From an optimization exercise on the open Yosys and OpenROAD flow, aimed at small area and a short achievable clock period; shortcuts taken in it are not production practice. Where RTL was checked, it was by simulation tests only, not by an equivalence proof against the original. Some runs may be left out. An edit can pass the tests and still lose a function that they never use. Only the layout flow was run in run 5; the RTL was not checked for function there. Power and IR drop assume default switching activity.

Figure 1. Close-up of the layout (run 1).
Scale bar: 10 µm. Region (107, 156) to (137, 186) µm. Cells in grey, sequential cells in the stronger grey; small squares are vias.
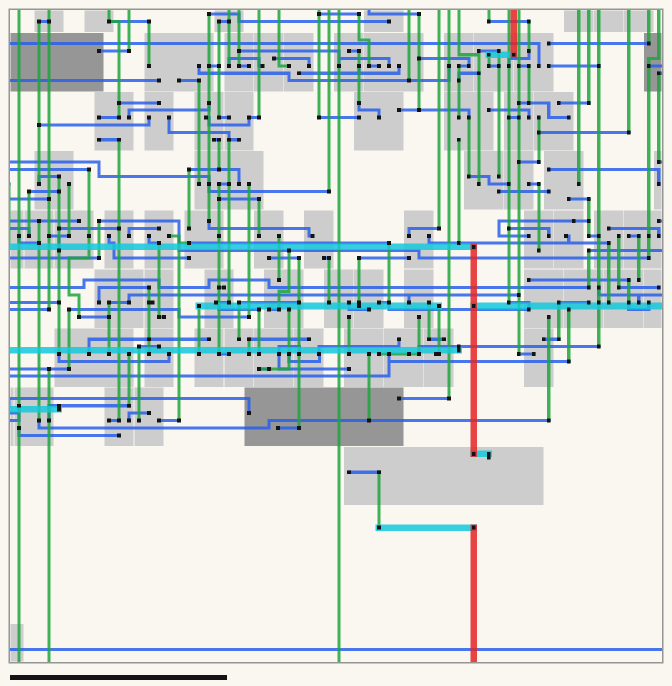
Figure 2. Hierarchy map of the flops (run 1).
Scale bar: 50 µm. Other sequential cells in the stronger grey, the rest of the logic in the fainter grey.
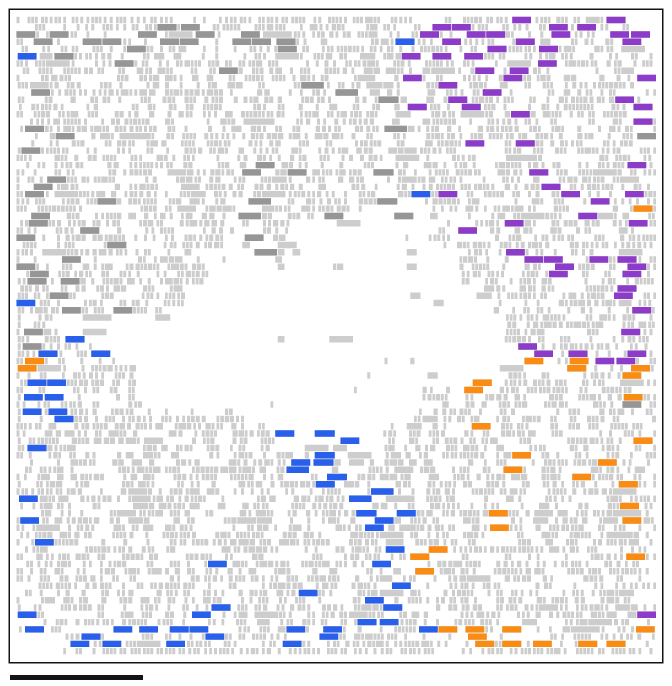
Figure 3. Local utilization (run 1).
24 x 24 tiles, from black (low) to pale yellow (high), 0 to 100% covered.
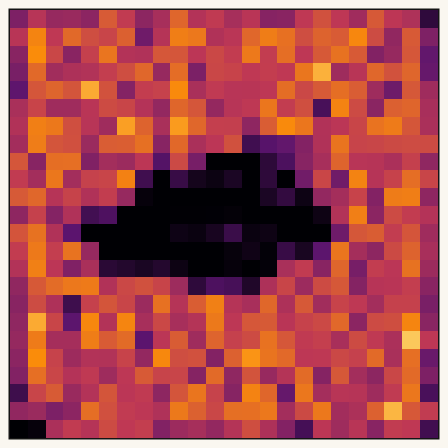
`flow/design.v`:
```
module alu(input  [31:0] a,
           input  [31:0] b,
           input  [3:0]  alucontrol,
           input         clr,
           input  [31:0] ext,
           input         ext_en,
           output [31:0] result,
           output        eq);
  wire        sub = alucontrol[3] | (alucontrol[1] & ~alucontrol[2]);
  wire [31:0] bx  = b ^ {32{sub}};
  wire [31:0] p   = a ^ bx;
  wire [31:0] g   = a & bx;
  wire [31:0] G0 = {g[31:1], g[0] | (p[0] & sub)};
  wire [31:0] P0 = p;
  wire [31:0] G1, P1;
  assign G1[0] = G0[0];
  assign P1[0] = P0[0];
  assign G1[1] = G0[1] | (P0[1] & G0[0]);
  assign P1[1] = P0[1] & P0[0];
  assign G1[2] = G0[2];
  assign P1[2] = P0[2];
  assign G1[3] = G0[3] | (P0[3] & G0[2]);
  assign P1[3] = P0[3] & P0[2];
  assign G1[4] = G0[4];
  assign P1[4] = P0[4];
  assign G1[5] = G0[5] | (P0[5] & G0[4]);
  assign P1[5] = P0[5] & P0[4];
  assign G1[6] = G0[6];
  assign P1[6] = P0[6];
  assign G1[7] = G0[7] | (P0[7] & G0[6]);
  assign P1[7] = P0[7] & P0[6];
  assign G1[8] = G0[8];
  assign P1[8] = P0[8];
  assign G1[9] = G0[9] | (P0[9] & G0[8]);
  assign P1[9] = P0[9] & P0[8];
  assign G1[10] = G0[10];
  assign P1[10] = P0[10];
  assign G1[11] = G0[11] | (P0[11] & G0[10]);
  assign P1[11] = P0[11] & P0[10];
  assign G1[12] = G0[12];
  assign P1[12] = P0[12];
  assign G1[13] = G0[13] | (P0[13] & G0[12]);
  assign P1[13] = P0[13] & P0[12];
  assign G1[14] = G0[14];
  assign P1[14] = P0[14];
  assign G1[15] = G0[15] | (P0[15] & G0[14]);
  assign P1[15] = P0[15] & P0[14];
  assign G1[16] = G0[16];
  assign P1[16] = P0[16];
  assign G1[17] = G0[17] | (P0[17] & G0[16]);
  assign P1[17] = P0[17] & P0[16];
  assign G1[18] = G0[18];
  assign P1[18] = P0[18];
  assign G1[19] = G0[19] | (P0[19] & G0[18]);
  assign P1[19] = P0[19] & P0[18];
  assign G1[20] = G0[20];
  assign P1[20] = P0[20];
  assign G1[21] = G0[21] | (P0[21] & G0[20]);
  assign P1[21] = P0[21] & P0[20];
  assign G1[22] = G0[22];
  assign P1[22] = P0[22];
  assign G1[23] = G0[23] | (P0[23] & G0[22]);
  assign P1[23] = P0[23] & P0[22];
  assign G1[24] = G0[24];
  assign P1[24] = P0[24];
  assign G1[25] = G0[25] | (P0[25] & G0[24]);
  assign P1[25] = P0[25] & P0[24];
  assign G1[26] = G0[26];
  assign P1[26] = P0[26];
  assign G1[27] = G0[27] | (P0[27] & G0[26]);
  assign P1[27] = P0[27] & P0[26];
  assign G1[28] = G0[28];
  assign P1[28] = P0[28];
  assign G1[29] = G0[29] | (P0[29] & G0[28]);
  assign P1[29] = P0[29] & P0[28];
  assign G1[30] = G0[30];
  assign P1[30] = P0[30];
  assign G1[31] = G0[31] | (P0[31] & G0[30]);
  assign P1[31] = P0[31] & P0[30];
  wire [31:0] G2, P2;
  assign G2[0] = G1[0];
  assign P2[0] = P1[0];
  assign G2[1] = G1[1];
  assign P2[1] = P1[1];
  assign G2[2] = G1[2] | (P1[2] & G1[1]);
  assign P2[2] = P1[2] & P1[1];
  assign G2[3] = G1[3] | (P1[3] & G1[1]);
  assign P2[3] = P1[3] & P1[1];
  assign G2[4] = G1[4];
  assign P2[4] = P1[4];
  assign G2[5] = G1[5];
  assign P2[5] = P1[5];
  assign G2[6] = G1[6] | (P1[6] & G1[5]);
  assign P2[6] = P1[6] & P1[5];
  assign G2[7] = G1[7] | (P1[7] & G1[5]);
  assign P2[7] = P1[7] & P1[5];
  assign G2[8] = G1[8];
  assign P2[8] = P1[8];
  assign G2[9] = G1[9];
  assign P2[9] = P1[9];
  assign G2[10] = G1[10] | (P1[10] & G1[9]);
  assign P2[10] = P1[10] & P1[9];
  assign G2[11] = G1[11] | (P1[11] & G1[9]);
  assign P2[11] = P1[11] & P1[9];
  assign G2[12] = G1[12];
  assign P2[12] = P1[12];
  assign G2[13] = G1[13];
  assign P2[13] = P1[13];
  assign G2[14] = G1[14] | (P1[14] & G1[13]);
  assign P2[14] = P1[14] & P1[13];
  assign G2[15] = G1[15] | (P1[15] & G1[13]);
  assign P2[15] = P1[15] & P1[13];
  assign G2[16] = G1[16];
  assign P2[16] = P1[16];
  assign G2[17] = G1[17];
  assign P2[17] = P1[17];
  assign G2[18] = G1[18] | (P1[18] & G1[17]);
  assign P2[18] = P1[18] & P1[17];
  assign G2[19] = G1[19] | (P1[19] & G1[17]);
  assign P2[19] = P1[19] & P1[17];
  assign G2[20] = G1[20];
  assign P2[20] = P1[20];
  assign G2[21] = G1[21];
  assign P2[21] = P1[21];
  assign G2[22] = G1[22] | (P1[22] & G1[21]);
  assign P2[22] = P1[22] & P1[21];
  assign G2[23] = G1[23] | (P1[23] & G1[21]);
  assign P2[23] = P1[23] & P1[21];
  assign G2[24] = G1[24];
  assign P2[24] = P1[24];
  assign G2[25] = G1[25];
  assign P2[25] = P1[25];
  assign G2[26] = G1[26] | (P1[26] & G1[25]);
  assign P2[26] = P1[26] & P1[25];
  assign G2[27] = G1[27] | (P1[27] & G1[25]);
  assign P2[27] = P1[27] & P1[25];
  assign G2[28] = G1[28];
  assign P2[28] = P1[28];
  assign G2[29] = G1[29];
  assign P2[29] = P1[29];
  assign G2[30] = G1[30] | (P1[30] & G1[29]);
  assign P2[30] = P1[30] & P1[29];
  assign G2[31] = G1[31] | (P1[31] & G1[29]);
  assign P2[31] = P1[31] & P1[29];
  wire [31:0] G3, P3;
  assign G3[0] = G2[0];
  assign P3[0] = P2[0];
  assign G3[1] = G2[1];
  assign P3[1] = P2[1];
  assign G3[2] = G2[2];
  assign P3[2] = P2[2];
  assign G3[3] = G2[3];
  assign P3[3] = P2[3];
  assign G3[4] = G2[4] | (P2[4] & G2[3]);
  assign P3[4] = P2[4] & P2[3];
  assign G3[5] = G2[5] | (P2[5] & G2[3]);
  assign P3[5] = P2[5] & P2[3];
  assign G3[6] = G2[6] | (P2[6] & G2[3]);
  assign P3[6] = P2[6] & P2[3];
  assign G3[7] = G2[7] | (P2[7] & G2[3]);
  assign P3[7] = P2[7] & P2[3];
  assign G3[8] = G2[8];
  assign P3[8] = P2[8];
  assign G3[9] = G2[9];
  assign P3[9] = P2[9];
  assign G3[10] = G2[10];
  assign P3[10] = P2[10];
  assign G3[11] = G2[11];
  assign P3[11] = P2[11];
  assign G3[12] = G2[12] | (P2[12] & G2[11]);
  assign P3[12] = P2[12] & P2[11];
  assign G3[13] = G2[13] | (P2[13] & G2[11]);
  assign P3[13] = P2[13] & P2[11];
  assign G3[14] = G2[14] | (P2[14] & G2[11]);
  assign P3[14] = P2[14] & P2[11];
  assign G3[15] = G2[15] | (P2[15] & G2[11]);
  assign P3[15] = P2[15] & P2[11];
  assign G3[16] = G2[16];
  assign P3[16] = P2[16];
  assign G3[17] = G2[17];
  assign P3[17] = P2[17];
  assign G3[18] = G2[18];
  assign P3[18] = P2[18];
  assign G3[19] = G2[19];
  assign P3[19] = P2[19];
  assign G3[20] = G2[20] | (P2[20] & G2[19]);
  assign P3[20] = P2[20] & P2[19];
  assign G3[21] = G2[21] | (P2[21] & G2[19]);
  assign P3[21] = P2[21] & P2[19];
  assign G3[22] = G2[22] | (P2[22] & G2[19]);
  assign P3[22] = P2[22] & P2[19];
  assign G3[23] = G2[23] | (P2[23] & G2[19]);
  assign P3[23] = P2[23] & P2[19];
  assign G3[24] = G2[24];
  assign P3[24] = P2[24];
  assign G3[25] = G2[25];
  assign P3[25] = P2[25];
  assign G3[26] = G2[26];
  assign P3[26] = P2[26];
  assign G3[27] = G2[27];
  assign P3[27] = P2[27];
  assign G3[28] = G2[28] | (P2[28] & G2[27]);
  assign P3[28] = P2[28] & P2[27];
  assign G3[29] = G2[29] | (P2[29] & G2[27]);
  assign P3[29] = P2[29] & P2[27];
  assign G3[30] = G2[30] | (P2[30] & G2[27]);
  assign P3[30] = P2[30] & P2[27];
  assign G3[31] = G2[31] | (P2[31] & G2[27]);
  assign P3[31] = P2[31] & P2[27];
  wire [31:0] G4, P4;
  assign G4[0] = G3[0];
  assign P4[0] = P3[0];
  assign G4[1] = G3[1];
  assign P4[1] = P3[1];
  assign G4[2] = G3[2];
  assign P4[2] = P3[2];
  assign G4[3] = G3[3];
  assign P4[3] = P3[3];
  assign G4[4] = G3[4];
  assign P4[4] = P3[4];
  assign G4[5] = G3[5];
  assign P4[5] = P3[5];
  assign G4[6] = G3[6];
  assign P4[6] = P3[6];
  assign G4[7] = G3[7];
  assign P4[7] = P3[7];
  assign G4[8] = G3[8] | (P3[8] & G3[7]);
  assign P4[8] = P3[8] & P3[7];
  assign G4[9] = G3[9] | (P3[9] & G3[7]);
  assign P4[9] = P3[9] & P3[7];
  assign G4[10] = G3[10] | (P3[10] & G3[7]);
  assign P4[10] = P3[10] & P3[7];
  assign G4[11] = G3[11] | (P3[11] & G3[7]);
  assign P4[11] = P3[11] & P3[7];
  assign G4[12] = G3[12] | (P3[12] & G3[7]);
  assign P4[12] = P3[12] & P3[7];
  assign G4[13] = G3[13] | (P3[13] & G3[7]);
  assign P4[13] = P3[13] & P3[7];
  assign G4[14] = G3[14] | (P3[14] & G3[7]);
  assign P4[14] = P3[14] & P3[7];
  assign G4[15] = G3[15] | (P3[15] & G3[7]);
  assign P4[15] = P3[15] & P3[7];
  assign G4[16] = G3[16];
  assign P4[16] = P3[16];
  assign G4[17] = G3[17];
  assign P4[17] = P3[17];
  assign G4[18] = G3[18];
  assign P4[18] = P3[18];
  assign G4[19] = G3[19];
  assign P4[19] = P3[19];
  assign G4[20] = G3[20];
  assign P4[20] = P3[20];
  assign G4[21] = G3[21];
  assign P4[21] = P3[21];
  assign G4[22] = G3[22];
  assign P4[22] = P3[22];
  assign G4[23] = G3[23];
  assign P4[23] = P3[23];
  assign G4[24] = G3[24] | (P3[24] & G3[23]);
  assign P4[24] = P3[24] & P3[23];
  assign G4[25] = G3[25] | (P3[25] & G3[23]);
  assign P4[25] = P3[25] & P3[23];
  assign G4[26] = G3[26] | (P3[26] & G3[23]);
  assign P4[26] = P3[26] & P3[23];
  assign G4[27] = G3[27] | (P3[27] & G3[23]);
  assign P4[27] = P3[27] & P3[23];
  assign G4[28] = G3[28] | (P3[28] & G3[23]);
  assign P4[28] = P3[28] & P3[23];
  assign G4[29] = G3[29] | (P3[29] & G3[23]);
  assign P4[29] = P3[29] & P3[23];
  assign G4[30] = G3[30] | (P3[30] & G3[23]);
  assign P4[30] = P3[30] & P3[23];
  assign G4[31] = G3[31] | (P3[31] & G3[23]);
  assign P4[31] = P3[31] & P3[23];
  wire [31:0] G5, P5;
  assign G5[0] = G4[0];
  assign P5[0] = P4[0];
  assign G5[1] = G4[1];
  assign P5[1] = P4[1];
  assign G5[2] = G4[2];
  assign P5[2] = P4[2];
  assign G5[3] = G4[3];
  assign P5[3] = P4[3];
  assign G5[4] = G4[4];
  assign P5[4] = P4[4];
  assign G5[5] = G4[5];
  assign P5[5] = P4[5];
  assign G5[6] = G4[6];
  assign P5[6] = P4[6];
  assign G5[7] = G4[7];
  assign P5[7] = P4[7];
  assign G5[8] = G4[8];
  assign P5[8] = P4[8];
  assign G5[9] = G4[9];
  assign P5[9] = P4[9];
  assign G5[10] = G4[10];
  assign P5[10] = P4[10];
  assign G5[11] = G4[11];
  assign P5[11] = P4[11];
  assign G5[12] = G4[12];
  assign P5[12] = P4[12];
  assign G5[13] = G4[13];
  assign P5[13] = P4[13];
  assign G5[14] = G4[14];
  assign P5[14] = P4[14];
  assign G5[15] = G4[15];
  assign P5[15] = P4[15];
  assign G5[16] = G4[16] | (P4[16] & G4[15]);
  assign P5[16] = P4[16] & P4[15];
  assign G5[17] = G4[17] | (P4[17] & G4[15]);
  assign P5[17] = P4[17] & P4[15];
  assign G5[18] = G4[18] | (P4[18] & G4[15]);
  assign P5[18] = P4[18] & P4[15];
  assign G5[19] = G4[19] | (P4[19] & G4[15]);
  assign P5[19] = P4[19] & P4[15];
  assign G5[20] = G4[20] | (P4[20] & G4[15]);
  assign P5[20] = P4[20] & P4[15];
  assign G5[21] = G4[21] | (P4[21] & G4[15]);
  assign P5[21] = P4[21] & P4[15];
  assign G5[22] = G4[22] | (P4[22] & G4[15]);
  assign P5[22] = P4[22] & P4[15];
  assign G5[23] = G4[23] | (P4[23] & G4[15]);
  assign P5[23] = P4[23] & P4[15];
  assign G5[24] = G4[24] | (P4[24] & G4[15]);
  assign P5[24] = P4[24] & P4[15];
  assign G5[25] = G4[25] | (P4[25] & G4[15]);
  assign P5[25] = P4[25] & P4[15];
  assign G5[26] = G4[26] | (P4[26] & G4[15]);
  assign P5[26] = P4[26] & P4[15];
  assign G5[27] = G4[27] | (P4[27] & G4[15]);
  assign P5[27] = P4[27] & P4[15];
  assign G5[28] = G4[28] | (P4[28] & G4[15]);
  assign P5[28] = P4[28] & P4[15];
  assign G5[29] = G4[29] | (P4[29] & G4[15]);
  assign P5[29] = P4[29] & P4[15];
  assign G5[30] = G4[30] | (P4[30] & G4[15]);
  assign P5[30] = P4[30] & P4[15];
  assign G5[31] = G4[31] | (P4[31] & G4[15]);
  assign P5[31] = P4[31] & P4[15];
  wire [32:0] c   = {G5, sub};
  wire [31:0] s   = p ^ c[31:0];
  wire        lt  = c[32] ^ (alucontrol[0] | p[31]);
  wire use_x   = ~clr & ext_en;
  wire alu_ok  = ~clr & ~ext_en;
  wire sel_ar  = alu_ok & ~alucontrol[3] & ~alucontrol[2];
  wire sel_lt  = alu_ok &  alucontrol[3];
  wire lg_ok   = alu_ok & ~alucontrol[3] &  alucontrol[2];
  wire k_g     = lg_ok & ~alucontrol[1];                        
  wire k_p     = lg_ok & (alucontrol[1] ^ alucontrol[0]);       
  wire k_n     = lg_ok &  alucontrol[1] & alucontrol[0];        
  assign result = ({32{sel_ar}} & s) | ({32{k_g}} & g) | ({32{k_p}} & p) |
                  ({32{k_n}} & ~(p | g)) | ({32{use_x}} & ext) |
                  {31'd0, sel_lt & lt};
  assign eq     = &p;
endmodule
module tgt_add(input  [21:0] pc,
               input  [21:0] imm,
               output [21:0] t,
               output        co);
  wire [21:0] p = pc[21:0] ^ imm;
  wire [21:0] g = pc[21:0] & imm;
  wire [21:0] G0 = g;
  wire [21:0] P0 = p;
  wire [21:0] G1, P1;
  assign G1[0] = G0[0];
  assign P1[0] = P0[0];
  assign G1[1] = G0[1] | (P0[1] & G0[0]);
  assign P1[1] = P0[1] & P0[0];
  assign G1[2] = G0[2];
  assign P1[2] = P0[2];
  assign G1[3] = G0[3] | (P0[3] & G0[2]);
  assign P1[3] = P0[3] & P0[2];
  assign G1[4] = G0[4];
  assign P1[4] = P0[4];
  assign G1[5] = G0[5] | (P0[5] & G0[4]);
  assign P1[5] = P0[5] & P0[4];
  assign G1[6] = G0[6];
  assign P1[6] = P0[6];
  assign G1[7] = G0[7] | (P0[7] & G0[6]);
  assign P1[7] = P0[7] & P0[6];
  assign G1[8] = G0[8];
  assign P1[8] = P0[8];
  assign G1[9] = G0[9] | (P0[9] & G0[8]);
  assign P1[9] = P0[9] & P0[8];
  assign G1[10] = G0[10];
  assign P1[10] = P0[10];
  assign G1[11] = G0[11] | (P0[11] & G0[10]);
  assign P1[11] = P0[11] & P0[10];
  assign G1[12] = G0[12];
  assign P1[12] = P0[12];
  assign G1[13] = G0[13] | (P0[13] & G0[12]);
  assign P1[13] = P0[13] & P0[12];
  assign G1[14] = G0[14];
  assign P1[14] = P0[14];
  assign G1[15] = G0[15] | (P0[15] & G0[14]);
  assign P1[15] = P0[15] & P0[14];
  assign G1[16] = G0[16];
  assign P1[16] = P0[16];
  assign G1[17] = G0[17] | (P0[17] & G0[16]);
  assign P1[17] = P0[17] & P0[16];
  assign G1[18] = G0[18];
  assign P1[18] = P0[18];
  assign G1[19] = G0[19] | (P0[19] & G0[18]);
  assign P1[19] = P0[19] & P0[18];
  assign G1[20] = G0[20];
  assign P1[20] = P0[20];
  assign G1[21] = G0[21] | (P0[21] & G0[20]);
  assign P1[21] = P0[21] & P0[20];
  wire [21:0] G2, P2;
  assign G2[0] = G1[0];
  assign P2[0] = P1[0];
  assign G2[1] = G1[1];
  assign P2[1] = P1[1];
  assign G2[2] = G1[2] | (P1[2] & G1[1]);
  assign P2[2] = P1[2] & P1[1];
  assign G2[3] = G1[3] | (P1[3] & G1[1]);
  assign P2[3] = P1[3] & P1[1];
  assign G2[4] = G1[4];
  assign P2[4] = P1[4];
  assign G2[5] = G1[5];
  assign P2[5] = P1[5];
  assign G2[6] = G1[6] | (P1[6] & G1[5]);
  assign P2[6] = P1[6] & P1[5];
  assign G2[7] = G1[7] | (P1[7] & G1[5]);
  assign P2[7] = P1[7] & P1[5];
  assign G2[8] = G1[8];
  assign P2[8] = P1[8];
  assign G2[9] = G1[9];
  assign P2[9] = P1[9];
  assign G2[10] = G1[10] | (P1[10] & G1[9]);
  assign P2[10] = P1[10] & P1[9];
  assign G2[11] = G1[11] | (P1[11] & G1[9]);
  assign P2[11] = P1[11] & P1[9];
  assign G2[12] = G1[12];
  assign P2[12] = P1[12];
  assign G2[13] = G1[13];
  assign P2[13] = P1[13];
  assign G2[14] = G1[14] | (P1[14] & G1[13]);
  assign P2[14] = P1[14] & P1[13];
  assign G2[15] = G1[15] | (P1[15] & G1[13]);
  assign P2[15] = P1[15] & P1[13];
  assign G2[16] = G1[16];
  assign P2[16] = P1[16];
  assign G2[17] = G1[17];
  assign P2[17] = P1[17];
  assign G2[18] = G1[18] | (P1[18] & G1[17]);
  assign P2[18] = P1[18] & P1[17];
  assign G2[19] = G1[19] | (P1[19] & G1[17]);
  assign P2[19] = P1[19] & P1[17];
  assign G2[20] = G1[20];
  assign P2[20] = P1[20];
  assign G2[21] = G1[21];
  assign P2[21] = P1[21];
  wire [21:0] G3, P3;
  assign G3[0] = G2[0];
  assign P3[0] = P2[0];
  assign G3[1] = G2[1];
  assign P3[1] = P2[1];
  assign G3[2] = G2[2];
  assign P3[2] = P2[2];
  assign G3[3] = G2[3];
  assign P3[3] = P2[3];
  assign G3[4] = G2[4] | (P2[4] & G2[3]);
  assign P3[4] = P2[4] & P2[3];
  assign G3[5] = G2[5] | (P2[5] & G2[3]);
  assign P3[5] = P2[5] & P2[3];
  assign G3[6] = G2[6] | (P2[6] & G2[3]);
  assign P3[6] = P2[6] & P2[3];
  assign G3[7] = G2[7] | (P2[7] & G2[3]);
  assign P3[7] = P2[7] & P2[3];
  assign G3[8] = G2[8];
  assign P3[8] = P2[8];
  assign G3[9] = G2[9];
  assign P3[9] = P2[9];
  assign G3[10] = G2[10];
  assign P3[10] = P2[10];
  assign G3[11] = G2[11];
  assign P3[11] = P2[11];
  assign G3[12] = G2[12] | (P2[12] & G2[11]);
  assign P3[12] = P2[12] & P2[11];
  assign G3[13] = G2[13] | (P2[13] & G2[11]);
  assign P3[13] = P2[13] & P2[11];
  assign G3[14] = G2[14] | (P2[14] & G2[11]);
  assign P3[14] = P2[14] & P2[11];
  assign G3[15] = G2[15] | (P2[15] & G2[11]);
  assign P3[15] = P2[15] & P2[11];
  assign G3[16] = G2[16];
  assign P3[16] = P2[16];
  assign G3[17] = G2[17];
  assign P3[17] = P2[17];
  assign G3[18] = G2[18];
  assign P3[18] = P2[18];
  assign G3[19] = G2[19];
  assign P3[19] = P2[19];
  assign G3[20] = G2[20] | (P2[20] & G2[19]);
  assign P3[20] = P2[20] & P2[19];
  assign G3[21] = G2[21] | (P2[21] & G2[19]);
  assign P3[21] = P2[21] & P2[19];
  wire [21:0] G4, P4;
  assign G4[0] = G3[0];
  assign P4[0] = P3[0];
  assign G4[1] = G3[1];
  assign P4[1] = P3[1];
  assign G4[2] = G3[2];
  assign P4[2] = P3[2];
  assign G4[3] = G3[3];
  assign P4[3] = P3[3];
  assign G4[4] = G3[4];
  assign P4[4] = P3[4];
  assign G4[5] = G3[5];
  assign P4[5] = P3[5];
  assign G4[6] = G3[6];
  assign P4[6] = P3[6];
  assign G4[7] = G3[7];
  assign P4[7] = P3[7];
  assign G4[8] = G3[8] | (P3[8] & G3[7]);
  assign P4[8] = P3[8] & P3[7];
  assign G4[9] = G3[9] | (P3[9] & G3[7]);
  assign P4[9] = P3[9] & P3[7];
  assign G4[10] = G3[10] | (P3[10] & G3[7]);
  assign P4[10] = P3[10] & P3[7];
  assign G4[11] = G3[11] | (P3[11] & G3[7]);
  assign P4[11] = P3[11] & P3[7];
  assign G4[12] = G3[12] | (P3[12] & G3[7]);
  assign P4[12] = P3[12] & P3[7];
  assign G4[13] = G3[13] | (P3[13] & G3[7]);
  assign P4[13] = P3[13] & P3[7];
  assign G4[14] = G3[14] | (P3[14] & G3[7]);
  assign P4[14] = P3[14] & P3[7];
  assign G4[15] = G3[15] | (P3[15] & G3[7]);
  assign P4[15] = P3[15] & P3[7];
  assign G4[16] = G3[16];
  assign P4[16] = P3[16];
  assign G4[17] = G3[17];
  assign P4[17] = P3[17];
  assign G4[18] = G3[18];
  assign P4[18] = P3[18];
  assign G4[19] = G3[19];
  assign P4[19] = P3[19];
  assign G4[20] = G3[20];
  assign P4[20] = P3[20];
  assign G4[21] = G3[21];
  assign P4[21] = P3[21];
  wire [21:0] G5, P5;
  assign G5[0] = G4[0];
  assign P5[0] = P4[0];
  assign G5[1] = G4[1];
  assign P5[1] = P4[1];
  assign G5[2] = G4[2];
  assign P5[2] = P4[2];
  assign G5[3] = G4[3];
  assign P5[3] = P4[3];
  assign G5[4] = G4[4];
  assign P5[4] = P4[4];
  assign G5[5] = G4[5];
  assign P5[5] = P4[5];
  assign G5[6] = G4[6];
  assign P5[6] = P4[6];
  assign G5[7] = G4[7];
  assign P5[7] = P4[7];
  assign G5[8] = G4[8];
  assign P5[8] = P4[8];
  assign G5[9] = G4[9];
  assign P5[9] = P4[9];
  assign G5[10] = G4[10];
  assign P5[10] = P4[10];
  assign G5[11] = G4[11];
  assign P5[11] = P4[11];
  assign G5[12] = G4[12];
  assign P5[12] = P4[12];
  assign G5[13] = G4[13];
  assign P5[13] = P4[13];
  assign G5[14] = G4[14];
  assign P5[14] = P4[14];
  assign G5[15] = G4[15];
  assign P5[15] = P4[15];
  assign G5[16] = G4[16] | (P4[16] & G4[15]);
  assign P5[16] = P4[16] & P4[15];
  assign G5[17] = G4[17] | (P4[17] & G4[15]);
  assign P5[17] = P4[17] & P4[15];
  assign G5[18] = G4[18] | (P4[18] & G4[15]);
  assign P5[18] = P4[18] & P4[15];
  assign G5[19] = G4[19] | (P4[19] & G4[15]);
  assign P5[19] = P4[19] & P4[15];
  assign G5[20] = G4[20] | (P4[20] & G4[15]);
  assign P5[20] = P4[20] & P4[15];
  assign G5[21] = G4[21] | (P4[21] & G4[15]);
  assign P5[21] = P4[21] & P4[15];
  wire [22:0] c = {G5, 1'b0};
  assign t  = p ^ c[21:0];
  assign co = c[22];
endmodule
module EX #(parameter BR = 0, parameter WD = 0)
         (input         CLK,
          input         reset,
          input         ALUSrc,
          input  [3:0]  ALUControl,
          input         Branch,
          input         BranchN,
          input  [31:0] RD1,
          input  [31:0] RD2,
          input  [31:0] ExtImm,
          input  [31:0] PCPlus4,
          input  [3:0]  Tag,
          input         Pred,
          output        PCSrc,
          output [31:0] ALUOut,
          output [31:0] WriteData,
          output [31:0] PCBranch,
          output [3:0]  Tago,
          output [4:0]  BTAPTag,
          output [31:0] BTAPAddr);
  wire [31:0] Imm  = {{16{ExtImm[16]}}, ExtImm[15:0]};
  wire [31:0] SrcB = ALUSrc ? Imm : RD2;
  wire [31:0] res;
  wire        eq;
  wire [31:0] brv;
  wire        brsel;
  alu a1(.a(RD1), .b(SrcB), .alucontrol(ALUControl), .clr(reset), .ext(brv), .ext_en(brsel),
         .result(res), .eq(eq));
  reg [3:0] TagE;
  always @(posedge CLK)
    TagE <= reset ? 4'd0 : Tag;
  assign Tago = TagE;
  generate
    if (WD) begin : g_wd
      reg [31:0] WDE;
      always @(posedge CLK)
        WDE <= reset ? 32'd0 : RD2;
      assign WriteData = WDE;
    end else begin : g_nowd
      assign WriteData = 32'd0;
    end
    if (BR) begin : g_br
      wire        isbr  = Branch | BranchN;
      wire        taken = (Branch & eq) | (BranchN & ~eq);
      localparam LO = 22;
      localparam HI = 30 - LO;
      wire [LO-1:0] tlo;
      wire          co;
      tgt_add ta(.pc(PCPlus4[LO+1:2]), .imm({{(LO-16){ExtImm[15]}}, ExtImm[15:0]}), .t(tlo), .co(co));
      wire          up   = co & ~ExtImm[15];
      wire          down = ~co & ExtImm[15];
      assign brv   = {PCPlus4[31:LO+2], tlo, up, down};
      assign brsel = isbr;
      reg  [31:0]   OutE;
      reg  [LO-1:0] PCLoE;
      reg           TakenE, PCSrcE;
      always @(posedge CLK) begin
        OutE   <= res;
        PCLoE  <= PCPlus4[LO+1:2];
        TakenE <= taken;
        PCSrcE <= taken ^ Pred;
      end
      wire [HI-1:0] hi = OutE[31:LO+2];
      wire [HI-1:0] flip;
      genvar i;
      for (i = 0; i < HI; i = i + 1) begin : g_flip
        if (i == 0) begin : g0
          assign flip[i] = OutE[1] | OutE[0];
        end else begin : gi
          assign flip[i] = (OutE[1] & (&hi[i-1:0])) | (OutE[0] & ~(|hi[i-1:0]));
        end
      end
      assign ALUOut   = OutE;
      assign BTAPAddr = {hi ^ flip, OutE[LO+1:2], 2'b00};
      assign PCBranch = {hi ^ (flip & {HI{TakenE}}), TakenE ? OutE[LO+1:2] : PCLoE, 2'b00};
      assign PCSrc    = PCSrcE;
      assign BTAPTag  = PCLoE[4:0] - 5'd1;
    end else begin : g_nobr
      assign brv   = 32'd0;
      assign brsel = 1'b0;
      reg [31:0] OutE;
      always @(posedge CLK)
        OutE <= res;
      assign ALUOut   = OutE;
      assign BTAPAddr = 32'd0;
      assign PCBranch = 32'd0;
      assign PCSrc    = 1'b0;
      assign BTAPTag  = 5'd0;
    end
  endgenerate
endmodule
module ex_cluster(input         CLK,
                  input         reset,
                  input         ALUSrcD1,
                  input  [3:0]  ALUControlD1,
                  input         BranchD1,
                  input         BranchND1,
                  input  [31:0] RDD11,
                  input  [31:0] RDD21,
                  input  [31:0] ExtImmD1,
                  input  [31:0] PCPlus41,
                  input  [3:0]  TagD1,
                  input         PredD1,
                  input         ALUSrcD2,
                  input  [3:0]  ALUControlD2,
                  input         BranchD2,
                  input         BranchND2,
                  input  [31:0] RDD12,
                  input  [31:0] RDD22,
                  input  [31:0] ExtImmD2,
                  input  [31:0] PCPlus42,
                  input  [3:0]  TagD2,
                  input         PredD2,
                  input         ALUSrcD3,
                  input  [3:0]  ALUControlD3,
                  input  [31:0] RDD13,
                  input  [31:0] RDD23,
                  input  [31:0] ExtImmD3,
                  input  [3:0]  TagD3,
                  input         ALUSrcD4,
                  input  [3:0]  ALUControlD4,
                  input  [31:0] RDD14,
                  input  [31:0] RDD24,
                  input  [31:0] ExtImmD4,
                  input  [3:0]  TagD4,
                  output        PCSrc1,
                  output [31:0] ALUOutE1,
                  output [3:0]  TagoE1,
                  output [31:0] PCBranch1,
                  output [4:0]  BTAPTag1,
                  output [31:0] BTAPAddr1,
                  output        PCSrc2,
                  output [31:0] ALUOutE2,
                  output [3:0]  TagoE2,
                  output [31:0] PCBranch2,
                  output [4:0]  BTAPTag2,
                  output [31:0] BTAPAddr2,
                  output [31:0] ALUOutE3,
                  output [31:0] WriteDataE3,
                  output [3:0]  TagoE3,
                  output [31:0] ALUOutE4,
                  output [3:0]  TagoE4);
  wire [31:0] unused_wd1, unused_wd2, unused_wd4;
  wire [31:0] unused_pcb3, unused_pcb4, unused_ba3, unused_ba4;
  wire [4:0]  unused_bt3, unused_bt4;
  wire        unused_ps3, unused_ps4;
  EX #(.BR(1), .WD(0)) ex1(.CLK(CLK), .reset(reset),
         .ALUSrc(ALUSrcD1), .ALUControl(ALUControlD1), .Branch(BranchD1), .BranchN(BranchND1),
         .RD1(RDD11), .RD2(RDD21), .ExtImm(ExtImmD1), .PCPlus4(PCPlus41), .Tag(TagD1), .Pred(PredD1),
         .PCSrc(PCSrc1), .ALUOut(ALUOutE1), .WriteData(unused_wd1), .PCBranch(PCBranch1), .Tago(TagoE1), .BTAPTag(BTAPTag1), .BTAPAddr(BTAPAddr1));
  EX #(.BR(1), .WD(0)) ex2(.CLK(CLK), .reset(reset),
         .ALUSrc(ALUSrcD2), .ALUControl(ALUControlD2), .Branch(BranchD2), .BranchN(BranchND2),
         .RD1(RDD12), .RD2(RDD22), .ExtImm(ExtImmD2), .PCPlus4(PCPlus42), .Tag(TagD2), .Pred(PredD2),
         .PCSrc(PCSrc2), .ALUOut(ALUOutE2), .WriteData(unused_wd2), .PCBranch(PCBranch2), .Tago(TagoE2), .BTAPTag(BTAPTag2), .BTAPAddr(BTAPAddr2));
  EX #(.BR(0), .WD(1)) ex3(.CLK(CLK), .reset(reset),
         .ALUSrc(ALUSrcD3), .ALUControl(ALUControlD3), .Branch(1'b0), .BranchN(1'b0),
         .RD1(RDD13), .RD2(RDD23), .ExtImm(ExtImmD3), .PCPlus4(32'd0), .Tag(TagD3), .Pred(1'b0),
         .PCSrc(unused_ps3), .ALUOut(ALUOutE3), .WriteData(WriteDataE3), .PCBranch(unused_pcb3), .Tago(TagoE3), .BTAPTag(unused_bt3), .BTAPAddr(unused_ba3));
  EX #(.BR(0), .WD(0)) ex4(.CLK(CLK), .reset(reset),
         .ALUSrc(ALUSrcD4), .ALUControl(ALUControlD4), .Branch(1'b0), .BranchN(1'b0),
         .RD1(RDD14), .RD2(RDD24), .ExtImm(ExtImmD4), .PCPlus4(32'd0), .Tag(TagD4), .Pred(1'b0),
         .PCSrc(unused_ps4), .ALUOut(ALUOutE4), .WriteData(unused_wd4), .PCBranch(unused_pcb4), .Tago(TagoE4), .BTAPTag(unused_bt4), .BTAPAddr(unused_ba4));
endmodule
```
`flow/flow/abc_out.script`:
```
strash
dch -f
map -D 400
topo
buffer -p
upsize -D 400
dnsize -D 400
stime -p
```
`flow/flow/run.sh`:
```
#!/bin/bash
# The standard layout (standard.sh) with these changes:
#  - synthesis maps the logic with ABC scripts of its own (flow/synth.tcl)
#    and without Yosys's full-adder extraction;
#  - port buffers are sky130_fd_sc_hd__buf_1 cells;
#  - timing repair up to clock tree synthesis aims for 6.2 ns of setup
#    slack, and after global routing for 6 ns.
# make's full output goes to make_cts.log and make_finish.log in the work folder.
set -euo pipefail
export OWN_WORK="$PWD"
export OWN_FLOW="$PWD/flow"
common=("SYNTH_SCRIPT=$PWD/flow/synth.tcl" ADDER_MAP_FILE=
        "BUFFER_PORTS_ARGS=-buffer_cell sky130_fd_sc_hd__buf_1")
bash standard.sh "${common[@]}" SETUP_SLACK_MARGIN=6.2 cts > make_cts.log 2>&1
bash standard.sh "${common[@]}" SETUP_SLACK_MARGIN=6 finish > make_finish.log 2>&1
```
`flow/flow/abc_in.script`:
```
strash
dch
map -B 0.9
topo
stime -c
buffer -c
upsize -c
dnsize -c
```
`flow/standard.sh`:
```
#!/bin/bash
# synth_recipe.tcl (not shown) runs the flow's synth.tcl, then flattens the netlist and writes it again
# the make line also repeats each setting of config.mk as NAME=value (left out here)
make -C /OpenROAD-flow-scripts/flow DESIGN_CONFIG=/design/flow/config.mk WORK_HOME=/design/flow/orfs CLKGATE_MAP_FILE= SYNTH_SCRIPT=/design/flow/synth_recipe.tcl "${@:-finish}"
```
`flow/flow/synth.tcl`:
```
# The standard synthesis (synth_recipe.tcl in the work folder), with one
# change in the technology mapping of the logic: ABC first maps the logic
# between the registers and the output ports with a tight delay target
# (flow/abc_out.script), then all other logic (flow/abc_in.script).
# Registers are mapped before ABC runs, exactly as in the standard synthesis.
proc abc {args} {
  set i [lsearch -exact $args -script]
  if {$i >= 0} { set args [lreplace $args $i [expr {$i + 1}]] }
  set j [lsearch -exact $args -D]
  if {$j >= 0} { set args [lreplace $args $j [expr {$j + 1}]] }
  yosys select -set outcone o:* %cie*
  yosys abc -script $::env(OWN_FLOW)/abc_out.script {*}$args @outcone
  yosys select -clear
  yosys opt_clean
  yosys abc -script $::env(OWN_FLOW)/abc_in.script {*}$args
}
source $::env(OWN_WORK)/synth_recipe.tcl
```
`flow/config.mk`:
```
export PLATFORM = sky130hd
export DESIGN_NAME = ex_cluster
export DESIGN_NICKNAME = ex_cluster
export VERILOG_FILES = /design/flow/design.v
export SDC_FILE = /design/flow/constraint.sdc
export NUM_CORES = 8
export LEC_CHECK = 0
export CAP_MARGIN = 20
export CORE_MARGIN = 2
export CORE_UTILIZATION = 40
export SLEW_MARGIN = 20
```
`flow/constraint.sdc`:
```
create_clock -name core_clock -period 10.0 [get_ports {CLK}]
set_input_delay 2.0000 -clock core_clock [delete_from_list [all_inputs] [get_ports {CLK}]]
set_output_delay 2.0000 -clock core_clock [all_outputs]
set_load 0.01 [all_outputs]
```
==> metrics.cfg, run 1 <==
[synth]
yosysTopAreaCellShare_pct=26.8
ys_types=67
avgSynthCellArea_um2=5.40
yosys.area.top_type=nand2_1
ys.flop_type=dfxtp_1
netlist_instances=4285
syn_area_um2=23100
synth.most_common_cell=nand2_1
synth_seq_area_share_pct=19.4
synth_commonest_cells=1654 x nand2_1, 573 x inv_1, 406 x nand3_1, 347 x nor2_1, 224 x dfxtp_1

[detailed_routing]
wl_mm=94.4
drcViolationCount=0
drt_iter0_markers=2149
drt-met1-wl_mm=40.1
top_layer=met5
viasPerCell=5.05
drtPass1Iterations=8
via_count=29000
route.met3.wl_mm=7.92
ant_nets=0
wire_per_inst_um=16.4

[cts]
cts.path.max_buffers=3
tritoncts=yes
cts_hold_buf=0
ctsRootBufferMaster=clkbuf_16
cts_sinks=224
cts_inserted_buffers=30
htreeDepth=1
clkTransAtPathRegs_ns=0.06

[grt]
grt_util_all_layers_pct=29.7
antenna_found_initial=28
grt_pass1_vias=25500

[timing]
rsz0062_at_grt=true
setup_viol=0
fin_crit_sh_pct=39.5
slew_violations=0
fmax_mhz=253

[floorplan]
dieArea_um2=59800
die_x_um=244
rows=88
io_pins=808

[layout]
syn2layout_area_growth_pct=20.8
layout-drive-gt1-share_pct=7.62
fillCellCount=6378

[pwr]
ir_worst_vdd_mv=0.133
leakagePower_uw=0.0147
power.density_nw_per_um2=129

[hold_path]
hp-class=in2reg

[critical_path]
criticalPathCategory=reg2out
max_stage_delay_ns=0.36
end_kind=output pin
cp-start-kind=flip-flop
crit_arrival_ns=1.95

[placed_design]
post-dp-hpwl_mm=71.5
place_congestion=0.967

[run_status]
outcome=timing/DRC/antenna clean

-- Figure 1 (at the start) --
legend:
  met2:
    colour: green
  met1:
    colour: blue
  met3:
    colour: cyan
  met4:
    colour: red
most frequent: nand2_1 (19), a21oi_1 (9)
sequential cells in the window: 2
netlist names of flops here include: ex2.g_br.OutE (2)
cells with their middle in the window: 61

-- Figure 2 (at the start) --
legend:
  ex4:
    colour: orange
    sequential_cells: 36
  ex3:
    colour: purple
    sequential_cells: 68
    where: top right
  ex1:
    colour: blue
    sequential_cells: 60
not coloured: 60
non-filler cells, final: 5748
final core utilization: 48.6%

-- Figure 3 (at the start) --
mean over tiles: 45%
fullest tile: 88%
tiles over 75% full: 1.4%
emptiest ninth of the die: middle
nearly empty tiles: 8.3%
initial core utilization: 40.3%
Placeable Area: 57500 µm²

[run 1: stage by stage]
step	hold WS, ns	setup slack, ns	instance area, µm²	total power, µW
finish	1.55	6.05	28000	3600
global route	1.53	5.97	27900	3840
CTS	1.52	6.03	27700	3590
detailed placement	2.16	4.66	25900	2360
global placement	2.16	4.60	25900	2350
floorplan	2.03	6.20	23200	2000
[run 1: repair_timing]
action | CTS | global route
gates resized for setup | 153 | 26
setup buffers | 21 | 6
pin swaps | 18 | 9
setup endpoints to repair | 190 | 69
gates cloned | 11 | 3
[run 1: area by class of cell]
cell class	count	area, µm²	share of cell area (%)
Inverter	607	2340	8.39
Antenna cell	20	50.0	0.179
Sequential cell	224	4530	16.2
Timing Repair inverter	3	22.5	0.0806
Multi-Input combinational cell	3293	15600	55.8
Clock inverter	12	199	0.712
Tap cell	765	957	3.42
Clock buffer	41	862	3.08
Timing Repair Buffer	783	3400	12.2
[run 1: metal layers]
metal / GRT usage [%] / vias up
met5: 0 / -
met4: 12.4 / 16
met3: 5.65 / 185
met2: 48.6 / 1110
met1: 38.1 / 12900
li1: - / 14900
[run 1: critical path: cells and delay by family, from the launching register on]
kind	cells	cell delay (ns)
buffers and inverters	1	0.18
AND/OR/NAND/NOR	2	0.47
AO/OA/AOI/OAI	1	0.10
flip-flops	1	0.36
XOR/XNOR	1	0.25
[run 1: report_power, final]
part	total [µW]	switching (µW)	leakage (µW)	internal, µW
clock	1170	449	0.000522	724
combinational	1410	957	0.0123	454
sequential	1020	53.3	0.00187	966
[run 1: placed cells by master, fill, tap and decap left out, types with 62 or more instances in the layout]
| master | n |
|---|---|
| nand2_1 | 1636 |
| dfxtp_1 | 207 |
| nand2_2 | 62 |
| nand3_1 | 402 |
| nor2_1 | 335 |
| o21ai_0 | 150 |
| o22ai_1 | 69 |
| buf_1 | 705 |
| inv_1 | 565 |
| a21oi_1 | 214 |
[run 1: logic make-up after synthesis]
family                    after synthesis  share of synthesized area, %
AOI/OAI and AO/OA                     572                          14.2
xor gates and xnor gates               82                          3.25
buffers and inverters                 783                          15.1
DFF                                   224                          19.4
other                                   1                        0.0162
and+or+nand+nor                      2623                          48.0
[run 1: registers in the layout, summed over array words and instances (netlist names)]
signal	flops
ex2.g_br.PCLoE	22
ex3.g_nobr.OutE	32
ex1.g_br.PCLoE	22
ex2.g_br.TakenE	1
ex2.TagE	4
ex1.TagE	4
ex2.g_br.OutE	32
ex1.g_br.OutE	32
ex2.g_br.PCSrcE	1
ex4.TagE	4
ex4.g_nobr.OutE	32
ex1.g_br.TakenE	1
ex1.g_br.PCSrcE	1
ex3.TagE	4
ex3.g_wd.WDE	32
[run 1: worst paths after layout]
path / startpoint / to / slack (ns) / cells after the start
setup / recovery: ex1.g_br.OutE[25] / BTAPAddr1[28] / 6.05 / 5
hold / removal: PCPlus42[16] / ex2.g_br.PCLoE[14] / 1.55 / 1
Figure 4. Wiring heat map (run 1).
Scale bar: 50 µm. 24 x 24 tiles, from black (low) to pale yellow (high), scaled to the fullest tile. Values are wire area over tile area, all layers added.
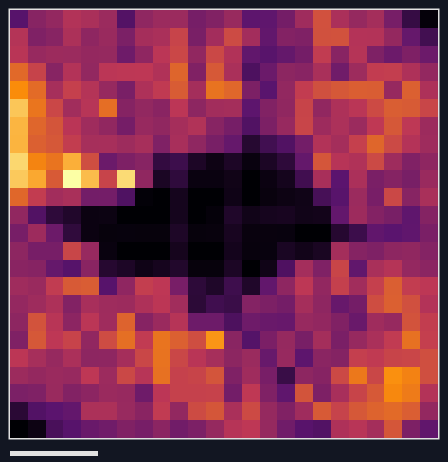

==> run 2, diff against run 1 <==
==> flow/flow/run.sh (replaced) <==
#!/bin/bash
# The standard layout (standard.sh) with these changes:
#  - synthesis maps the logic with ABC scripts of its own (flow/synth.tcl)
#    and without Yosys's full-adder extraction;
#  - port buffers are sky130_fd_sc_hd__buf_1 cells;
#  - clock tree sinks are clustered by 20 within 100 um;
#  - timing repair up to clock tree synthesis aims for 6.2 ns of setup
#    slack, and after global routing for 6 ns.
# make's full output goes to make_cts.log and make_finish.log in the work folder.
set -euo pipefail
export OWN_WORK="$PWD"
export OWN_FLOW="$PWD/flow"
common=("SYNTH_SCRIPT=$PWD/flow/synth.tcl" ADDER_MAP_FILE=
        "BUFFER_PORTS_ARGS=-buffer_cell sky130_fd_sc_hd__buf_1")
bash standard.sh "${common[@]}" SETUP_SLACK_MARGIN=6.2 CTS_CLUSTER_SIZE=20 CTS_CLUSTER_DIAMETER=100 cts > make_cts.log 2>&1
bash standard.sh "${common[@]}" SETUP_SLACK_MARGIN=6 CTS_CLUSTER_SIZE=20 CTS_CLUSTER_DIAMETER=100 finish > make_finish.log 2>&1
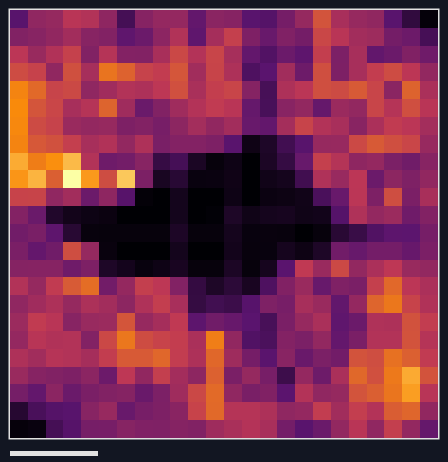
Figure 5: run 2, wiring heat map.
Scale bar: 50 µm. 24 x 24 tiles, from black (low) to pale yellow (high), scaled to the fullest tile. Values are wire area over tile area, all layers added.
emptiest ninth of the die: middle
tiles over half the peak: 22%
fullest tile: 0.73

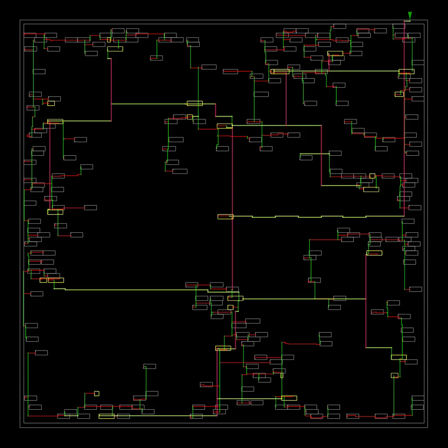
Figure 6: run 2, clock wiring as the flow saved it.
clkbuf count: 19
Seq cells: 224
CTS Sinks: 224

==> run 2 against run 1 <==
Still clean; sequential share of layout area up 0.28 points; worst setup slack worse by 0.0043 ns; core utilization down 0.85 points; worst hold slack better by 0.045 ns; combinational power about the same; synthesized cell count unchanged; synthesized area unchanged; largest power group unchanged.
==> metrics.cfg, run 2 <==
[run_status]
outcome=timing/DRC/antenna clean

[floorplan]
dieArea_um2=59800  ; unchanged
rows=88  ; unchanged
start_util_pct=40.3  ; unchanged
core_um2=57500  ; unchanged
io_pins=808  ; unchanged

[cts]
cts.path.max_buffers=3  ; unchanged
ctsRootBufferMaster=clkbuf_16
cts_inserted_buffers=17  ; -43%
htreeDepth=1  ; unchanged
clkTransAtPathRegs_ns=0.09  ; +0.03 ns
tritoncts=yes

[detailed_routing]
drt_iter0_markers=2020  ; -6.0%
drcViolationCount=0  ; unchanged
viasPerCell=5.07  ; +0.24%
wire_per_inst_um=16.6  ; +0.90%
wl_mm=94.8  ; +0.44%
ant_nets=0  ; unchanged
via_count=29000  ; -0.21%
drtPass1Iterations=7  ; -1

[synth]
synth-seq-cells=224
synth_seq_area_share_pct=19.4  ; unchanged
netlist_instances=4285  ; unchanged
yosys.area.top_type=nand2_1
yosysTopAreaCellShare_pct=26.8  ; unchanged
ys.flop_type=dfxtp_1
syn_area_um2=23100  ; unchanged
synth.most_common_cell=nand2_1
synth_commonest_cells=1654 x nand2_1, 573 x inv_1, 406 x nand3_1, 347 x nor2_1, 224 x dfxtp_1

[timing]
slew_violations=0  ; unchanged
fin_crit_sh_pct=39.6  ; +0.043 points
fmax_mhz=253  ; -0.11%
setup_viol=0  ; unchanged

[layout]
regArea_um2=4520  ; about the same
layout_commonest_cell=nand2_1
final_cell_mix=1638 x nand2_1, 706 x buf_1, 565 x inv_1, 402 x nand3_1, 335 x nor2_1
multi_input_area_um2=15600  ; +0.13%
fillCellCount=6415  ; +0.58%
syn2layout_area_growth_pct=18.7

[pwr]
p_sw_uw=1410  ; -3.2%
leakagePower_uw=0.0145  ; -1.6%
power.density_nw_per_um2=115  ; -11%
share_seq_of_total_power_pct=32.2  ; +3.9 points
power.share.switching_pct=44.7  ; +4.2 points
p_clk_share_pct=23.2  ; -9.4 points
combPwrFrac_pct=44.7  ; +5.6 points
ir_worst_vdd_mv=0.122  ; -8.4%

[placed_design]
place_congestion=0.967  ; unchanged
post-dp-hpwl_mm=71.5  ; unchanged

[grt]
overflow=0
grt_util_all_layers_pct=29.6  ; -0.12 points
grt_pass1_vias=25200  ; -1.3%
antenna_found_initial=24  ; -14%

[critical_path]
crit_start=ex1.g_br.OutE[25]
criticalPathCategory=reg2out
end_kind=output pin

[hold_path]
hp-start=PCPlus41[2]
hp-class=in2reg

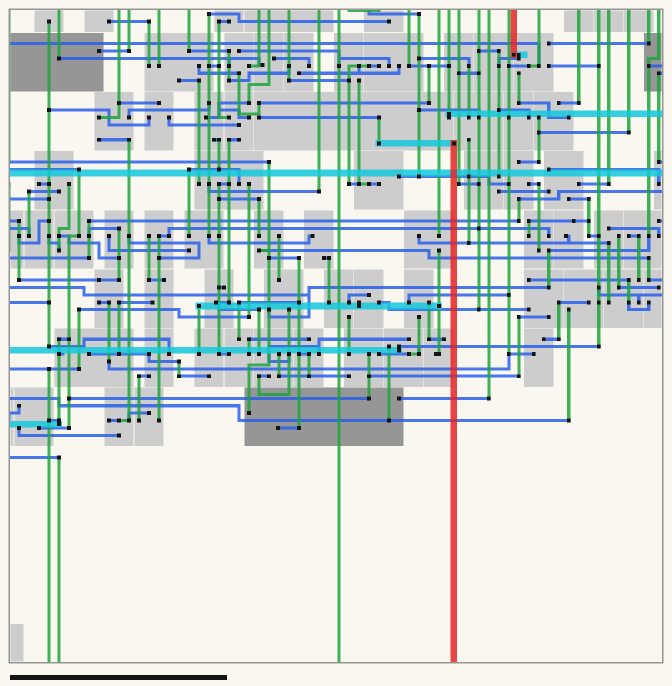
Figure 7: run 2, close-up of the layout.
Scale bar: 10 µm. Region (107, 156) to (137, 186) µm. Cells in grey, sequential cells in the stronger grey; small squares are vias.
legend:
  met2:
    colour: green
  met1:
    colour: blue
  met4:
    colour: red
  met3:
    colour: cyan
cells with their middle in the window: 61
sequential cells in the window: 2
netlist names of flops here include: ex2.g_br.OutE (2)
most frequent: nand2_1 (19), a21oi_1 (9)

[run 2: path summary, 6_finish.rpt]
check / slack (ns) / endpoint / cells after the start
setup / recovery: 6.04 / BTAPAddr1[28] / 5
hold / removal: 1.59 / ex1.g_br.PCLoE[0] / 1
[run 2: routing by layer]
layer	vias up	wire length [µm]	global-route usage, %
met1	12900	40000	38.3
met3	154	8060	5.17
met4	16	3120	10.6
met5	-	115	0
li1	14800	-	-
met2	1091	43500	49.2
[run 2: worst max-delay path, stage by stage (launching register included)]
cell     delay (ns)
dfxtp_4        0.37
nor3b_4        0.34
nand2_2        0.14
o21ai_4        0.10
xor2_2         0.27
buf_2          0.19
[run 2: cell type report]
cell class | instances | share of cell area (%)
multi-input combinational | 3294 | 56.8
sequential | 224 | 16.5
timing repair buffer | 783 | 12.5
inverter | 607 | 8.57
tap | 765 | 3.49
clock buffer | 19 | 1.61
clock inverter | 9 | 0.282
antenna | 17 | 0.155
timing repair inverter | 4 | 0.114
[run 2: repair_timing]
item / CTS / global route
endpoints found under the setup margin: 188 / 81
pin swaps: 11 / 8
buffers inserted: 18 / 6
cloned: 11 / 7
gates resized for setup: 142 / 30
hold buffers: 0 / 0
endpoints found under the hold margin: 0 / 0
[run 2: power groups by stage]
stage | clock (µW) | sequential, µW | combinational [µW]
6_report | 732 | 1020 | 1410
5_1_grt | 784 | 1020 | 1590
4_1_cts | 750 | 1020 | 1370
3_5_place_dp | 0 | 1040 | 1320
3_3_place_gp | 0 | 1040 | 1320
2_1_floorplan | 0 | 1050 | 955
[run 2: cell families after synthesis]
logic type	count (synthesis)	share of synthesized area, %
AO/OA/AOI/OAI	572	14.2
XOR/XNOR	82	3.25
buffers and inverters	783	15.1
flip-flops	224	19.4
other	1	0.0162
AND/OR/NAND/NOR	2623	48.0
[run 2: metrics by stage]
step                      utilization, %  instances  worst slack, ns  instance area [µm²]  hold slack (ns)
after floorplan                        -       4292             6.20                23200             2.03
after global placement              45.0       5634             4.60                25900             2.16
after detailed placement            45.0       5634             4.66                25900             2.16
after CTS                           47.2       5691             6.06                27100             1.56
after global routing                47.8       5720             5.98                27500             1.57
final                               47.8       5722             6.04                27500             1.59
Figure 8. Local utilization (run 2).
24 x 24 tiles, from black (low) to pale yellow (high), 0 to 100% covered.
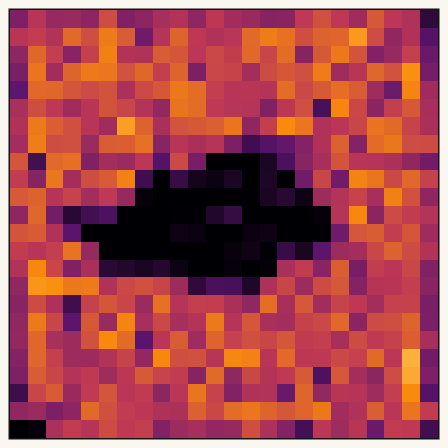

==> run 3, diff against run 2 <==
--- a/flow/design.v
+++ b/flow/design.v
@@ -1,5 +1,7 @@
 module alu(input  [31:0] a,
-           input  [31:0] b,
+           input  [31:0] r2,
+           input  [31:0] imm,
+           input         alusrc,
            input  [3:0]  alucontrol,
            input         clr,
            input  [31:0] ext,
@@ -7,7 +9,10 @@
            output [31:0] result,
            output        eq);
   wire        sub = alucontrol[3] | (alucontrol[1] & ~alucontrol[2]);
-  wire [31:0] bx  = b ^ {32{sub}};
+  wire        s_im = alusrc;
+  wire        s_r2 = ~alusrc & ~sub;
+  wire        s_nr = ~alusrc & sub;
+  wire [31:0] bx  = ({32{s_im}} & imm) | ({32{s_r2}} & r2) | ({32{s_nr}} & ~r2);
   wire [31:0] p   = a ^ bx;
   wire [31:0] g   = a & bx;
   wire [31:0] G0 = {g[31:1], g[0] | (p[0] & sub)};
@@ -611,12 +616,11 @@
           output [4:0]  BTAPTag,
           output [31:0] BTAPAddr);
   wire [31:0] Imm  = {{16{ExtImm[16]}}, ExtImm[15:0]};
-  wire [31:0] SrcB = ALUSrc ? Imm : RD2;
   wire [31:0] res;
   wire        eq;
   wire [31:0] brv;
   wire        brsel;
-  alu a1(.a(RD1), .b(SrcB), .alucontrol(ALUControl), .clr(reset), .ext(brv), .ext_en(brsel),
+  alu a1(.a(RD1), .r2(RD2), .imm(Imm), .alusrc(ALUSrc), .alucontrol(ALUControl), .clr(reset), .ext(brv), .ext_en(brsel),
          .result(res), .eq(eq));
   reg [3:0] TagE;
   always @(posedge CLK)
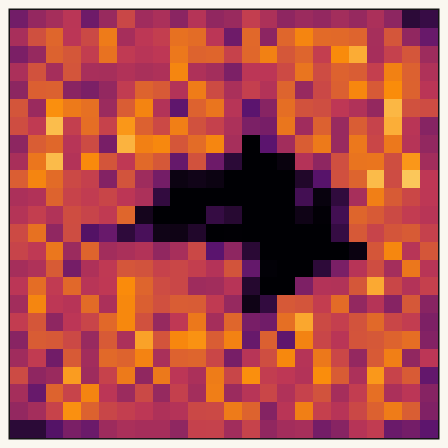
Figure 9: run 3, local utilization.
24 x 24 tiles, from black (low) to pale yellow (high), 0 to 100% covered.
mean over tiles: 47%
emptiest ninth of the die: middle
fullest tile: 88%

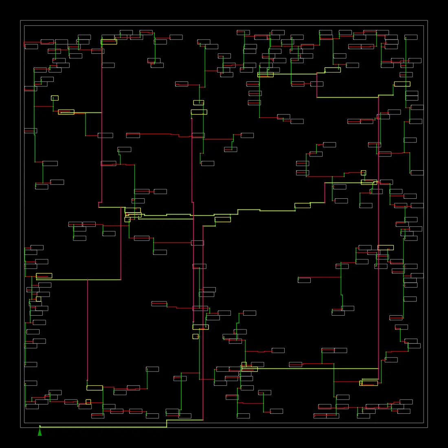
Figure 10: run 3, clock wiring as the flow saved it.
Num CTS Buffers: 17
clkbuf count: 18
P_clk: 721 µW

==> run 3 against run 2 <==
Worst setup slack gained 0.033 ns; critical path depth is 6 higher; maximum frequency is 0.84% higher; still clean on timing, DRC and antenna; critical path type is now in2reg; sequential share of layout area barely moved.
==> metrics.cfg, run 3 <==
[synth]
yosysTopAreaCellShare_pct=22.1  ; -4.7 points
syn_area_um2=21700  ; -6.2%
synthAdderAreaFrac_pct=0  ; unchanged
synth_compound_area_share_pct=18.0  ; +3.8 points
synth.mux.area_fraction_pct=0  ; unchanged
synth_commonest_cells=1278 x nand2_1, 463 x inv_1, 394 x nor2_1, 329 x nand3_1, 224 x dfxtp_1
synth_xor_xnor_area_share_pct=1.29  ; -2.0 points
yosys.area_share.simple_pct=46.5  ; -1.5 points
synth-seq-cells=224  ; unchanged
ys.flop_type=dfxtp_1
netlist_instances=3839  ; -10%
yosys.area.top_type=nand2_1
synth_top_family_by_area=simple AND/OR/NAND/NOR gates

[floorplan]
start_util_pct=40.4  ; +0.16 points
dieArea_um2=56100  ; -6.1%
rows=85  ; -3.4%
core_um2=53700  ; -6.6%
io_pins=808  ; unchanged

[timing]
setup_viol=0  ; unchanged
fmax_mhz=255  ; +0.84%
fin_crit_sh_pct=39.2  ; -0.33 points
slew_violations=0  ; unchanged

[grt]
grt_util_all_layers_pct=31.4  ; +1.9 points
antenna_found_initial=35  ; +46%
overflow=0  ; unchanged
grt_pass1_vias=24000  ; -4.8%

[cts]
cts_sinks=224  ; unchanged
htreeDepth=1  ; unchanged
tritoncts=yes
cts.path.max_buffers=3  ; unchanged
ctsRootBufferMaster=clkbuf_16
cts_hold_buf=0  ; unchanged

[detailed_routing]
via_count=27300  ; -5.7%
drcViolationCount=0  ; unchanged
ant_nets=0  ; unchanged
viasPerCell=5.15  ; +1.6%
drt_iter0_markers=1976  ; -2.2%

[hold_path]
hp-start=PCPlus42[14]
hp-class=in2reg

[critical_path]
path_buf_inv=5  ; +4
criticalPathCategory=in2reg
path_delay_family=buffers and inverters
cp_slowest_cell=clkinvlp_4
end_kind=flip-flop
crit_start=reset
max_stage_delay_ns=0.52  ; +0.15 ns
path_cells=buf_2 -> buf_12 -> inv_1 -> nand3_1 -> nor2_1 -> inv_1 -> nor2_1 -> clkinvlp_4 -> o22ai_1 -> a21oi_1 -> o211ai_1

[placed_design]
post-dp-hpwl_mm=69.9  ; -2.2%
place_area_um2=24800  ; -4.1%
place_congestion=0.961  ; -0.60%

[layout]
layout_commonest_cell=nand2_1
fin_area_um2=27400  ; -0.12%
syn2layout_area_growth_pct=26.4
final_util_pct=51.1  ; +3.3 points
layout-drive-gt1-share_pct=14.4
final_cell_mix=1222 x nand2_1, 703 x buf_1, 440 x inv_1, 349 x nor2_1, 324 x nand3_1

[pwr]
leakagePower_uw=0.0133  ; -8.5%
ir_worst_vdd_mv=0.140  ; +14%

[run_status]
outcome=timing/DRC/antenna clean

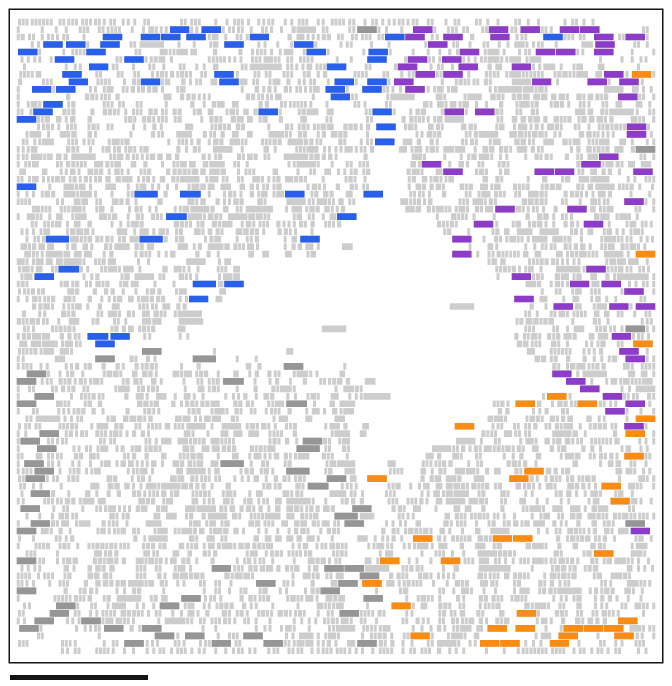
Figure 11: run 3, hierarchy map of the flops.
Scale bar: 50 µm. Other sequential cells in the stronger grey, the rest of the logic in the fainter grey.
legend:
  ex3:
    colour: purple
    sequential_cells: 68
  ex1:
    colour: blue
    sequential_cells: 60
  ex4:
    colour: orange
    sequential_cells: 36
    where: bottom right
not coloured: 60

run 3: cell types whose count changed after synthesis, sizes merged, moves of 25 or more:
cell | before | now
nand3b | 36 | 7
nand3 | 418 | 346
xnor2 | 38 | 12
xor2 | 44 | 19
nor2 | 369 | 430
o211ai | 10 | 96
or2 | 17 | 103
nand2 | 1715 | 1351
o21ai | 182 | 138
inv | 602 | 496
run 3: report_power, final:
part	total (µW)	switching (µW)	internal [µW]
clock network	721	400	321
registers	1020	55.1	962
logic	1340	872	463
total	3070	1330	1750
run 3: routing by layer:
layer	up-vias	share of wire [%]	global-route usage, %
met1	12100	42	40.9
met3	176	9.8	7.37
met4	26	3.4	11.0
met2	1128	45	50.7
met5	-	0.19	0
li1	13900	-	-
run 3: area by class of cell:
type	count	area, µm²
well taps	696	871
repair buffers	855	4060
repair inverters	8	60.1
flip-flops and latches	224	4530
multi-input cells	2976	15400
fillers	5815	26300
inverters	503	1980
clock inverters	8	75.1
diodes	23	57.6
clock buffers	18	429
run 3: logic make-up (layout without fill, tap and decap cells):
group | count (synthesis) | count (layout)
flip-flops | 224 | 224
AO/OA/AOI/OAI | 606 | 606
other | 1 | 31
buffers and inverters | 660 | 1392
XOR/XNOR | 31 | 31
AND/OR/NAND/NOR | 2317 | 2331
run 3: metrics by stage:
stage                     total power [µW]  cells  hold slack (ns)  setup WS [ns]
after floorplan                       1880   3846             2.03           6.11
after global placement                2200   5141             2.15           4.59
after detailed placement              2210   5141             2.15           4.65
after CTS                             3040   5265             1.58           6.09
after global routing                  3270   5299             1.59           5.92
final                                 3070   5311             1.61           6.08
run 3: timing repair:
action                                  in CTS  in global routing
cloned                                      23                  2
setup buffers                               75                 21
pin swaps                                   38                 24
gates resized for setup                    200                 66
endpoints found under the setup margin     197                 72
run 3: worst paths after layout:
path,slack [ns],cells after the start,to
setup / recovery,6.08,11,ex2.g_br.OutE[16]
hold / removal,1.61,1,ex2.g_br.PCLoE[12]
Figure 12. Close-up of the layout (run 3).
Scale bar: 10 µm. Region (103, 151) to (133, 181) µm. Cells in grey, sequential cells in the stronger grey; small squares are vias.
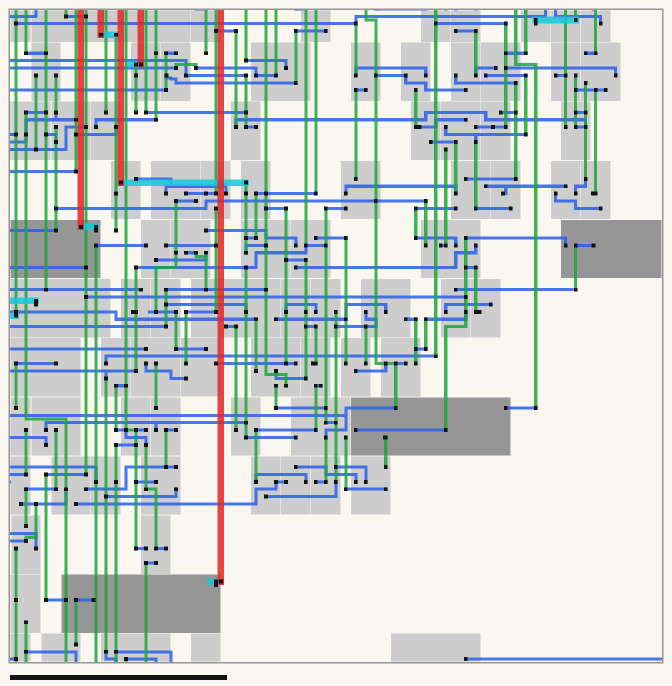

==> run 4, diff against run 3 <==
==> flow/flow/run.sh (replaced) <==
#!/bin/bash
# The standard layout (standard.sh) with these changes:
#  - synthesis maps the logic with ABC scripts of its own (flow/synth.tcl)
#    and without Yosys's full-adder extraction;
#  - port buffers are sky130_fd_sc_hd__buf_1 cells;
#  - timing repair up to clock tree synthesis aims for 6.2 ns of setup
#    slack, and after global routing for 6 ns.
# make's full output goes to make_cts.log and make_finish.log in the work folder.
set -euo pipefail
export OWN_WORK="$PWD"
export OWN_FLOW="$PWD/flow"
common=("SYNTH_SCRIPT=$PWD/flow/synth.tcl" ADDER_MAP_FILE=
        "BUFFER_PORTS_ARGS=-buffer_cell sky130_fd_sc_hd__buf_1")
bash standard.sh "${common[@]}" SETUP_SLACK_MARGIN=6.2  cts > make_cts.log 2>&1
bash standard.sh "${common[@]}" SETUP_SLACK_MARGIN=6  finish > make_finish.log 2>&1
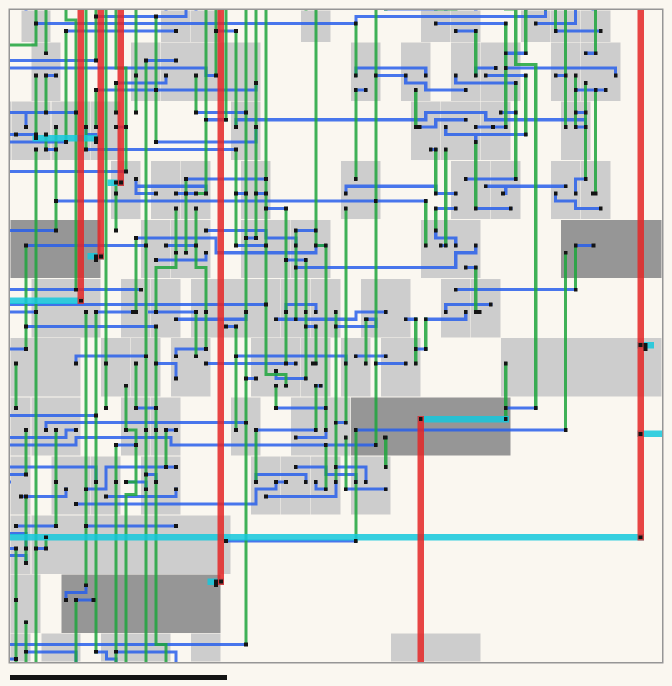
Figure 13: run 4, close-up of the layout.
Scale bar: 10 µm. Region (103, 151) to (133, 181) µm. Cells in grey, sequential cells in the stronger grey; small squares are vias.
legend:
  met4:
    colour: red
  met2:
    colour: green
  met1:
    colour: blue
  met3:
    colour: cyan
netlist names of flops here include: ex1.g_br.OutE (4)
most frequent: nand2_1 (24), inv_1 (9), nor2_1 (9)
cells with their middle in the window: 79
sequential cells in the window: 4

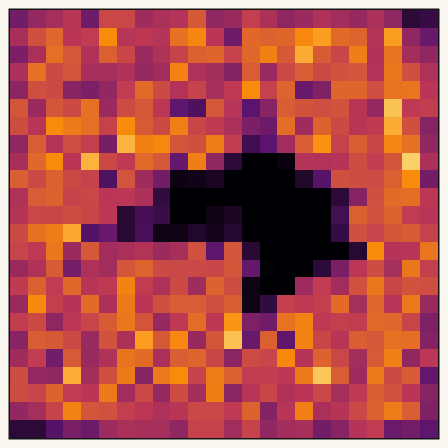
Figure 14: run 4, local utilization.
24 x 24 tiles, from black (low) to pale yellow (high), 0 to 100% covered.
fullest tile: 90%
tiles over 75% full: 2.6%
mean over tiles: 47%
nearly empty tiles: 6.4%
emptiest ninth of the die: middle

==> run 4 against run 3 <==
Still clean; sequential share of layout area barely moved; final cell count is 0.13% lower; first-iteration DRC count grew 5.7%; synthesized cell count is the same; critical endpoint is now PCBranch1[31].
==> metrics.cfg, run 4 <==
[run_status]
outcome=timing/DRC/antenna clean

[critical_path]
path_cells=nor3b_4 -> buf_4 -> a32oi_2 -> o21bai_1 -> nand2_1 -> buf_6
path_delay_family=flip-flops
max_stage_delay_ns=0.38  ; -0.14 ns
cp_slowest_cell=dfxtp_4

[synth]
ys.flop_type=dfxtp_1
synth_commonest_cells=1278 x nand2_1, 463 x inv_1, 394 x nor2_1, 329 x nand3_1, 224 x dfxtp_1
yosys.area.top_type=nand2_1
netlist_instances=3839  ; unchanged
synth-seq-cells=224  ; unchanged
yosysTopAreaCellShare_pct=22.1  ; unchanged

[floorplan]
core_um2=53700  ; unchanged
io_pins=808  ; unchanged

[detailed_routing]
via_count=27200  ; -0.41%
viasPerCell=5.13  ; -0.28%
drcViolationCount=0  ; unchanged
ant_nets=0  ; unchanged
drt_iter0_markers=2088  ; +5.7%

[cts]
cts_inserted_buffers=29  ; +12
cts_hold_buf=0  ; unchanged
tritoncts=yes

[placed_design]
place_area_um2=24800  ; unchanged
place_congestion=0.961  ; unchanged
pre_cts_slack_ns=4.65  ; unchanged
post-dp-hpwl_mm=69.9  ; unchanged

[grt]
grt_pass1_vias=23900  ; -0.16%
grt_util_all_layers_pct=31.2  ; -0.22 points

[layout]
regArea_um2=4530  ; +0.14%
fin_area_um2=27400  ; about the same
syn2layout_area_growth_pct=26.3  ; about the same
layout_commonest_cell=nand2_1
final_cell_mix=1238 x nand2_1, 703 x buf_1, 442 x inv_1, 360 x nor2_1, 323 x nand3_1
multi_input_area_um2=15200  ; -1.1%

[pwr]
leakagePower_uw=0.0133  ; +0.17%
ir_worst_vdd_mv=0.127  ; -9.1%

[timing]
setup_ws_ns=6.11  ; +0.0346 ns
setup_viol=0  ; unchanged
fin_crit_sh_pct=38.9  ; -0.35 points
fmax_mhz=257  ; +0.89%
hold_slack_ns=1.55  ; -0.0573 ns

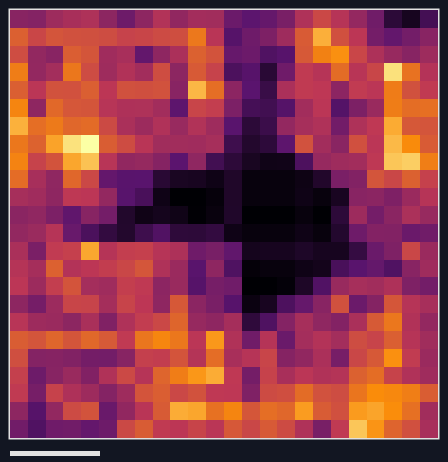
Figure 15: run 4, wiring heat map.
Scale bar: 50 µm. 24 x 24 tiles, from black (low) to pale yellow (high), scaled to the fullest tile. Values are wire area over tile area, all layers added.
mean over tiles: 0.28
fullest tile: 0.67
nearly empty tiles: 2.1%

==> run 4: layout make-up <==
cell class | count | share of cell area, %
repair buffers | 830 | 13.8
repair inverters | 8 | 0.219
diodes | 19 | 0.174
multi-input cells | 2973 | 55.4
flip-flops and latches | 224 | 16.5
inverters | 503 | 7.23
clock inverters | 15 | 0.557
clock buffers | 36 | 2.89
well taps | 696 | 3.18
==> run 4: kinds of logic after synthesis <==
kind of cell	count (synthesis)	synth area share, %
buf+inv	660	13.5
xor+xnor	31	1.29
simple gates	2317	46.5
other cells	1	0.0173
compound gates	606	18.0
flops	224	20.7
==> run 4: timing repair <==
action / CTS / global route
gates cloned: 19 / 2
pin swaps: 31 / 14
buffers inserted: 58 / 14
endpoints found under the setup margin: 201 / 74
gates resized for setup: 171 / 51
==> run 4: worst max-delay path by stage <==
stage | start | end | slack [ns] | cells after the start
final | ex1.g_br.OutE[25] | PCBranch1[31] | 6.11 | 6
after global routing | reset | ex2.g_br.OutE[0] | 5.94 | 13
after CTS | reset | ex2.g_br.OutE[14] | 6.08 | 12
after detailed placement | reset | ex3.g_nobr.OutE[8] | 4.65 | 9
after global placement | reset | ex3.g_nobr.OutE[8] | 4.59 | 9
after floorplan | ALUControlD2[3] | ex2.g_br.OutE[23] | 6.11 | 19
==> run 4: power breakdown <==
part | internal, µW | switching, µW | total (µW)
combinational | 442 | 852 | 1290
sequential | 964 | 55.1 | 1020
clock | 613 | 461 | 1070
total | 2020 | 1370 | 3390
==> run 4: metrics by stage <==
stage                     cells  utilization [%]  power [µW]
after CTS                  5269             50.3        3360
after global placement     5141             46.2        2200
after floorplan            3846                -        1880
after detailed placement   5141             46.2        2210
final                      5304             51.0        3390
after global routing       5295             51.0        3590
==> run 4: routing by layer <==
metal	global-route usage (%)	up-vias	wire, µm
li1	-	13800	-
met1	40.6	12100	39100
met2	49.9	1125	41000
met3	7.40	185	9200
met4	11.7	20	3420
met5	0	-	137
Figure 16. Hierarchy map of the flops (run 4).
Scale bar: 50 µm. Other sequential cells in the stronger grey, the rest of the logic in the fainter grey.
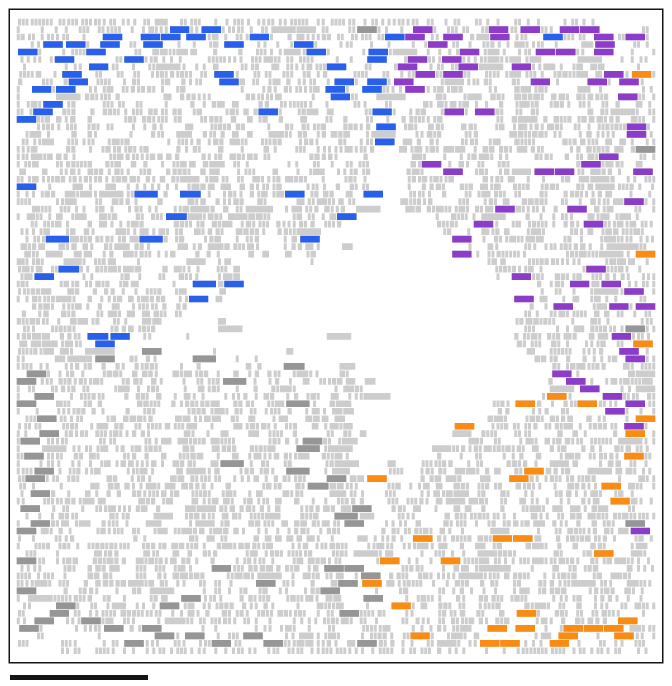

==> run 5, diff against run 4 <==
--- a/flow/design.v
+++ b/flow/design.v
@@ -1,7 +1,5 @@
 module alu(input  [31:0] a,
-           input  [31:0] r2,
-           input  [31:0] imm,
-           input         alusrc,
+           input  [31:0] b,
            input  [3:0]  alucontrol,
            input         clr,
            input  [31:0] ext,
@@ -9,10 +7,7 @@
            output [31:0] result,
            output        eq);
   wire        sub = alucontrol[3] | (alucontrol[1] & ~alucontrol[2]);
-  wire        s_im = alusrc;
-  wire        s_r2 = ~alusrc & ~sub;
-  wire        s_nr = ~alusrc & sub;
-  wire [31:0] bx  = ({32{s_im}} & imm) | ({32{s_r2}} & r2) | ({32{s_nr}} & ~r2);
+  wire [31:0] bx  = b ^ {32{sub}};
   wire [31:0] p   = a ^ bx;
   wire [31:0] g   = a & bx;
   wire [31:0] G0 = {g[31:1], g[0] | (p[0] & sub)};
@@ -358,15 +353,15 @@
                   {31'd0, sel_lt & lt};
   assign eq     = &p;
 endmodule
-module tgt_add(input  [21:0] pc,
-               input  [21:0] imm,
-               output [21:0] t,
+module tgt_add(input  [25:0] pc,
+               input  [25:0] imm,
+               output [25:0] t,
                output        co);
-  wire [21:0] p = pc[21:0] ^ imm;
-  wire [21:0] g = pc[21:0] & imm;
-  wire [21:0] G0 = g;
-  wire [21:0] P0 = p;
-  wire [21:0] G1, P1;
+  wire [25:0] p = pc[25:0] ^ imm;
+  wire [25:0] g = pc[25:0] & imm;
+  wire [25:0] G0 = g;
+  wire [25:0] P0 = p;
+  wire [25:0] G1, P1;
   assign G1[0] = G0[0];
   assign P1[0] = P0[0];
   assign G1[1] = G0[1] | (P0[1] & G0[0]);
@@ -411,7 +406,15 @@
   assign P1[20] = P0[20];
   assign G1[21] = G0[21] | (P0[21] & G0[20]);
   assign P1[21] = P0[21] & P0[20];
-  wire [21:0] G2, P2;
+  assign G1[22] = G0[22];
+  assign P1[22] = P0[22];
+  assign G1[23] = G0[23] | (P0[23] & G0[22]);
+  assign P1[23] = P0[23] & P0[22];
+  assign G1[24] = G0[24];
+  assign P1[24] = P0[24];
+  assign G1[25] = G0[25] | (P0[25] & G0[24]);
+  assign P1[25] = P0[25] & P0[24];
+  wire [25:0] G2, P2;
   assign G2[0] = G1[0];
   assign P2[0] = P1[0];
   assign G2[1] = G1[1];
@@ -456,7 +459,15 @@
   assign P2[20] = P1[20];
   assign G2[21] = G1[21];
   assign P2[21] = P1[21];
-  wire [21:0] G3, P3;
+  assign G2[22] = G1[22] | (P1[22] & G1[21]);
+  assign P2[22] = P1[22] & P1[21];
+  assign G2[23] = G1[23] | (P1[23] & G1[21]);
+  assign P2[23] = P1[23] & P1[21];
+  assign G2[24] = G1[24];
+  assign P2[24] = P1[24];
+  assign G2[25] = G1[25];
+  assign P2[25] = P1[25];
+  wire [25:0] G3, P3;
   assign G3[0] = G2[0];
   assign P3[0] = P2[0];
   assign G3[1] = G2[1];
@@ -501,7 +512,15 @@
   assign P3[20] = P2[20] & P2[19];
   assign G3[21] = G2[21] | (P2[21] & G2[19]);
   assign P3[21] = P2[21] & P2[19];
-  wire [21:0] G4, P4;
+  assign G3[22] = G2[22] | (P2[22] & G2[19]);
+  assign P3[22] = P2[22] & P2[19];
+  assign G3[23] = G2[23] | (P2[23] & G2[19]);
+  assign P3[23] = P2[23] & P2[19];
+  assign G3[24] = G2[24];
+  assign P3[24] = P2[24];
+  assign G3[25] = G2[25];
+  assign P3[25] = P2[25];
+  wire [25:0] G4, P4;
   assign G4[0] = G3[0];
   assign P4[0] = P3[0];
   assign G4[1] = G3[1];
@@ -546,7 +565,15 @@
   assign P4[20] = P3[20];
   assign G4[21] = G3[21];
   assign P4[21] = P3[21];
-  wire [21:0] G5, P5;
+  assign G4[22] = G3[22];
+  assign P4[22] = P3[22];
+  assign G4[23] = G3[23];
+  assign P4[23] = P3[23];
+  assign G4[24] = G3[24] | (P3[24] & G3[23]);
+  assign P4[24] = P3[24] & P3[23];
+  assign G4[25] = G3[25] | (P3[25] & G3[23]);
+  assign P4[25] = P3[25] & P3[23];
+  wire [25:0] G5, P5;
   assign G5[0] = G4[0];
   assign P5[0] = P4[0];
   assign G5[1] = G4[1];
@@ -591,9 +618,17 @@
   assign P5[20] = P4[20] & P4[15];
   assign G5[21] = G4[21] | (P4[21] & G4[15]);
   assign P5[21] = P4[21] & P4[15];
-  wire [22:0] c = {G5, 1'b0};
-  assign t  = p ^ c[21:0];
-  assign co = c[22];
+  assign G5[22] = G4[22] | (P4[22] & G4[15]);
+  assign P5[22] = P4[22] & P4[15];
+  assign G5[23] = G4[23] | (P4[23] & G4[15]);
+  assign P5[23] = P4[23] & P4[15];
+  assign G5[24] = G4[24] | (P4[24] & G4[15]);
+  assign P5[24] = P4[24] & P4[15];
+  assign G5[25] = G4[25] | (P4[25] & G4[15]);
+  assign P5[25] = P4[25] & P4[15];
+  wire [26:0] c = {G5, 1'b0};
+  assign t  = p ^ c[25:0];
+  assign co = c[26];
 endmodule
 module EX #(parameter BR = 0, parameter WD = 0)
          (input         CLK,
@@ -616,11 +651,12 @@
           output [4:0]  BTAPTag,
           output [31:0] BTAPAddr);
   wire [31:0] Imm  = {{16{ExtImm[16]}}, ExtImm[15:0]};
+  wire [31:0] SrcB = ALUSrc ? Imm : RD2;
   wire [31:0] res;
   wire        eq;
   wire [31:0] brv;
   wire        brsel;
-  alu a1(.a(RD1), .r2(RD2), .imm(Imm), .alusrc(ALUSrc), .alucontrol(ALUControl), .clr(reset), .ext(brv), .ext_en(brsel),
+  alu a1(.a(RD1), .b(SrcB), .alucontrol(ALUControl), .clr(reset), .ext(brv), .ext_en(brsel),
          .result(res), .eq(eq));
   reg [3:0] TagE;
   always @(posedge CLK)
@@ -638,7 +674,7 @@
     if (BR) begin : g_br
       wire        isbr  = Branch | BranchN;
       wire        taken = (Branch & eq) | (BranchN & ~eq);
-      localparam LO = 22;
+      localparam LO = 26;
       localparam HI = 30 - LO;
       wire [LO-1:0] tlo;
       wire          co;
==> flow/flow/run.sh (replaced) <==
#!/bin/bash
# The standard layout (standard.sh) with these changes:
#  - synthesis maps the logic with ABC scripts of its own (flow/synth.tcl)
#    and without Yosys's full-adder extraction;
#  - port buffers are sky130_fd_sc_hd__buf_1 cells;
#  - timing repair up to clock tree synthesis aims for 6.3 ns of setup
#    slack, and after global routing for 6 ns.
# make's full output goes to make_cts.log and make_finish.log in the work folder.
set -euo pipefail
export OWN_WORK="$PWD"
export OWN_FLOW="$PWD/flow"
common=("SYNTH_SCRIPT=$PWD/flow/synth.tcl" ADDER_MAP_FILE=
        "BUFFER_PORTS_ARGS=-buffer_cell sky130_fd_sc_hd__buf_1")
bash standard.sh "${common[@]}" SETUP_SLACK_MARGIN=6.3 cts > make_cts.log 2>&1
bash standard.sh "${common[@]}" SETUP_SLACK_MARGIN=6 finish > make_finish.log 2>&1
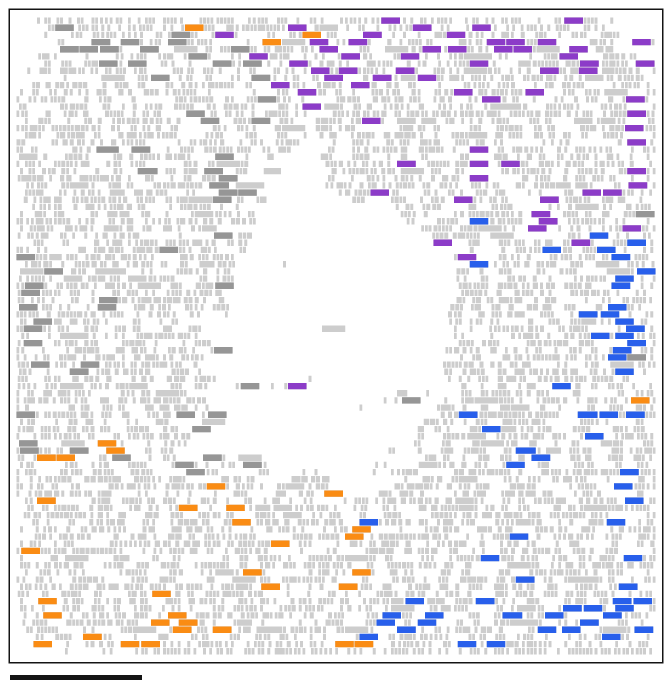
Figure 17: run 5, hierarchy map of the flops.
Scale bar: 50 µm. Other sequential cells in the stronger grey, the rest of the logic in the fainter grey.
legend:
  ex1:
    colour: blue
    sequential_cells: 64
  ex3:
    colour: purple
    sequential_cells: 68
  ex4:
    colour: orange
    sequential_cells: 36
die area: 61200 µm²
final core utilization: 48.9%
non-filler cells, final: 5835

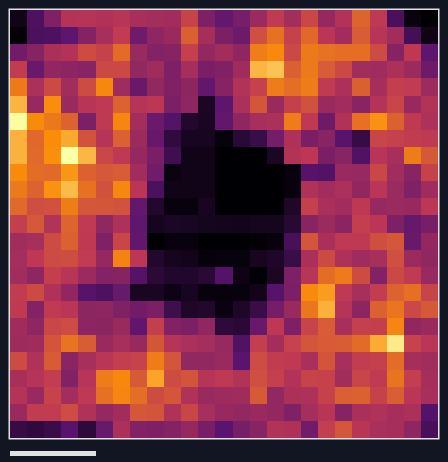
Figure 18: run 5, wiring heat map.
Scale bar: 50 µm. 25 x 25 tiles, from black (low) to pale yellow (high), scaled to the fullest tile. Values are wire area over tile area, all layers added.
tiles over half the peak: 36%
emptiest ninth of the die: middle
mean over tiles: 0.26
nearly empty tiles: 4.0%
WL final: 95.9 mm
GRT Overall Usage: 29.9%
vias post-DR: 29200
Avg WL per Cell: 16.4 µm

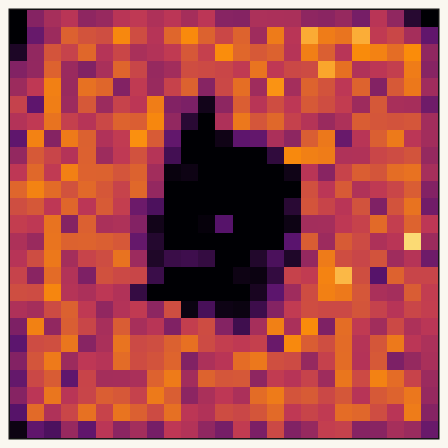
Figure 19: run 5, local utilization.
25 x 25 tiles, from black (low) to pale yellow (high), 0 to 100% covered.
nearly empty tiles: 9.0%
tiles over 75% full: 1.4%
fullest tile: 92%
initial core utilization: 40.3%
Placeable Area: 58800 µm²

==> run 5 against run 4 <==
Wire length is 3.3% higher; non-clock buffer count is 50 lower; worst setup slack better by 0.040 ns; core utilization is 2.1 points lower; sequential cell count is 8 higher; final cell count is 10% higher.
==> metrics.cfg, run 5 <==
[run_status]
outcome=timing/DRC/antenna clean

[placed_design]
place_congestion=0.956  ; -0.51%
post-dp-hpwl_mm=72.0  ; +3.0%

[cts]
tritoncts=yes
ctsRootBufferMaster=clkbuf_16
cts_inserted_buffers=35  ; +21%
cts_hold_buf=0  ; unchanged

[synth]
synth-async-reset-ratio_pct=0
yosysTopAreaCellShare_pct=26.1  ; +4.0 points
netlist_instances=4369  ; +14%
syn_area_um2=23700
ys_types=64
synth-seq-cells=232  ; +3.6%
synth_commonest_cells=1649 x nand2_1, 608 x inv_1, 392 x nand3_1, 373 x nor2_1, 232 x dfxtp_1
yosys.area.top_type=nand2_1
ys.flop_type=dfxtp_1

[pwr]
leakagePower_uw=0.0151  ; +14%
ir_worst_vdd_mv=0.139  ; +8.9%

[timing]
fin_crit_sh_pct=38.5  ; -0.40 points
setup_viol=0  ; unchanged
fin_crit_ns=3.85
fmax_mhz=260  ; +1.0%

[grt]
grt_pass1_vias=25700  ; +7.5%
grt_max_degree=43

[detailed_routing]
ant_nets=0  ; unchanged
drt_iter0_markers=2045  ; -2.1%
drcViolationCount=0  ; unchanged
viasPerCell=5.01  ; -2.4%

[layout]
fillCellCount=6541
syn2layout_area_growth_pct=21.2
regArea_um2=4650  ; +2.7%
layout_commonest_cell=nand2_1
multi_input_area_um2=16000  ; +5.6%
final_cell_mix=1594 x nand2_1, 721 x buf_1, 598 x inv_1, 377 x nand3_1, 353 x nor2_1

[floorplan]
fp.dieH_um=247
io_pins=808  ; unchanged

[critical_path]
path_cells=buf_2 -> buf_4 -> nor3_1 -> inv_1 -> nor2_1 -> clkinvlp_4 -> o21ai_0 -> a21oi_1 -> o21ai_0
max_stage_delay_ns=0.65  ; +0.27 ns
cp_slowest_cell=clkinvlp_4

run 5: changes by cell type after synthesis, moves of 39 or more:
cell	delta
o211ai_2	-39
inv_1	+145
nand2_1	+371
o211ai_1	-46
nand3_1	+63
or2_1	-49
run 5: critical path: cells and delay by family:
kind | cells | cell delay, ns
buf+inv | 4 | 1.11
simple gates | 2 | 0.59
compound gates | 3 | 0.59
run 5: repair_timing:
item | in CTS | in global routing
buffers inserted | 21 | 0
gates cloned | 16 | 0
endpoints found under the setup margin | 175 | 30
pin swaps | 12 | 0
gates resized for setup | 103 | 1
run 5: final timing paths:
check	depth (start not counted)	slack (ns)	endpoint	start
worst max-delay path	9	6.15	ex4.g_nobr.OutE[8]	reset
worst min-delay path	1	1.59	ex1.g_br.PCLoE[6]	PCPlus41[8]
run 5: cell type report:
| cell class | instances | area share, % |
|---|---|---|
| timing repair buffer | 780 | 11.4 |
| timing repair inverter | 3 | 0.0740 |
| clock buffer | 45 | 3.35 |
| tap | 773 | 3.37 |
| sequential | 232 | 16.2 |
| clock inverter | 17 | 0.775 |
| antenna | 19 | 0.165 |
| multi-input combinational | 3315 | 55.8 |
| inverter | 651 | 8.82 |
run 5: cell families after synthesis:
kind of cell              after synthesis  synth area share (%)
buffers and inverters                 839                  15.9
DFF                                   232                  19.6
and+or+nand+nor                      2653                  47.8
AOI/OAI and AO/OA                     571                  13.9
xor gates and xnor gates               73                  2.87
other                                   1                0.0158
run 5: through the flow:
step | power (µW) | std cells | cell area (µm²) | setup slack, ns | hold slack (ns)
after detailed placement | 2440 | 5717 | 26700 | 4.69 | 2.15
final | 3810 | 5835 | 28700 | 6.15 | 1.59
after CTS | 3810 | 5816 | 28700 | 6.23 | 1.56
after global placement | 2430 | 5717 | 26700 | 4.71 | 2.15
after floorplan | 2090 | 4376 | 24200 | 6.23 | 2.03
after global routing | 4050 | 5830 | 28700 | 5.95 | 1.57
run 5: per-layer routing:
metal  GRT usage, %  vias up  wire (µm)
met5              0        -         72
met4           12.0       12       3330
met3           5.05      174       7340
met2           50.2     1033      44900
met1           37.9    13000      40300
li1               -    15000          -
run 5: where the power goes:
group	switching, µW	total [µW]	internal, µW
clock network	522	1310	790
registers	58.4	1060	1000
logic	978	1440	459
Figure 20. Clock wiring as the flow saved it (run 5).
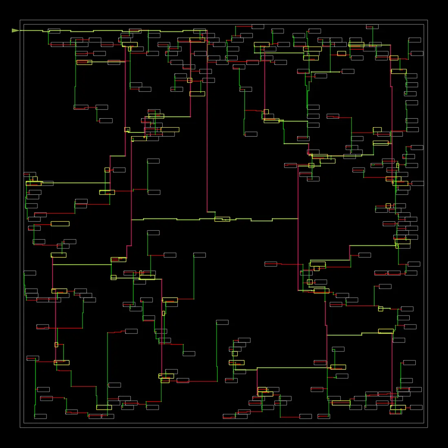

==> run 6: too many edits to list; what changed since run 5 <==
flow/design.v: 795 -> 914 lines; modules unchanged: 1
  alu: edited, 355 -> 425 lines
  tgt_add: edited, 277 -> 327 lines
  EX: edited, 91 -> 90 lines
==> module EX as of run 6 <==
module EX #(parameter BR = 0, parameter WD = 0)
         (input         CLK,
          input         reset,
          input         ALUSrc,
          input  [3:0]  ALUControl,
          input         Branch,
          input         BranchN,
          input  [31:0] RD1,
          input  [31:0] RD2,
          input  [31:0] ExtImm,
          input  [31:0] PCPlus4,
          input  [3:0]  Tag,
          input         Pred,
          output        PCSrc,
          output [31:0] ALUOut,
          output [31:0] WriteData,
          output [31:0] PCBranch,
          output [3:0]  Tago,
          output [4:0]  BTAPTag,
          output [31:0] BTAPAddr);
  wire [31:0] Imm  = {{16{ExtImm[16]}}, ExtImm[15:0]};
  wire [31:0] res;
  wire        eq;
  wire [31:0] brv;
  wire        brsel;
  alu a1(.a(RD1), .r2(RD2), .imm(Imm), .alusrc(ALUSrc), .alucontrol(ALUControl), .clr(reset), .ext(brv), .ext_en(brsel),
         .result(res), .eq(eq));
  reg [3:0] TagE;
  always @(posedge CLK)
    TagE <= reset ? 4'd0 : Tag;
  assign Tago = TagE;
  generate
    if (WD) begin : g_wd
      reg [31:0] WDE;
      always @(posedge CLK)
        WDE <= reset ? 32'd0 : RD2;
      assign WriteData = WDE;
    end else begin : g_nowd
      assign WriteData = 32'd0;
    end
    if (BR) begin : g_br
      wire        isbr  = Branch | BranchN;
      wire        taken = (Branch & eq) | (BranchN & ~eq);
      localparam LO = 22;
      localparam HI = 30 - LO;
      wire [LO-1:0] tlo;
      wire          co;
      tgt_add ta(.pc(PCPlus4[LO+1:2]), .imm({{(LO-16){ExtImm[15]}}, ExtImm[15:0]}), .t(tlo), .co(co));
      wire          up   = co & ~ExtImm[15];
      wire          down = ~co & ExtImm[15];
      assign brv   = {PCPlus4[31:LO+2], tlo, up, down};
      assign brsel = isbr;
      reg  [31:0]   OutE;
      reg  [LO-1:0] PCLoE;
      reg           TakenE, PCSrcE;
      always @(posedge CLK) begin
        OutE   <= res;
        PCLoE  <= PCPlus4[LO+1:2];
        TakenE <= taken;
        PCSrcE <= taken ^ Pred;
      end
      wire [HI-1:0] hi = OutE[31:LO+2];
      wire [HI-1:0] flip;
      genvar i;
      for (i = 0; i < HI; i = i + 1) begin : g_flip
        if (i == 0) begin : g0
          assign flip[i] = OutE[1] | OutE[0];
        end else begin : gi
          assign flip[i] = (OutE[1] & (&hi[i-1:0])) | (OutE[0] & ~(|hi[i-1:0]));
        end
      end
      assign ALUOut   = OutE;
      assign BTAPAddr = {hi ^ flip, OutE[LO+1:2], 2'b00};
      assign PCBranch = {hi ^ (flip & {HI{TakenE}}), TakenE ? OutE[LO+1:2] : PCLoE, 2'b00};
      assign PCSrc    = PCSrcE;
      assign BTAPTag  = PCLoE[4:0] - 5'd1;
    end else begin : g_nobr
      assign brv   = 32'd0;
      assign brsel = 1'b0;
      reg [31:0] OutE;
      always @(posedge CLK)
        OutE <= res;
      assign ALUOut   = OutE;
      assign BTAPAddr = 32'd0;
      assign PCBranch = 32'd0;
      assign PCSrc    = 1'b0;
      assign BTAPTag  = 5'd0;
    end
  endgenerate
endmodule
==> flow/flow/run.sh (replaced) <==
#!/bin/bash
# The standard layout (standard.sh) with these changes:
#  - synthesis maps the logic with ABC scripts of its own (flow/synth.tcl)
#    and without Yosys's full-adder extraction;
#  - port buffers are sky130_fd_sc_hd__buf_1 cells;
#  - timing repair up to clock tree synthesis aims for 6.2 ns of setup
#    slack, and after global routing for 6 ns.
# make's full output goes to make_cts.log and make_finish.log in the work folder.
set -euo pipefail
export OWN_WORK="$PWD"
export OWN_FLOW="$PWD/flow"
common=("SYNTH_SCRIPT=$PWD/flow/synth.tcl" ADDER_MAP_FILE=
        "BUFFER_PORTS_ARGS=-buffer_cell sky130_fd_sc_hd__buf_1")
bash standard.sh "${common[@]}" SETUP_SLACK_MARGIN=6.2  cts > make_cts.log 2>&1
bash standard.sh "${common[@]}" SETUP_SLACK_MARGIN=6  finish > make_finish.log 2>&1
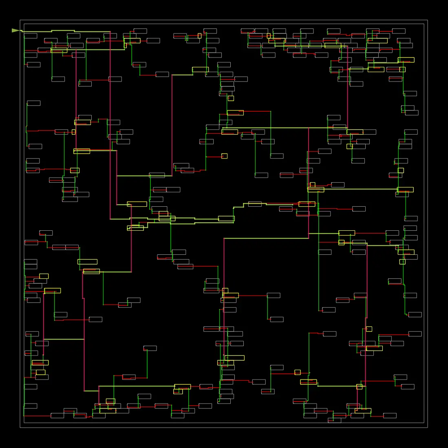
Figure 21: run 6, clock wiring as the flow saved it.
clkbuf count: 37
Num CTS Buffers: 30
P_clk: 1180 µW

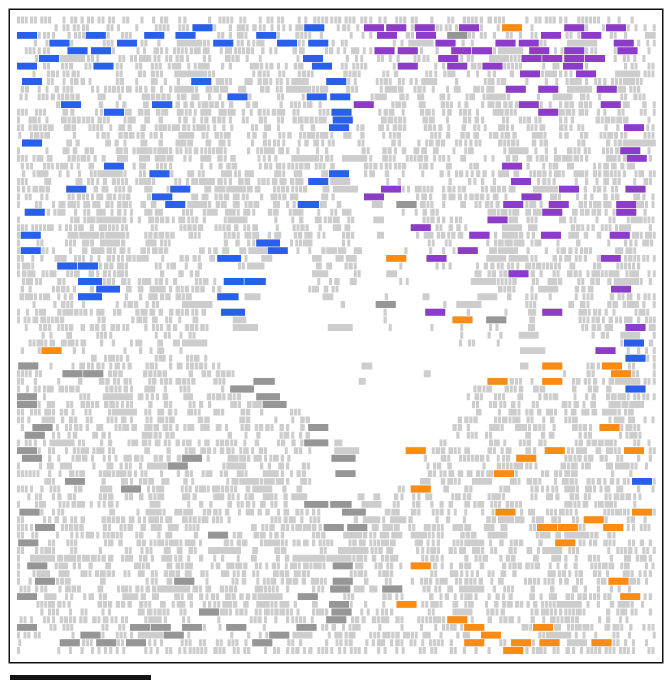
Figure 22: run 6, hierarchy map of the flops.
Scale bar: 50 µm. Other sequential cells in the stronger grey, the rest of the logic in the fainter grey.
legend:
  ex4:
    colour: orange
    sequential_cells: 36
  ex3:
    colour: purple
    sequential_cells: 68
    where: top right
  ex1:
    colour: blue
    sequential_cells: 60

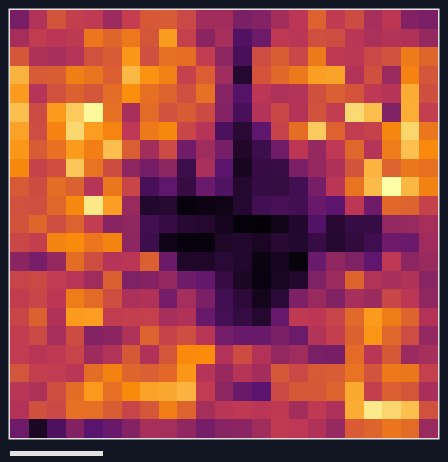
Figure 23: run 6, wiring heat map.
Scale bar: 50 µm. 23 x 23 tiles, from black (low) to pale yellow (high), scaled to the fullest tile. Values are wire area over tile area, all layers added.
nearly empty tiles: 0.40%
densest ninth of the die: top left
fullest tile: 0.60
mean over tiles: 0.29
vias post-DR: 26200
Avg WL per Cell: 17.8 µm

==> run 6 against run 5 <==
Still clean on timing, DRC and antenna; synthesized cell count fell by 17%; critical path depth down 2; final cell count is 13% lower; synthesized area shrank 13%; worst setup slack lost 0.070 ns; die area down 13%; via count fell by 10%; core utilization rose by 3.4 points; largest power group unchanged.
==> metrics.cfg, run 6 <==
[run_status]
outcome=timing/DRC/antenna clean

[placed_design]
portBuffers=735
place_congestion=0.940  ; -1.7%
post-dp-hpwl_mm=67.0  ; -6.9%
placed_cells=4900  ; -14%

[synth]
yosys.area.top_type=dfxtp_1
syn_area_um2=20600  ; -13%
synth-async-reset-ratio_pct=0  ; unchanged
ys.flop_type=dfxtp_1
synth-seq-cells=224  ; -3.4%
yosysTopAreaCellShare_pct=21.8  ; -4.3 points
netlist_instances=3608  ; -17%
ys_types=65  ; +1.6%
synth_commonest_cells=1192 x nand2_1, 422 x inv_1, 367 x nor2_1, 297 x nand3_1, 224 x dfxtp_1

[pwr]
total_power_uw=3430  ; -10%
p_sw_uw=1360  ; -13%
share_seq_of_total_power_pct=29.7  ; +1.9 points
power.share.switching_pct=39.6  ; -1.3 points
power.density_nw_per_um2=128
ir_worst_vdd_mv=0.131  ; -5.7%
combPwrFrac_pct=35.8  ; -1.9 points
p_int_uw=2070  ; -8.0%
p_clk_share_pct=34.5  ; about the same
leakagePower_uw=0.0127  ; -16%

[timing]
setup_viol=0  ; unchanged
fin_crit_sh_pct=39.2  ; +0.70 points
fin_crit_ns=3.92  ; +0.0704 ns
fmax_mhz=255  ; -1.8%

[detailed_routing]
ant_nets=0  ; unchanged
drt_iter0_markers=2178  ; +6.5%
drtPass1Iterations=6
drcViolationCount=0  ; unchanged
viasPerCell=5.16  ; +3.0%
wl_mm=90.6  ; -5.5%

[layout]
final_cell_mix=1133 x nand2_1, 695 x buf_1, 404 x inv_1, 336 x nor2_1, 290 x nand3_1
syn2layout_area_growth_pct=30.0
fin_cells=5085  ; -13%
fillCellCount=5499  ; -16%
layout_commonest_cell=nand2_1

[hold_path]
hp-class=in2reg

[floorplan]
start_util_pct=40.2  ; -0.097 points
die_x_um=231
core_um2=51100  ; -13%
io_pins=808  ; unchanged
dieArea_um2=53200  ; -13%
fp.dieH_um=231  ; -6.8%

[grt]
grt_pass1_wl_mm=134
grt_max_degree=58  ; +35%
grt_util_all_layers_pct=32.3  ; +2.4 points
grt_pass1_vias=23400  ; -9.0%

[cts]
htreeDepth=1
ctsRootBufferMaster=clkbuf_16
tritoncts=yes
cts.path.max_buffers=3

==> run 6: final timing paths <==
path	to	from	slack, ns	cells after the start
worst max-delay path	PCBranch2[31]	ex2.g_br.OutE[25]	6.08	7
worst min-delay path	ex2.g_br.PCLoE[4]	PCPlus42[6]	1.54	1
==> run 6: cell type report <==
type                    instances  area, µm²  share of cell area (%)
multi-input cells            2806      14300                    53.5
flip-flops and latches        224       4540                    17.0
repair buffers                845       4100                    15.4
inverters                     449       1790                    6.69
well taps                     680        851                    3.18
clock buffers                  37        837                    3.13
clock inverters                19        239                   0.894
diodes                         22       55.1                   0.206
repair inverters                3       22.5                  0.0843
==> run 6: worst max-delay path, cell delays in order (launching register included) <==
cell,delay (ns)
dfxtp_4,0.37
nor3b_4,0.26
buf_6,0.14
buf_4,0.10
a32oi_1,0.10
o21bai_1,0.14
nand2_1,0.06
buf_2,0.14
==> run 6: cells by family (layout without fill, tap and decap cells) <==
group                      Yosys count  after routing  synth area share [%]
xor gates and xnor gates            37             37                  1.61
adders and majority gates            2              2                0.0974
buffers and inverters              601           1353                  12.9
DFF                                224            224                  21.8
and+or+nand+nor                   2144           2160                  45.5
other                                1             30                0.0182
AOI/OAI and AO/OA                  599            599                  18.0
==> run 6: per-stage QoR <==
stage / utilization [%] / hold slack [ns] / area [µm²] / setup slack (ns)
after floorplan: - / 2.03 / 20800 / 6.12
after global placement: 46.3 / 2.15 / 23700 / 4.28
after detailed placement: 46.3 / 2.16 / 23700 / 4.30
after CTS: 51.4 / 1.51 / 26300 / 6.03
after global routing: 52.3 / 1.52 / 26700 / 5.97
final: 52.3 / 1.54 / 26700 / 6.08
==> run 6: power by group through the flow <==
stage / Combinational, µW / Clock, µW / Sequential (µW)
final: 1230 / 1180 / 1020
after global routing: 1360 / 1240 / 1020
after CTS: 1180 / 1200 / 1020
after global placement: 1080 / 0 / 1040
after floorplan: 747 / 0 / 1050
after detailed placement: 1090 / 0 / 1040
==> run 6: per-layer routing <==
| metal | share of wire (%) | up-vias | global-route usage [%] |
|---|---|---|---|
| li1 | - | 13200 | - |
| met1 | 43 | 11700 | 42.6 |
| met2 | 44 | 1120 | 50.7 |
| met3 | 9.2 | 188 | 7.00 |
| met4 | 4.0 | 24 | 13.6 |
| met5 | 0.19 | - | 0 |
==> run 6: timing repair <==
action / in CTS / in global routing
setup endpoints to repair: 192 / 57
hold buffers: 0 / 0
setup buffers: 65 / 17
cloned: 23 / 2
gates resized for setup: 195 / 54
pin swaps: 49 / 21
Figure 24. Local utilization (run 6).
23 x 23 tiles, from black (low) to pale yellow (high), 0 to 100% covered.
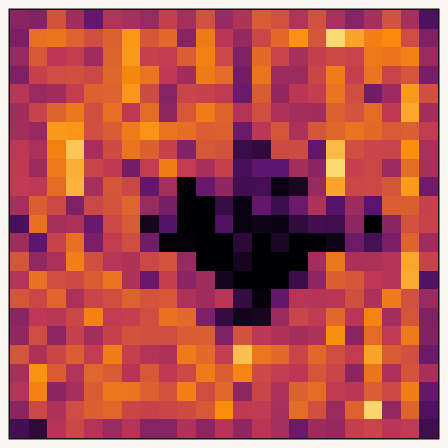

==> run 7, diff against run 6 <==
--- a/flow/design.v
+++ b/flow/design.v
@@ -418,9 +418,9 @@
   wire k_g     = lg_ok & ~alucontrol[1];                        
   wire k_p     = lg_ok & (alucontrol[1] ^ alucontrol[0]);       
   wire k_n     = lg_ok &  alucontrol[1] & alucontrol[0];        
-  assign result = ({32{sel_ar}} & s) | ({32{k_g}} & g) | ({32{k_p}} & p) |
-                  ({32{k_n}} & ~(p | g)) | ({32{use_x}} & ext) |
-                  {31'd0, sel_lt & lt};
+  wire [31:0] pl  = ({32{sel_ar | k_p}} & p) | ({32{k_g}} & g) | ({32{k_n}} & ~(p | g));
+  wire [31:0] cc  = c[31:0] & {32{sel_ar}};
+  assign result = (pl ^ cc) | ({32{use_x}} & ext) | {31'd0, sel_lt & lt};
   assign eq     = &p;
 endmodule
 module tgt_add(input  [21:0] pc,
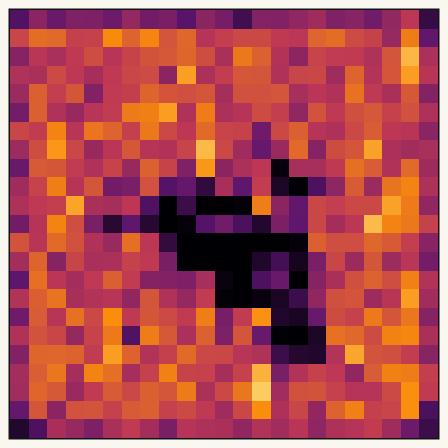
Figure 25: run 7, local utilization.
23 x 23 tiles, from black (low) to pale yellow (high), 0 to 100% covered.
tiles over 75% full: 4.0%
fullest tile: 89%
mean over tiles: 47%
nearly empty tiles: 4.7%
emptiest ninth of the die: middle
final core utilization: 51.3%
Placeable Area: 50300 µm²
initial core utilization: 40.6%

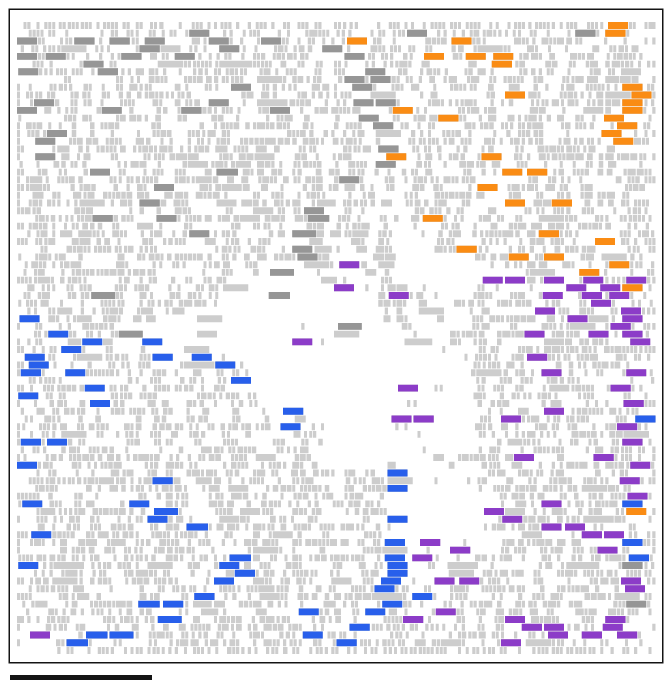
Figure 26: run 7, hierarchy map of the flops.
Scale bar: 50 µm. Other sequential cells in the stronger grey, the rest of the logic in the fainter grey.
legend:
  ex4:
    colour: orange
    sequential_cells: 36
    where: top right
  ex3:
    colour: purple
    sequential_cells: 68
  ex1:
    colour: blue
    sequential_cells: 60

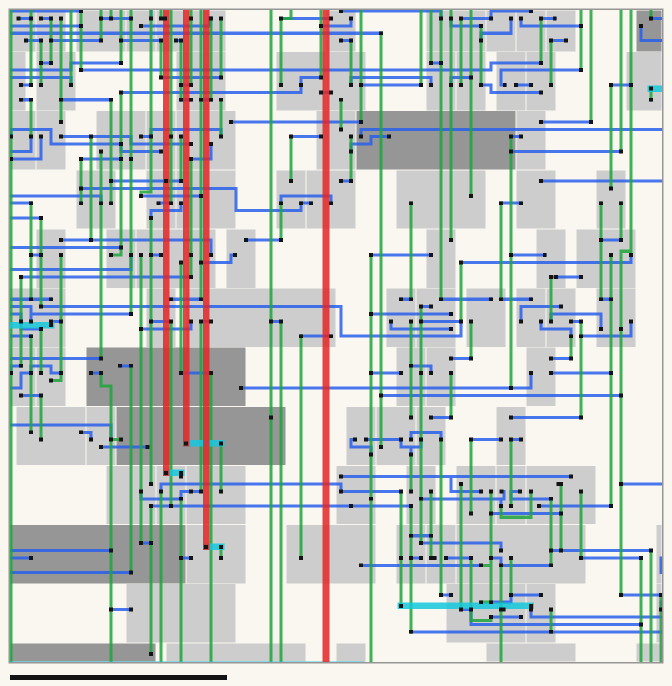
Figure 27: run 7, close-up of the layout.
Scale bar: 10 µm. Region (100, 146) to (130, 176) µm. Cells in grey, sequential cells in the stronger grey; small squares are vias.
legend:
  met1:
    colour: blue
  met2:
    colour: green
  met4:
    colour: red
  met3:
    colour: cyan
sequential cells in the window: 4
cells with their middle in the window: 84
most frequent: nand2_1 (29), inv_1 (9), nand3_1 (6)
netlist names of flops here include: ex2.g_br.OutE (4)

==> run 7 against run 6 <==
Clock power increased by 6%; total power decreased by 0.94%; worst hold slack improved by 0.0032 ns; final area decreased by 3.6%; die area decreased by 0.69%; final cell count decreased by 2.5%; worst setup slack improved by 0.017 ns; global-route usage increased by 0.11 points; largest cell class unchanged.
==> metrics.cfg, run 7 <==
[detailed_routing]
drt_iter0_markers=1786  ; -18%
wl_mm=90.8  ; +0.21%
wire_per_inst_um=18.3  ; +2.8%
via_count=25600  ; -2.4%

[cts]
cts.path.max_buffers=3  ; unchanged
cts_inserted_buffers=31  ; +3.3%
cts_hold_buf=0  ; unchanged

[critical_path]
max_stage_delay_ns=0.71  ; +0.34 ns
cp_slowest_cell=a221oi_1

[synth]
synthAdderAreaFrac_pct=0  ; -0.097 points
syn_area_um2=20400  ; -0.70%
synth.mux.area_fraction_pct=0  ; unchanged
synth_top_family_by_area=simple AND/OR/NAND/NOR gates
synth_commonest_cells=1156 x nand2_1, 409 x inv_1, 382 x nor2_1, 279 x nand3_1, 224 x dfxtp_1
yosys.area_share.simple_pct=45.8  ; +0.35 points
synth-async-reset-ratio_pct=0  ; unchanged
ys.flop_type=dfxtp_1
synth_xor_xnor_area_share_pct=3.95  ; +2.3 points
ys_types=63  ; -3.1%
yosys.area.top_type=dfxtp_1

[pwr]
p_clk_share_pct=36.8  ; +2.3 points
p_int_uw=2100  ; +1.6%
combPwrFrac_pct=32.7  ; -3.1 points
share_seq_of_total_power_pct=30.5  ; +0.8 points
power.share.switching_pct=38.0  ; -1.6 points

[layout]
final_cell_mix=1139 x nand2_1, 710 x buf_1, 398 x inv_1, 364 x nor2_1, 278 x nand3_1
regArea_um2=4520  ; -0.33%
multi_input_area_um2=13800  ; -3.5%
fillCellCount=5388  ; -2.0%

[grt]
grt_util_all_layers_pct=32.4  ; +0.11 points
grt_pass1_vias=22500  ; -4.0%

[timing]
hold_slack_ns=1.54  ; +0.00325 ns
setup_viol=0  ; unchanged
fmax_mhz=256  ; +0.43%
setup_ws_ns=6.10  ; +0.0168 ns

[placed_design]
place_congestion=0.977  ; +3.9%
pre_cts_slack_ns=4.70  ; +0.397 ns
portBuffers=735  ; unchanged

[floorplan]
io_pins=808  ; unchanged
dieArea_um2=52800  ; -0.69%
die_x_um=230  ; -0.34%

[hold_path]
hp-class=in2reg

[run_status]
outcome=timing/DRC/antenna clean

[run 7: cell count changes after synthesis, moves of 20 or more]
cell	previous run	this run
o21ai_0	153	65
xor2_1	24	68
or2_2	49	69
a21oi_1	199	126
nand4_1	48	73
nand2_1	1192	1156
[run 7: cells by family after synthesis]
| kind of cell | count (synthesis) |
|---|---|
| AO/OA/AOI/OAI | 479 |
| other | 1 |
| buffers and inverters | 593 |
| XOR/XNOR | 92 |
| flip-flops | 224 |
| AND/OR/NAND/NOR | 2136 |
[run 7: worst paths after layout]
| check | start | endpoint | slack (ns) | cells past startpoint |
|---|---|---|---|---|
| worst min-delay path | PCPlus41[3] | ex1.g_br.PCLoE[1] | 1.54 | 1 |
| worst max-delay path | reset | ex2.g_br.OutE[7] | 6.10 | 9 |
[run 7: layout make-up]
type,instances,share of cell area [%]
sequential,224,17.6
inverter,435,6.62
clock inverter,21,1.17
timing repair inverter,5,0.146
timing repair buffer,819,14.3
multi-input combinational,2725,53.5
antenna,18,0.175
tap,672,3.26
clock buffer,37,3.25
[run 7: through the flow]
step	std cells	area (µm²)	total power [µW]
global route	4951	25800	3570
CTS	4927	25500	3400
finish	4956	25800	3390
floorplan	3532	20500	1740
global placement	4798	23300	2080
detailed placement	4798	23300	2080
[run 7: worst max-delay path: cells and delay by family]
kind / cells / cell delay (ns)
AOI/OAI and AO/OA: 2 / 0.88
and+or+nand+nor: 5 / 0.61
buffers and inverters: 2 / 0.88
[run 7: timing repair]
action	in CTS	in global routing
gates resized for setup	157	19
pin swaps	28	8
cloned	16	1
setup buffers	55	10
endpoints found under the setup margin	196	42
[run 7: power groups by stage]
stage	clock, µW	sequential [µW]	combinational, µW
floorplan	0	1060	677
global placement	0	1050	1020
detailed placement	0	1050	1030
CTS	1280	1030	1090
global route	1300	1040	1230
finish	1250	1030	1110
[run 7: metal layers]
metal	global-route usage (%)	up-vias	wire length, µm
li1	-	12900	-
met1	40.4	11500	37100
met2	52.6	1053	40800
met3	8.62	155	8870
met4	13.5	6	3990
met5	0	-	44
Figure 28. Clock wiring as the flow saved it (run 7).
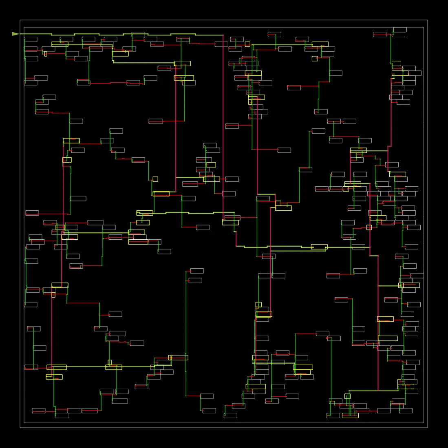

==> run 8, diff against run 7 <==
--- a/flow/design.v
+++ b/flow/design.v
@@ -16,7 +16,7 @@
   wire [31:0] p   = a ^ bx;
   wire [31:0] g   = a & bx;
   wire [31:0] G0 = {g[31:1], g[0] | (p[0] & sub)};
-  wire [31:0] P0 = p;
+  wire [31:0] P0 = a | bx;
   wire [31:0] G1, P1;
   assign G1[0] = G0[0];
   assign P1[0] = P0[0];
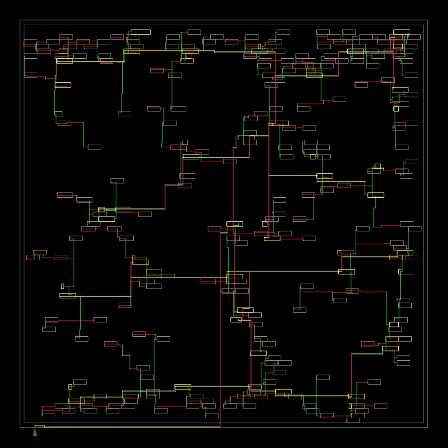
Figure 29: run 8, clock wiring as the flow saved it.
P_clk: 1100 µW
clkbuf count: 39

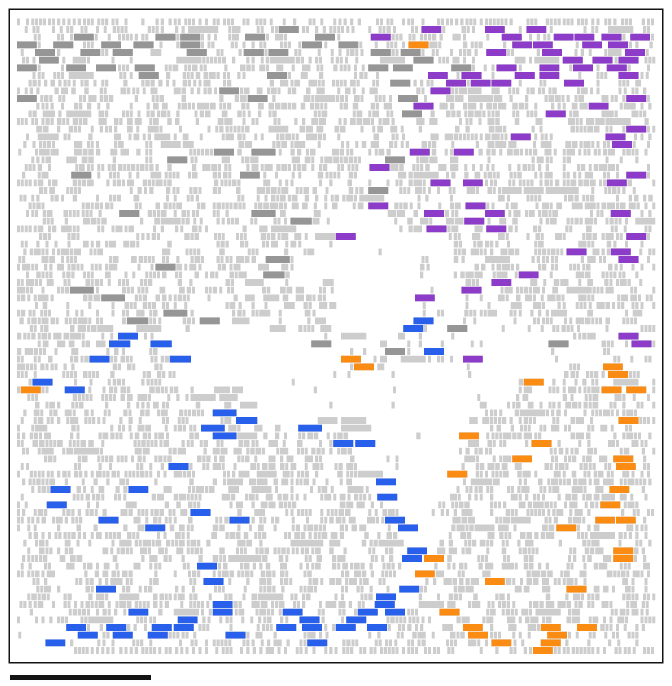
Figure 30: run 8, hierarchy map of the flops.
Scale bar: 50 µm. Other sequential cells in the stronger grey, the rest of the logic in the fainter grey.
legend:
  ex3:
    colour: purple
    sequential_cells: 68
    where: top right
  ex1:
    colour: blue
    sequential_cells: 60
  ex4:
    colour: orange
    sequential_cells: 36
not coloured: 60

==> run 8 against run 7 <==
Die area increased by 1.3%; worst setup slack got worse by 0.030 ns; critical path depth decreased by 4; maximum frequency decreased by 0.75%; still clean; count of clock-buffer cells in the layout increased by 2; via count increased by 1.4%; largest power group is now combinational logic; synthesized cell count increased by 3.7%; sequential cell count unchanged; first-iteration DRC count increased by 19%; final area decreased by 0.33%; non-clock buffer count decreased by 13; sequential power about the same.
==> metrics.cfg, run 8 <==
[floorplan]
core_um2=51200  ; +1.8%
io_pins=808  ; unchanged
die_x_um=231  ; +0.63%
dieArea_um2=53500  ; +1.3%

[layout]
fin_area_um2=25700  ; -0.33%
multi_input_area_um2=13700  ; -0.67%
regArea_um2=4530  ; +0.14%
final_util_pct=50.2  ; -1.1 points
final_cell_mix=1160 x nand2_1, 709 x buf_1, 490 x inv_1, 414 x nor2_1, 351 x nand3_1
fillCellCount=5563  ; +3.2%

[hold_path]
hp-class=in2reg

[cts]
cts_hold_buf=0  ; unchanged
cts_inserted_buffers=30  ; -3.2%
cts.path.max_buffers=3  ; unchanged

[placed_design]
place_congestion=0.976  ; -0.13%
portBuffers=735  ; unchanged
place_area_um2=23500  ; +0.91%

[timing]
fmax_mhz=254  ; -0.75%
setup_viol=0  ; unchanged

[synth]
ys_types=59  ; -6.3%
syn_area_um2=20700  ; +1.3%
ys.flop_type=dfxtp_1
synth_commonest_cells=1174 x nand2_1, 500 x inv_1, 426 x nor2_1, 355 x nand3_1, 224 x dfxtp_1
synth.most_common_cell=nand2_1

[run_status]
outcome=timing/DRC/antenna clean

[pwr]
total_power_uw=3300  ; -2.9%

[detailed_routing]
wl_mm=92.1  ; +1.4%
drt_iter0_markers=2117  ; +19%
via_count=25900  ; +1.4%

[grt]
grt_util_all_layers_pct=32.3  ; -0.11 points

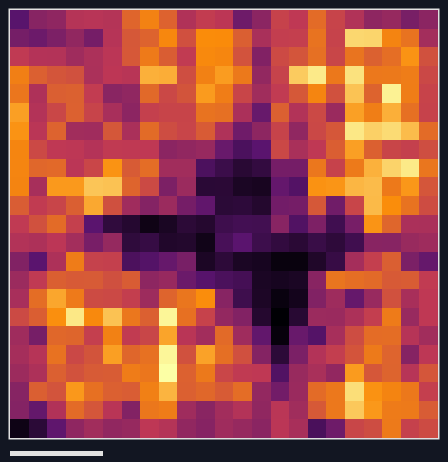
Figure 31: run 8, wiring heat map.
Scale bar: 50 µm. 23 x 23 tiles, from black (low) to pale yellow (high), scaled to the fullest tile. Values are wire area over tile area, all layers added.
densest ninth of the die: top right
emptiest ninth of the die: middle
fullest tile: 0.58
tiles over half the peak: 54%
mean over tiles: 0.29
nearly empty tiles: 0.40%

## run 8: cell count changes after synthesis, sizes merged, moves of 11 or more
cell	change
nor3	+16
o211ai	-11
o22ai	-11
nor2	+39
nand4	-13
or2	-19
a21boi	+13
nand2	+31
inv	+81
a21oi	-45
o21ai	-12
nand3	+73
## run 8: path summary, 6_finish.rpt
check	slack (ns)	to	from	cells after the start
worst min-delay path	1.55	ex2.g_br.PCLoE[12]	PCPlus42[14]	1
worst max-delay path	6.07	BTAPAddr2[26]	ex2.g_br.OutE[24]	5
## run 8: power by group
part | total [µW] | internal (µW) | switching, µW
registers | 1030 | 972 | 61.6
logic | 1160 | 385 | 774
clock network | 1100 | 634 | 470
total | 3300 | 1990 | 1310
## run 8: logic make-up (layout without fill, tap and decap cells)
group | count (synthesis) | in the layout | share of synthesized area (%)
xor gates and xnor gates | 87 | 87 | 3.69
DFF | 224 | 224 | 21.7
buffers and inverters | 673 | 1378 | 13.9
AOI/OAI and AO/OA | 405 | 405 | 13.0
and+or+nand+nor | 2265 | 2270 | 47.7
other | 1 | 18 | 0.0181
## run 8: cell type report
class | instances | share of cell area, %
Multi-Input combinational cell | 2770 | 53.3
Sequential cell | 224 | 17.6
Timing Repair Buffer | 806 | 13.9
Inverter | 515 | 7.76
Tap cell | 680 | 3.31
Clock buffer | 39 | 3.21
Clock inverter | 14 | 0.624
Timing Repair inverter | 4 | 0.117
Antenna cell | 10 | 0.0974
## run 8: repair_timing
item,in CTS,in global routing
gates cloned,11,1
setup endpoints to repair,198,48
resized for setup,169,16
buffers inserted,44,6
pin swaps,21,7
## run 8: routing by layer
| metal | track usage, % | part of all wire (%) |
|---|---|---|
| met1 | 43.2 | 42 |
| met2 | 50.5 | 44 |
| met3 | 7.33 | 10 |
| met4 | 11.7 | 3.5 |
| met5 | 0 | 0.11 |
## run 8: critical path, cell delays in order, from the launching register on
cell and delay (ns):
dfxtp_4 0.39, inv_1 0.07, nand2_1 0.15, o21ai_2 0.32, xor2_1 0.22, buf_1 0.17
## run 8: through the flow
stage	instances	setup slack (ns)
3_5_place_dp	4937	4.14
2_1_floorplan	3662	6.24
5_1_grt	5057	6.00
3_3_place_gp	4937	4.05
4_1_cts	5045	6.09
6_report	5062	6.07

## separate check: timing with driven ports
No port has a modelled driver above. Below, the same layouts with a new extraction and two added sets of constraints. Step 1 (the two cells are an assumption about what drives the block):
set clk [get_ports {CLK}]
set_driving_cell -lib_cell sky130_fd_sc_hd__clkbuf_16 $clk
set_driving_cell -lib_cell sky130_fd_sc_hd__buf_2 [delete_from_list [all_inputs] $clk]
Step 2 adds t to the input delays and takes it off the output delays; t is the mean of the earliest and latest rising clock arrival at the registers after step 1. Input paths then give back, and output paths get back, about the clock's delay inside the block. a / b / c = ideal ports / drivers / drivers and shift; a / b = the first two.
run | t (ns) | setup WS [ns] | hold WS [ns] | cell pins on the clock port's net
run 1 | 0.657 | 6.049 / 5.985 / 5.540 | 1.547 / 1.509 / 2.167 | 1
run 2 | 0.605 | 6.044 / 5.984 / 5.571 | 1.592 / 1.555 / 2.159 | 1
run 3 | 0.589 | 6.078 / 6.079 / 5.490 | 1.612 / 1.573 / 2.162 | 1
run 4 | 0.641 | 6.112 / 6.053 / 5.466 | 1.555 / 1.520 / 2.162 | 1
run 5 | 0.608 | 6.153 / 6.194 / 5.586 | 1.585 / 1.553 / 2.161 | 1
run 6 | 0.667 | 6.082 / 6.020 / 5.459 | 1.538 / 1.498 / 2.165 | 1
run 7 | 0.658 | 6.099 / 6.109 / 5.478 | 1.541 / 1.503 / 2.161 | 1
run 8 | 0.647 | 6.069 / 6.013 / 5.504 | 1.553 / 1.519 / 2.166 | 1
After both steps every run listed still meets setup and hold. For run 4, which loses most, drivers alone change the setup slack by -0.059 ns; drivers and shift together by -0.646 ns.
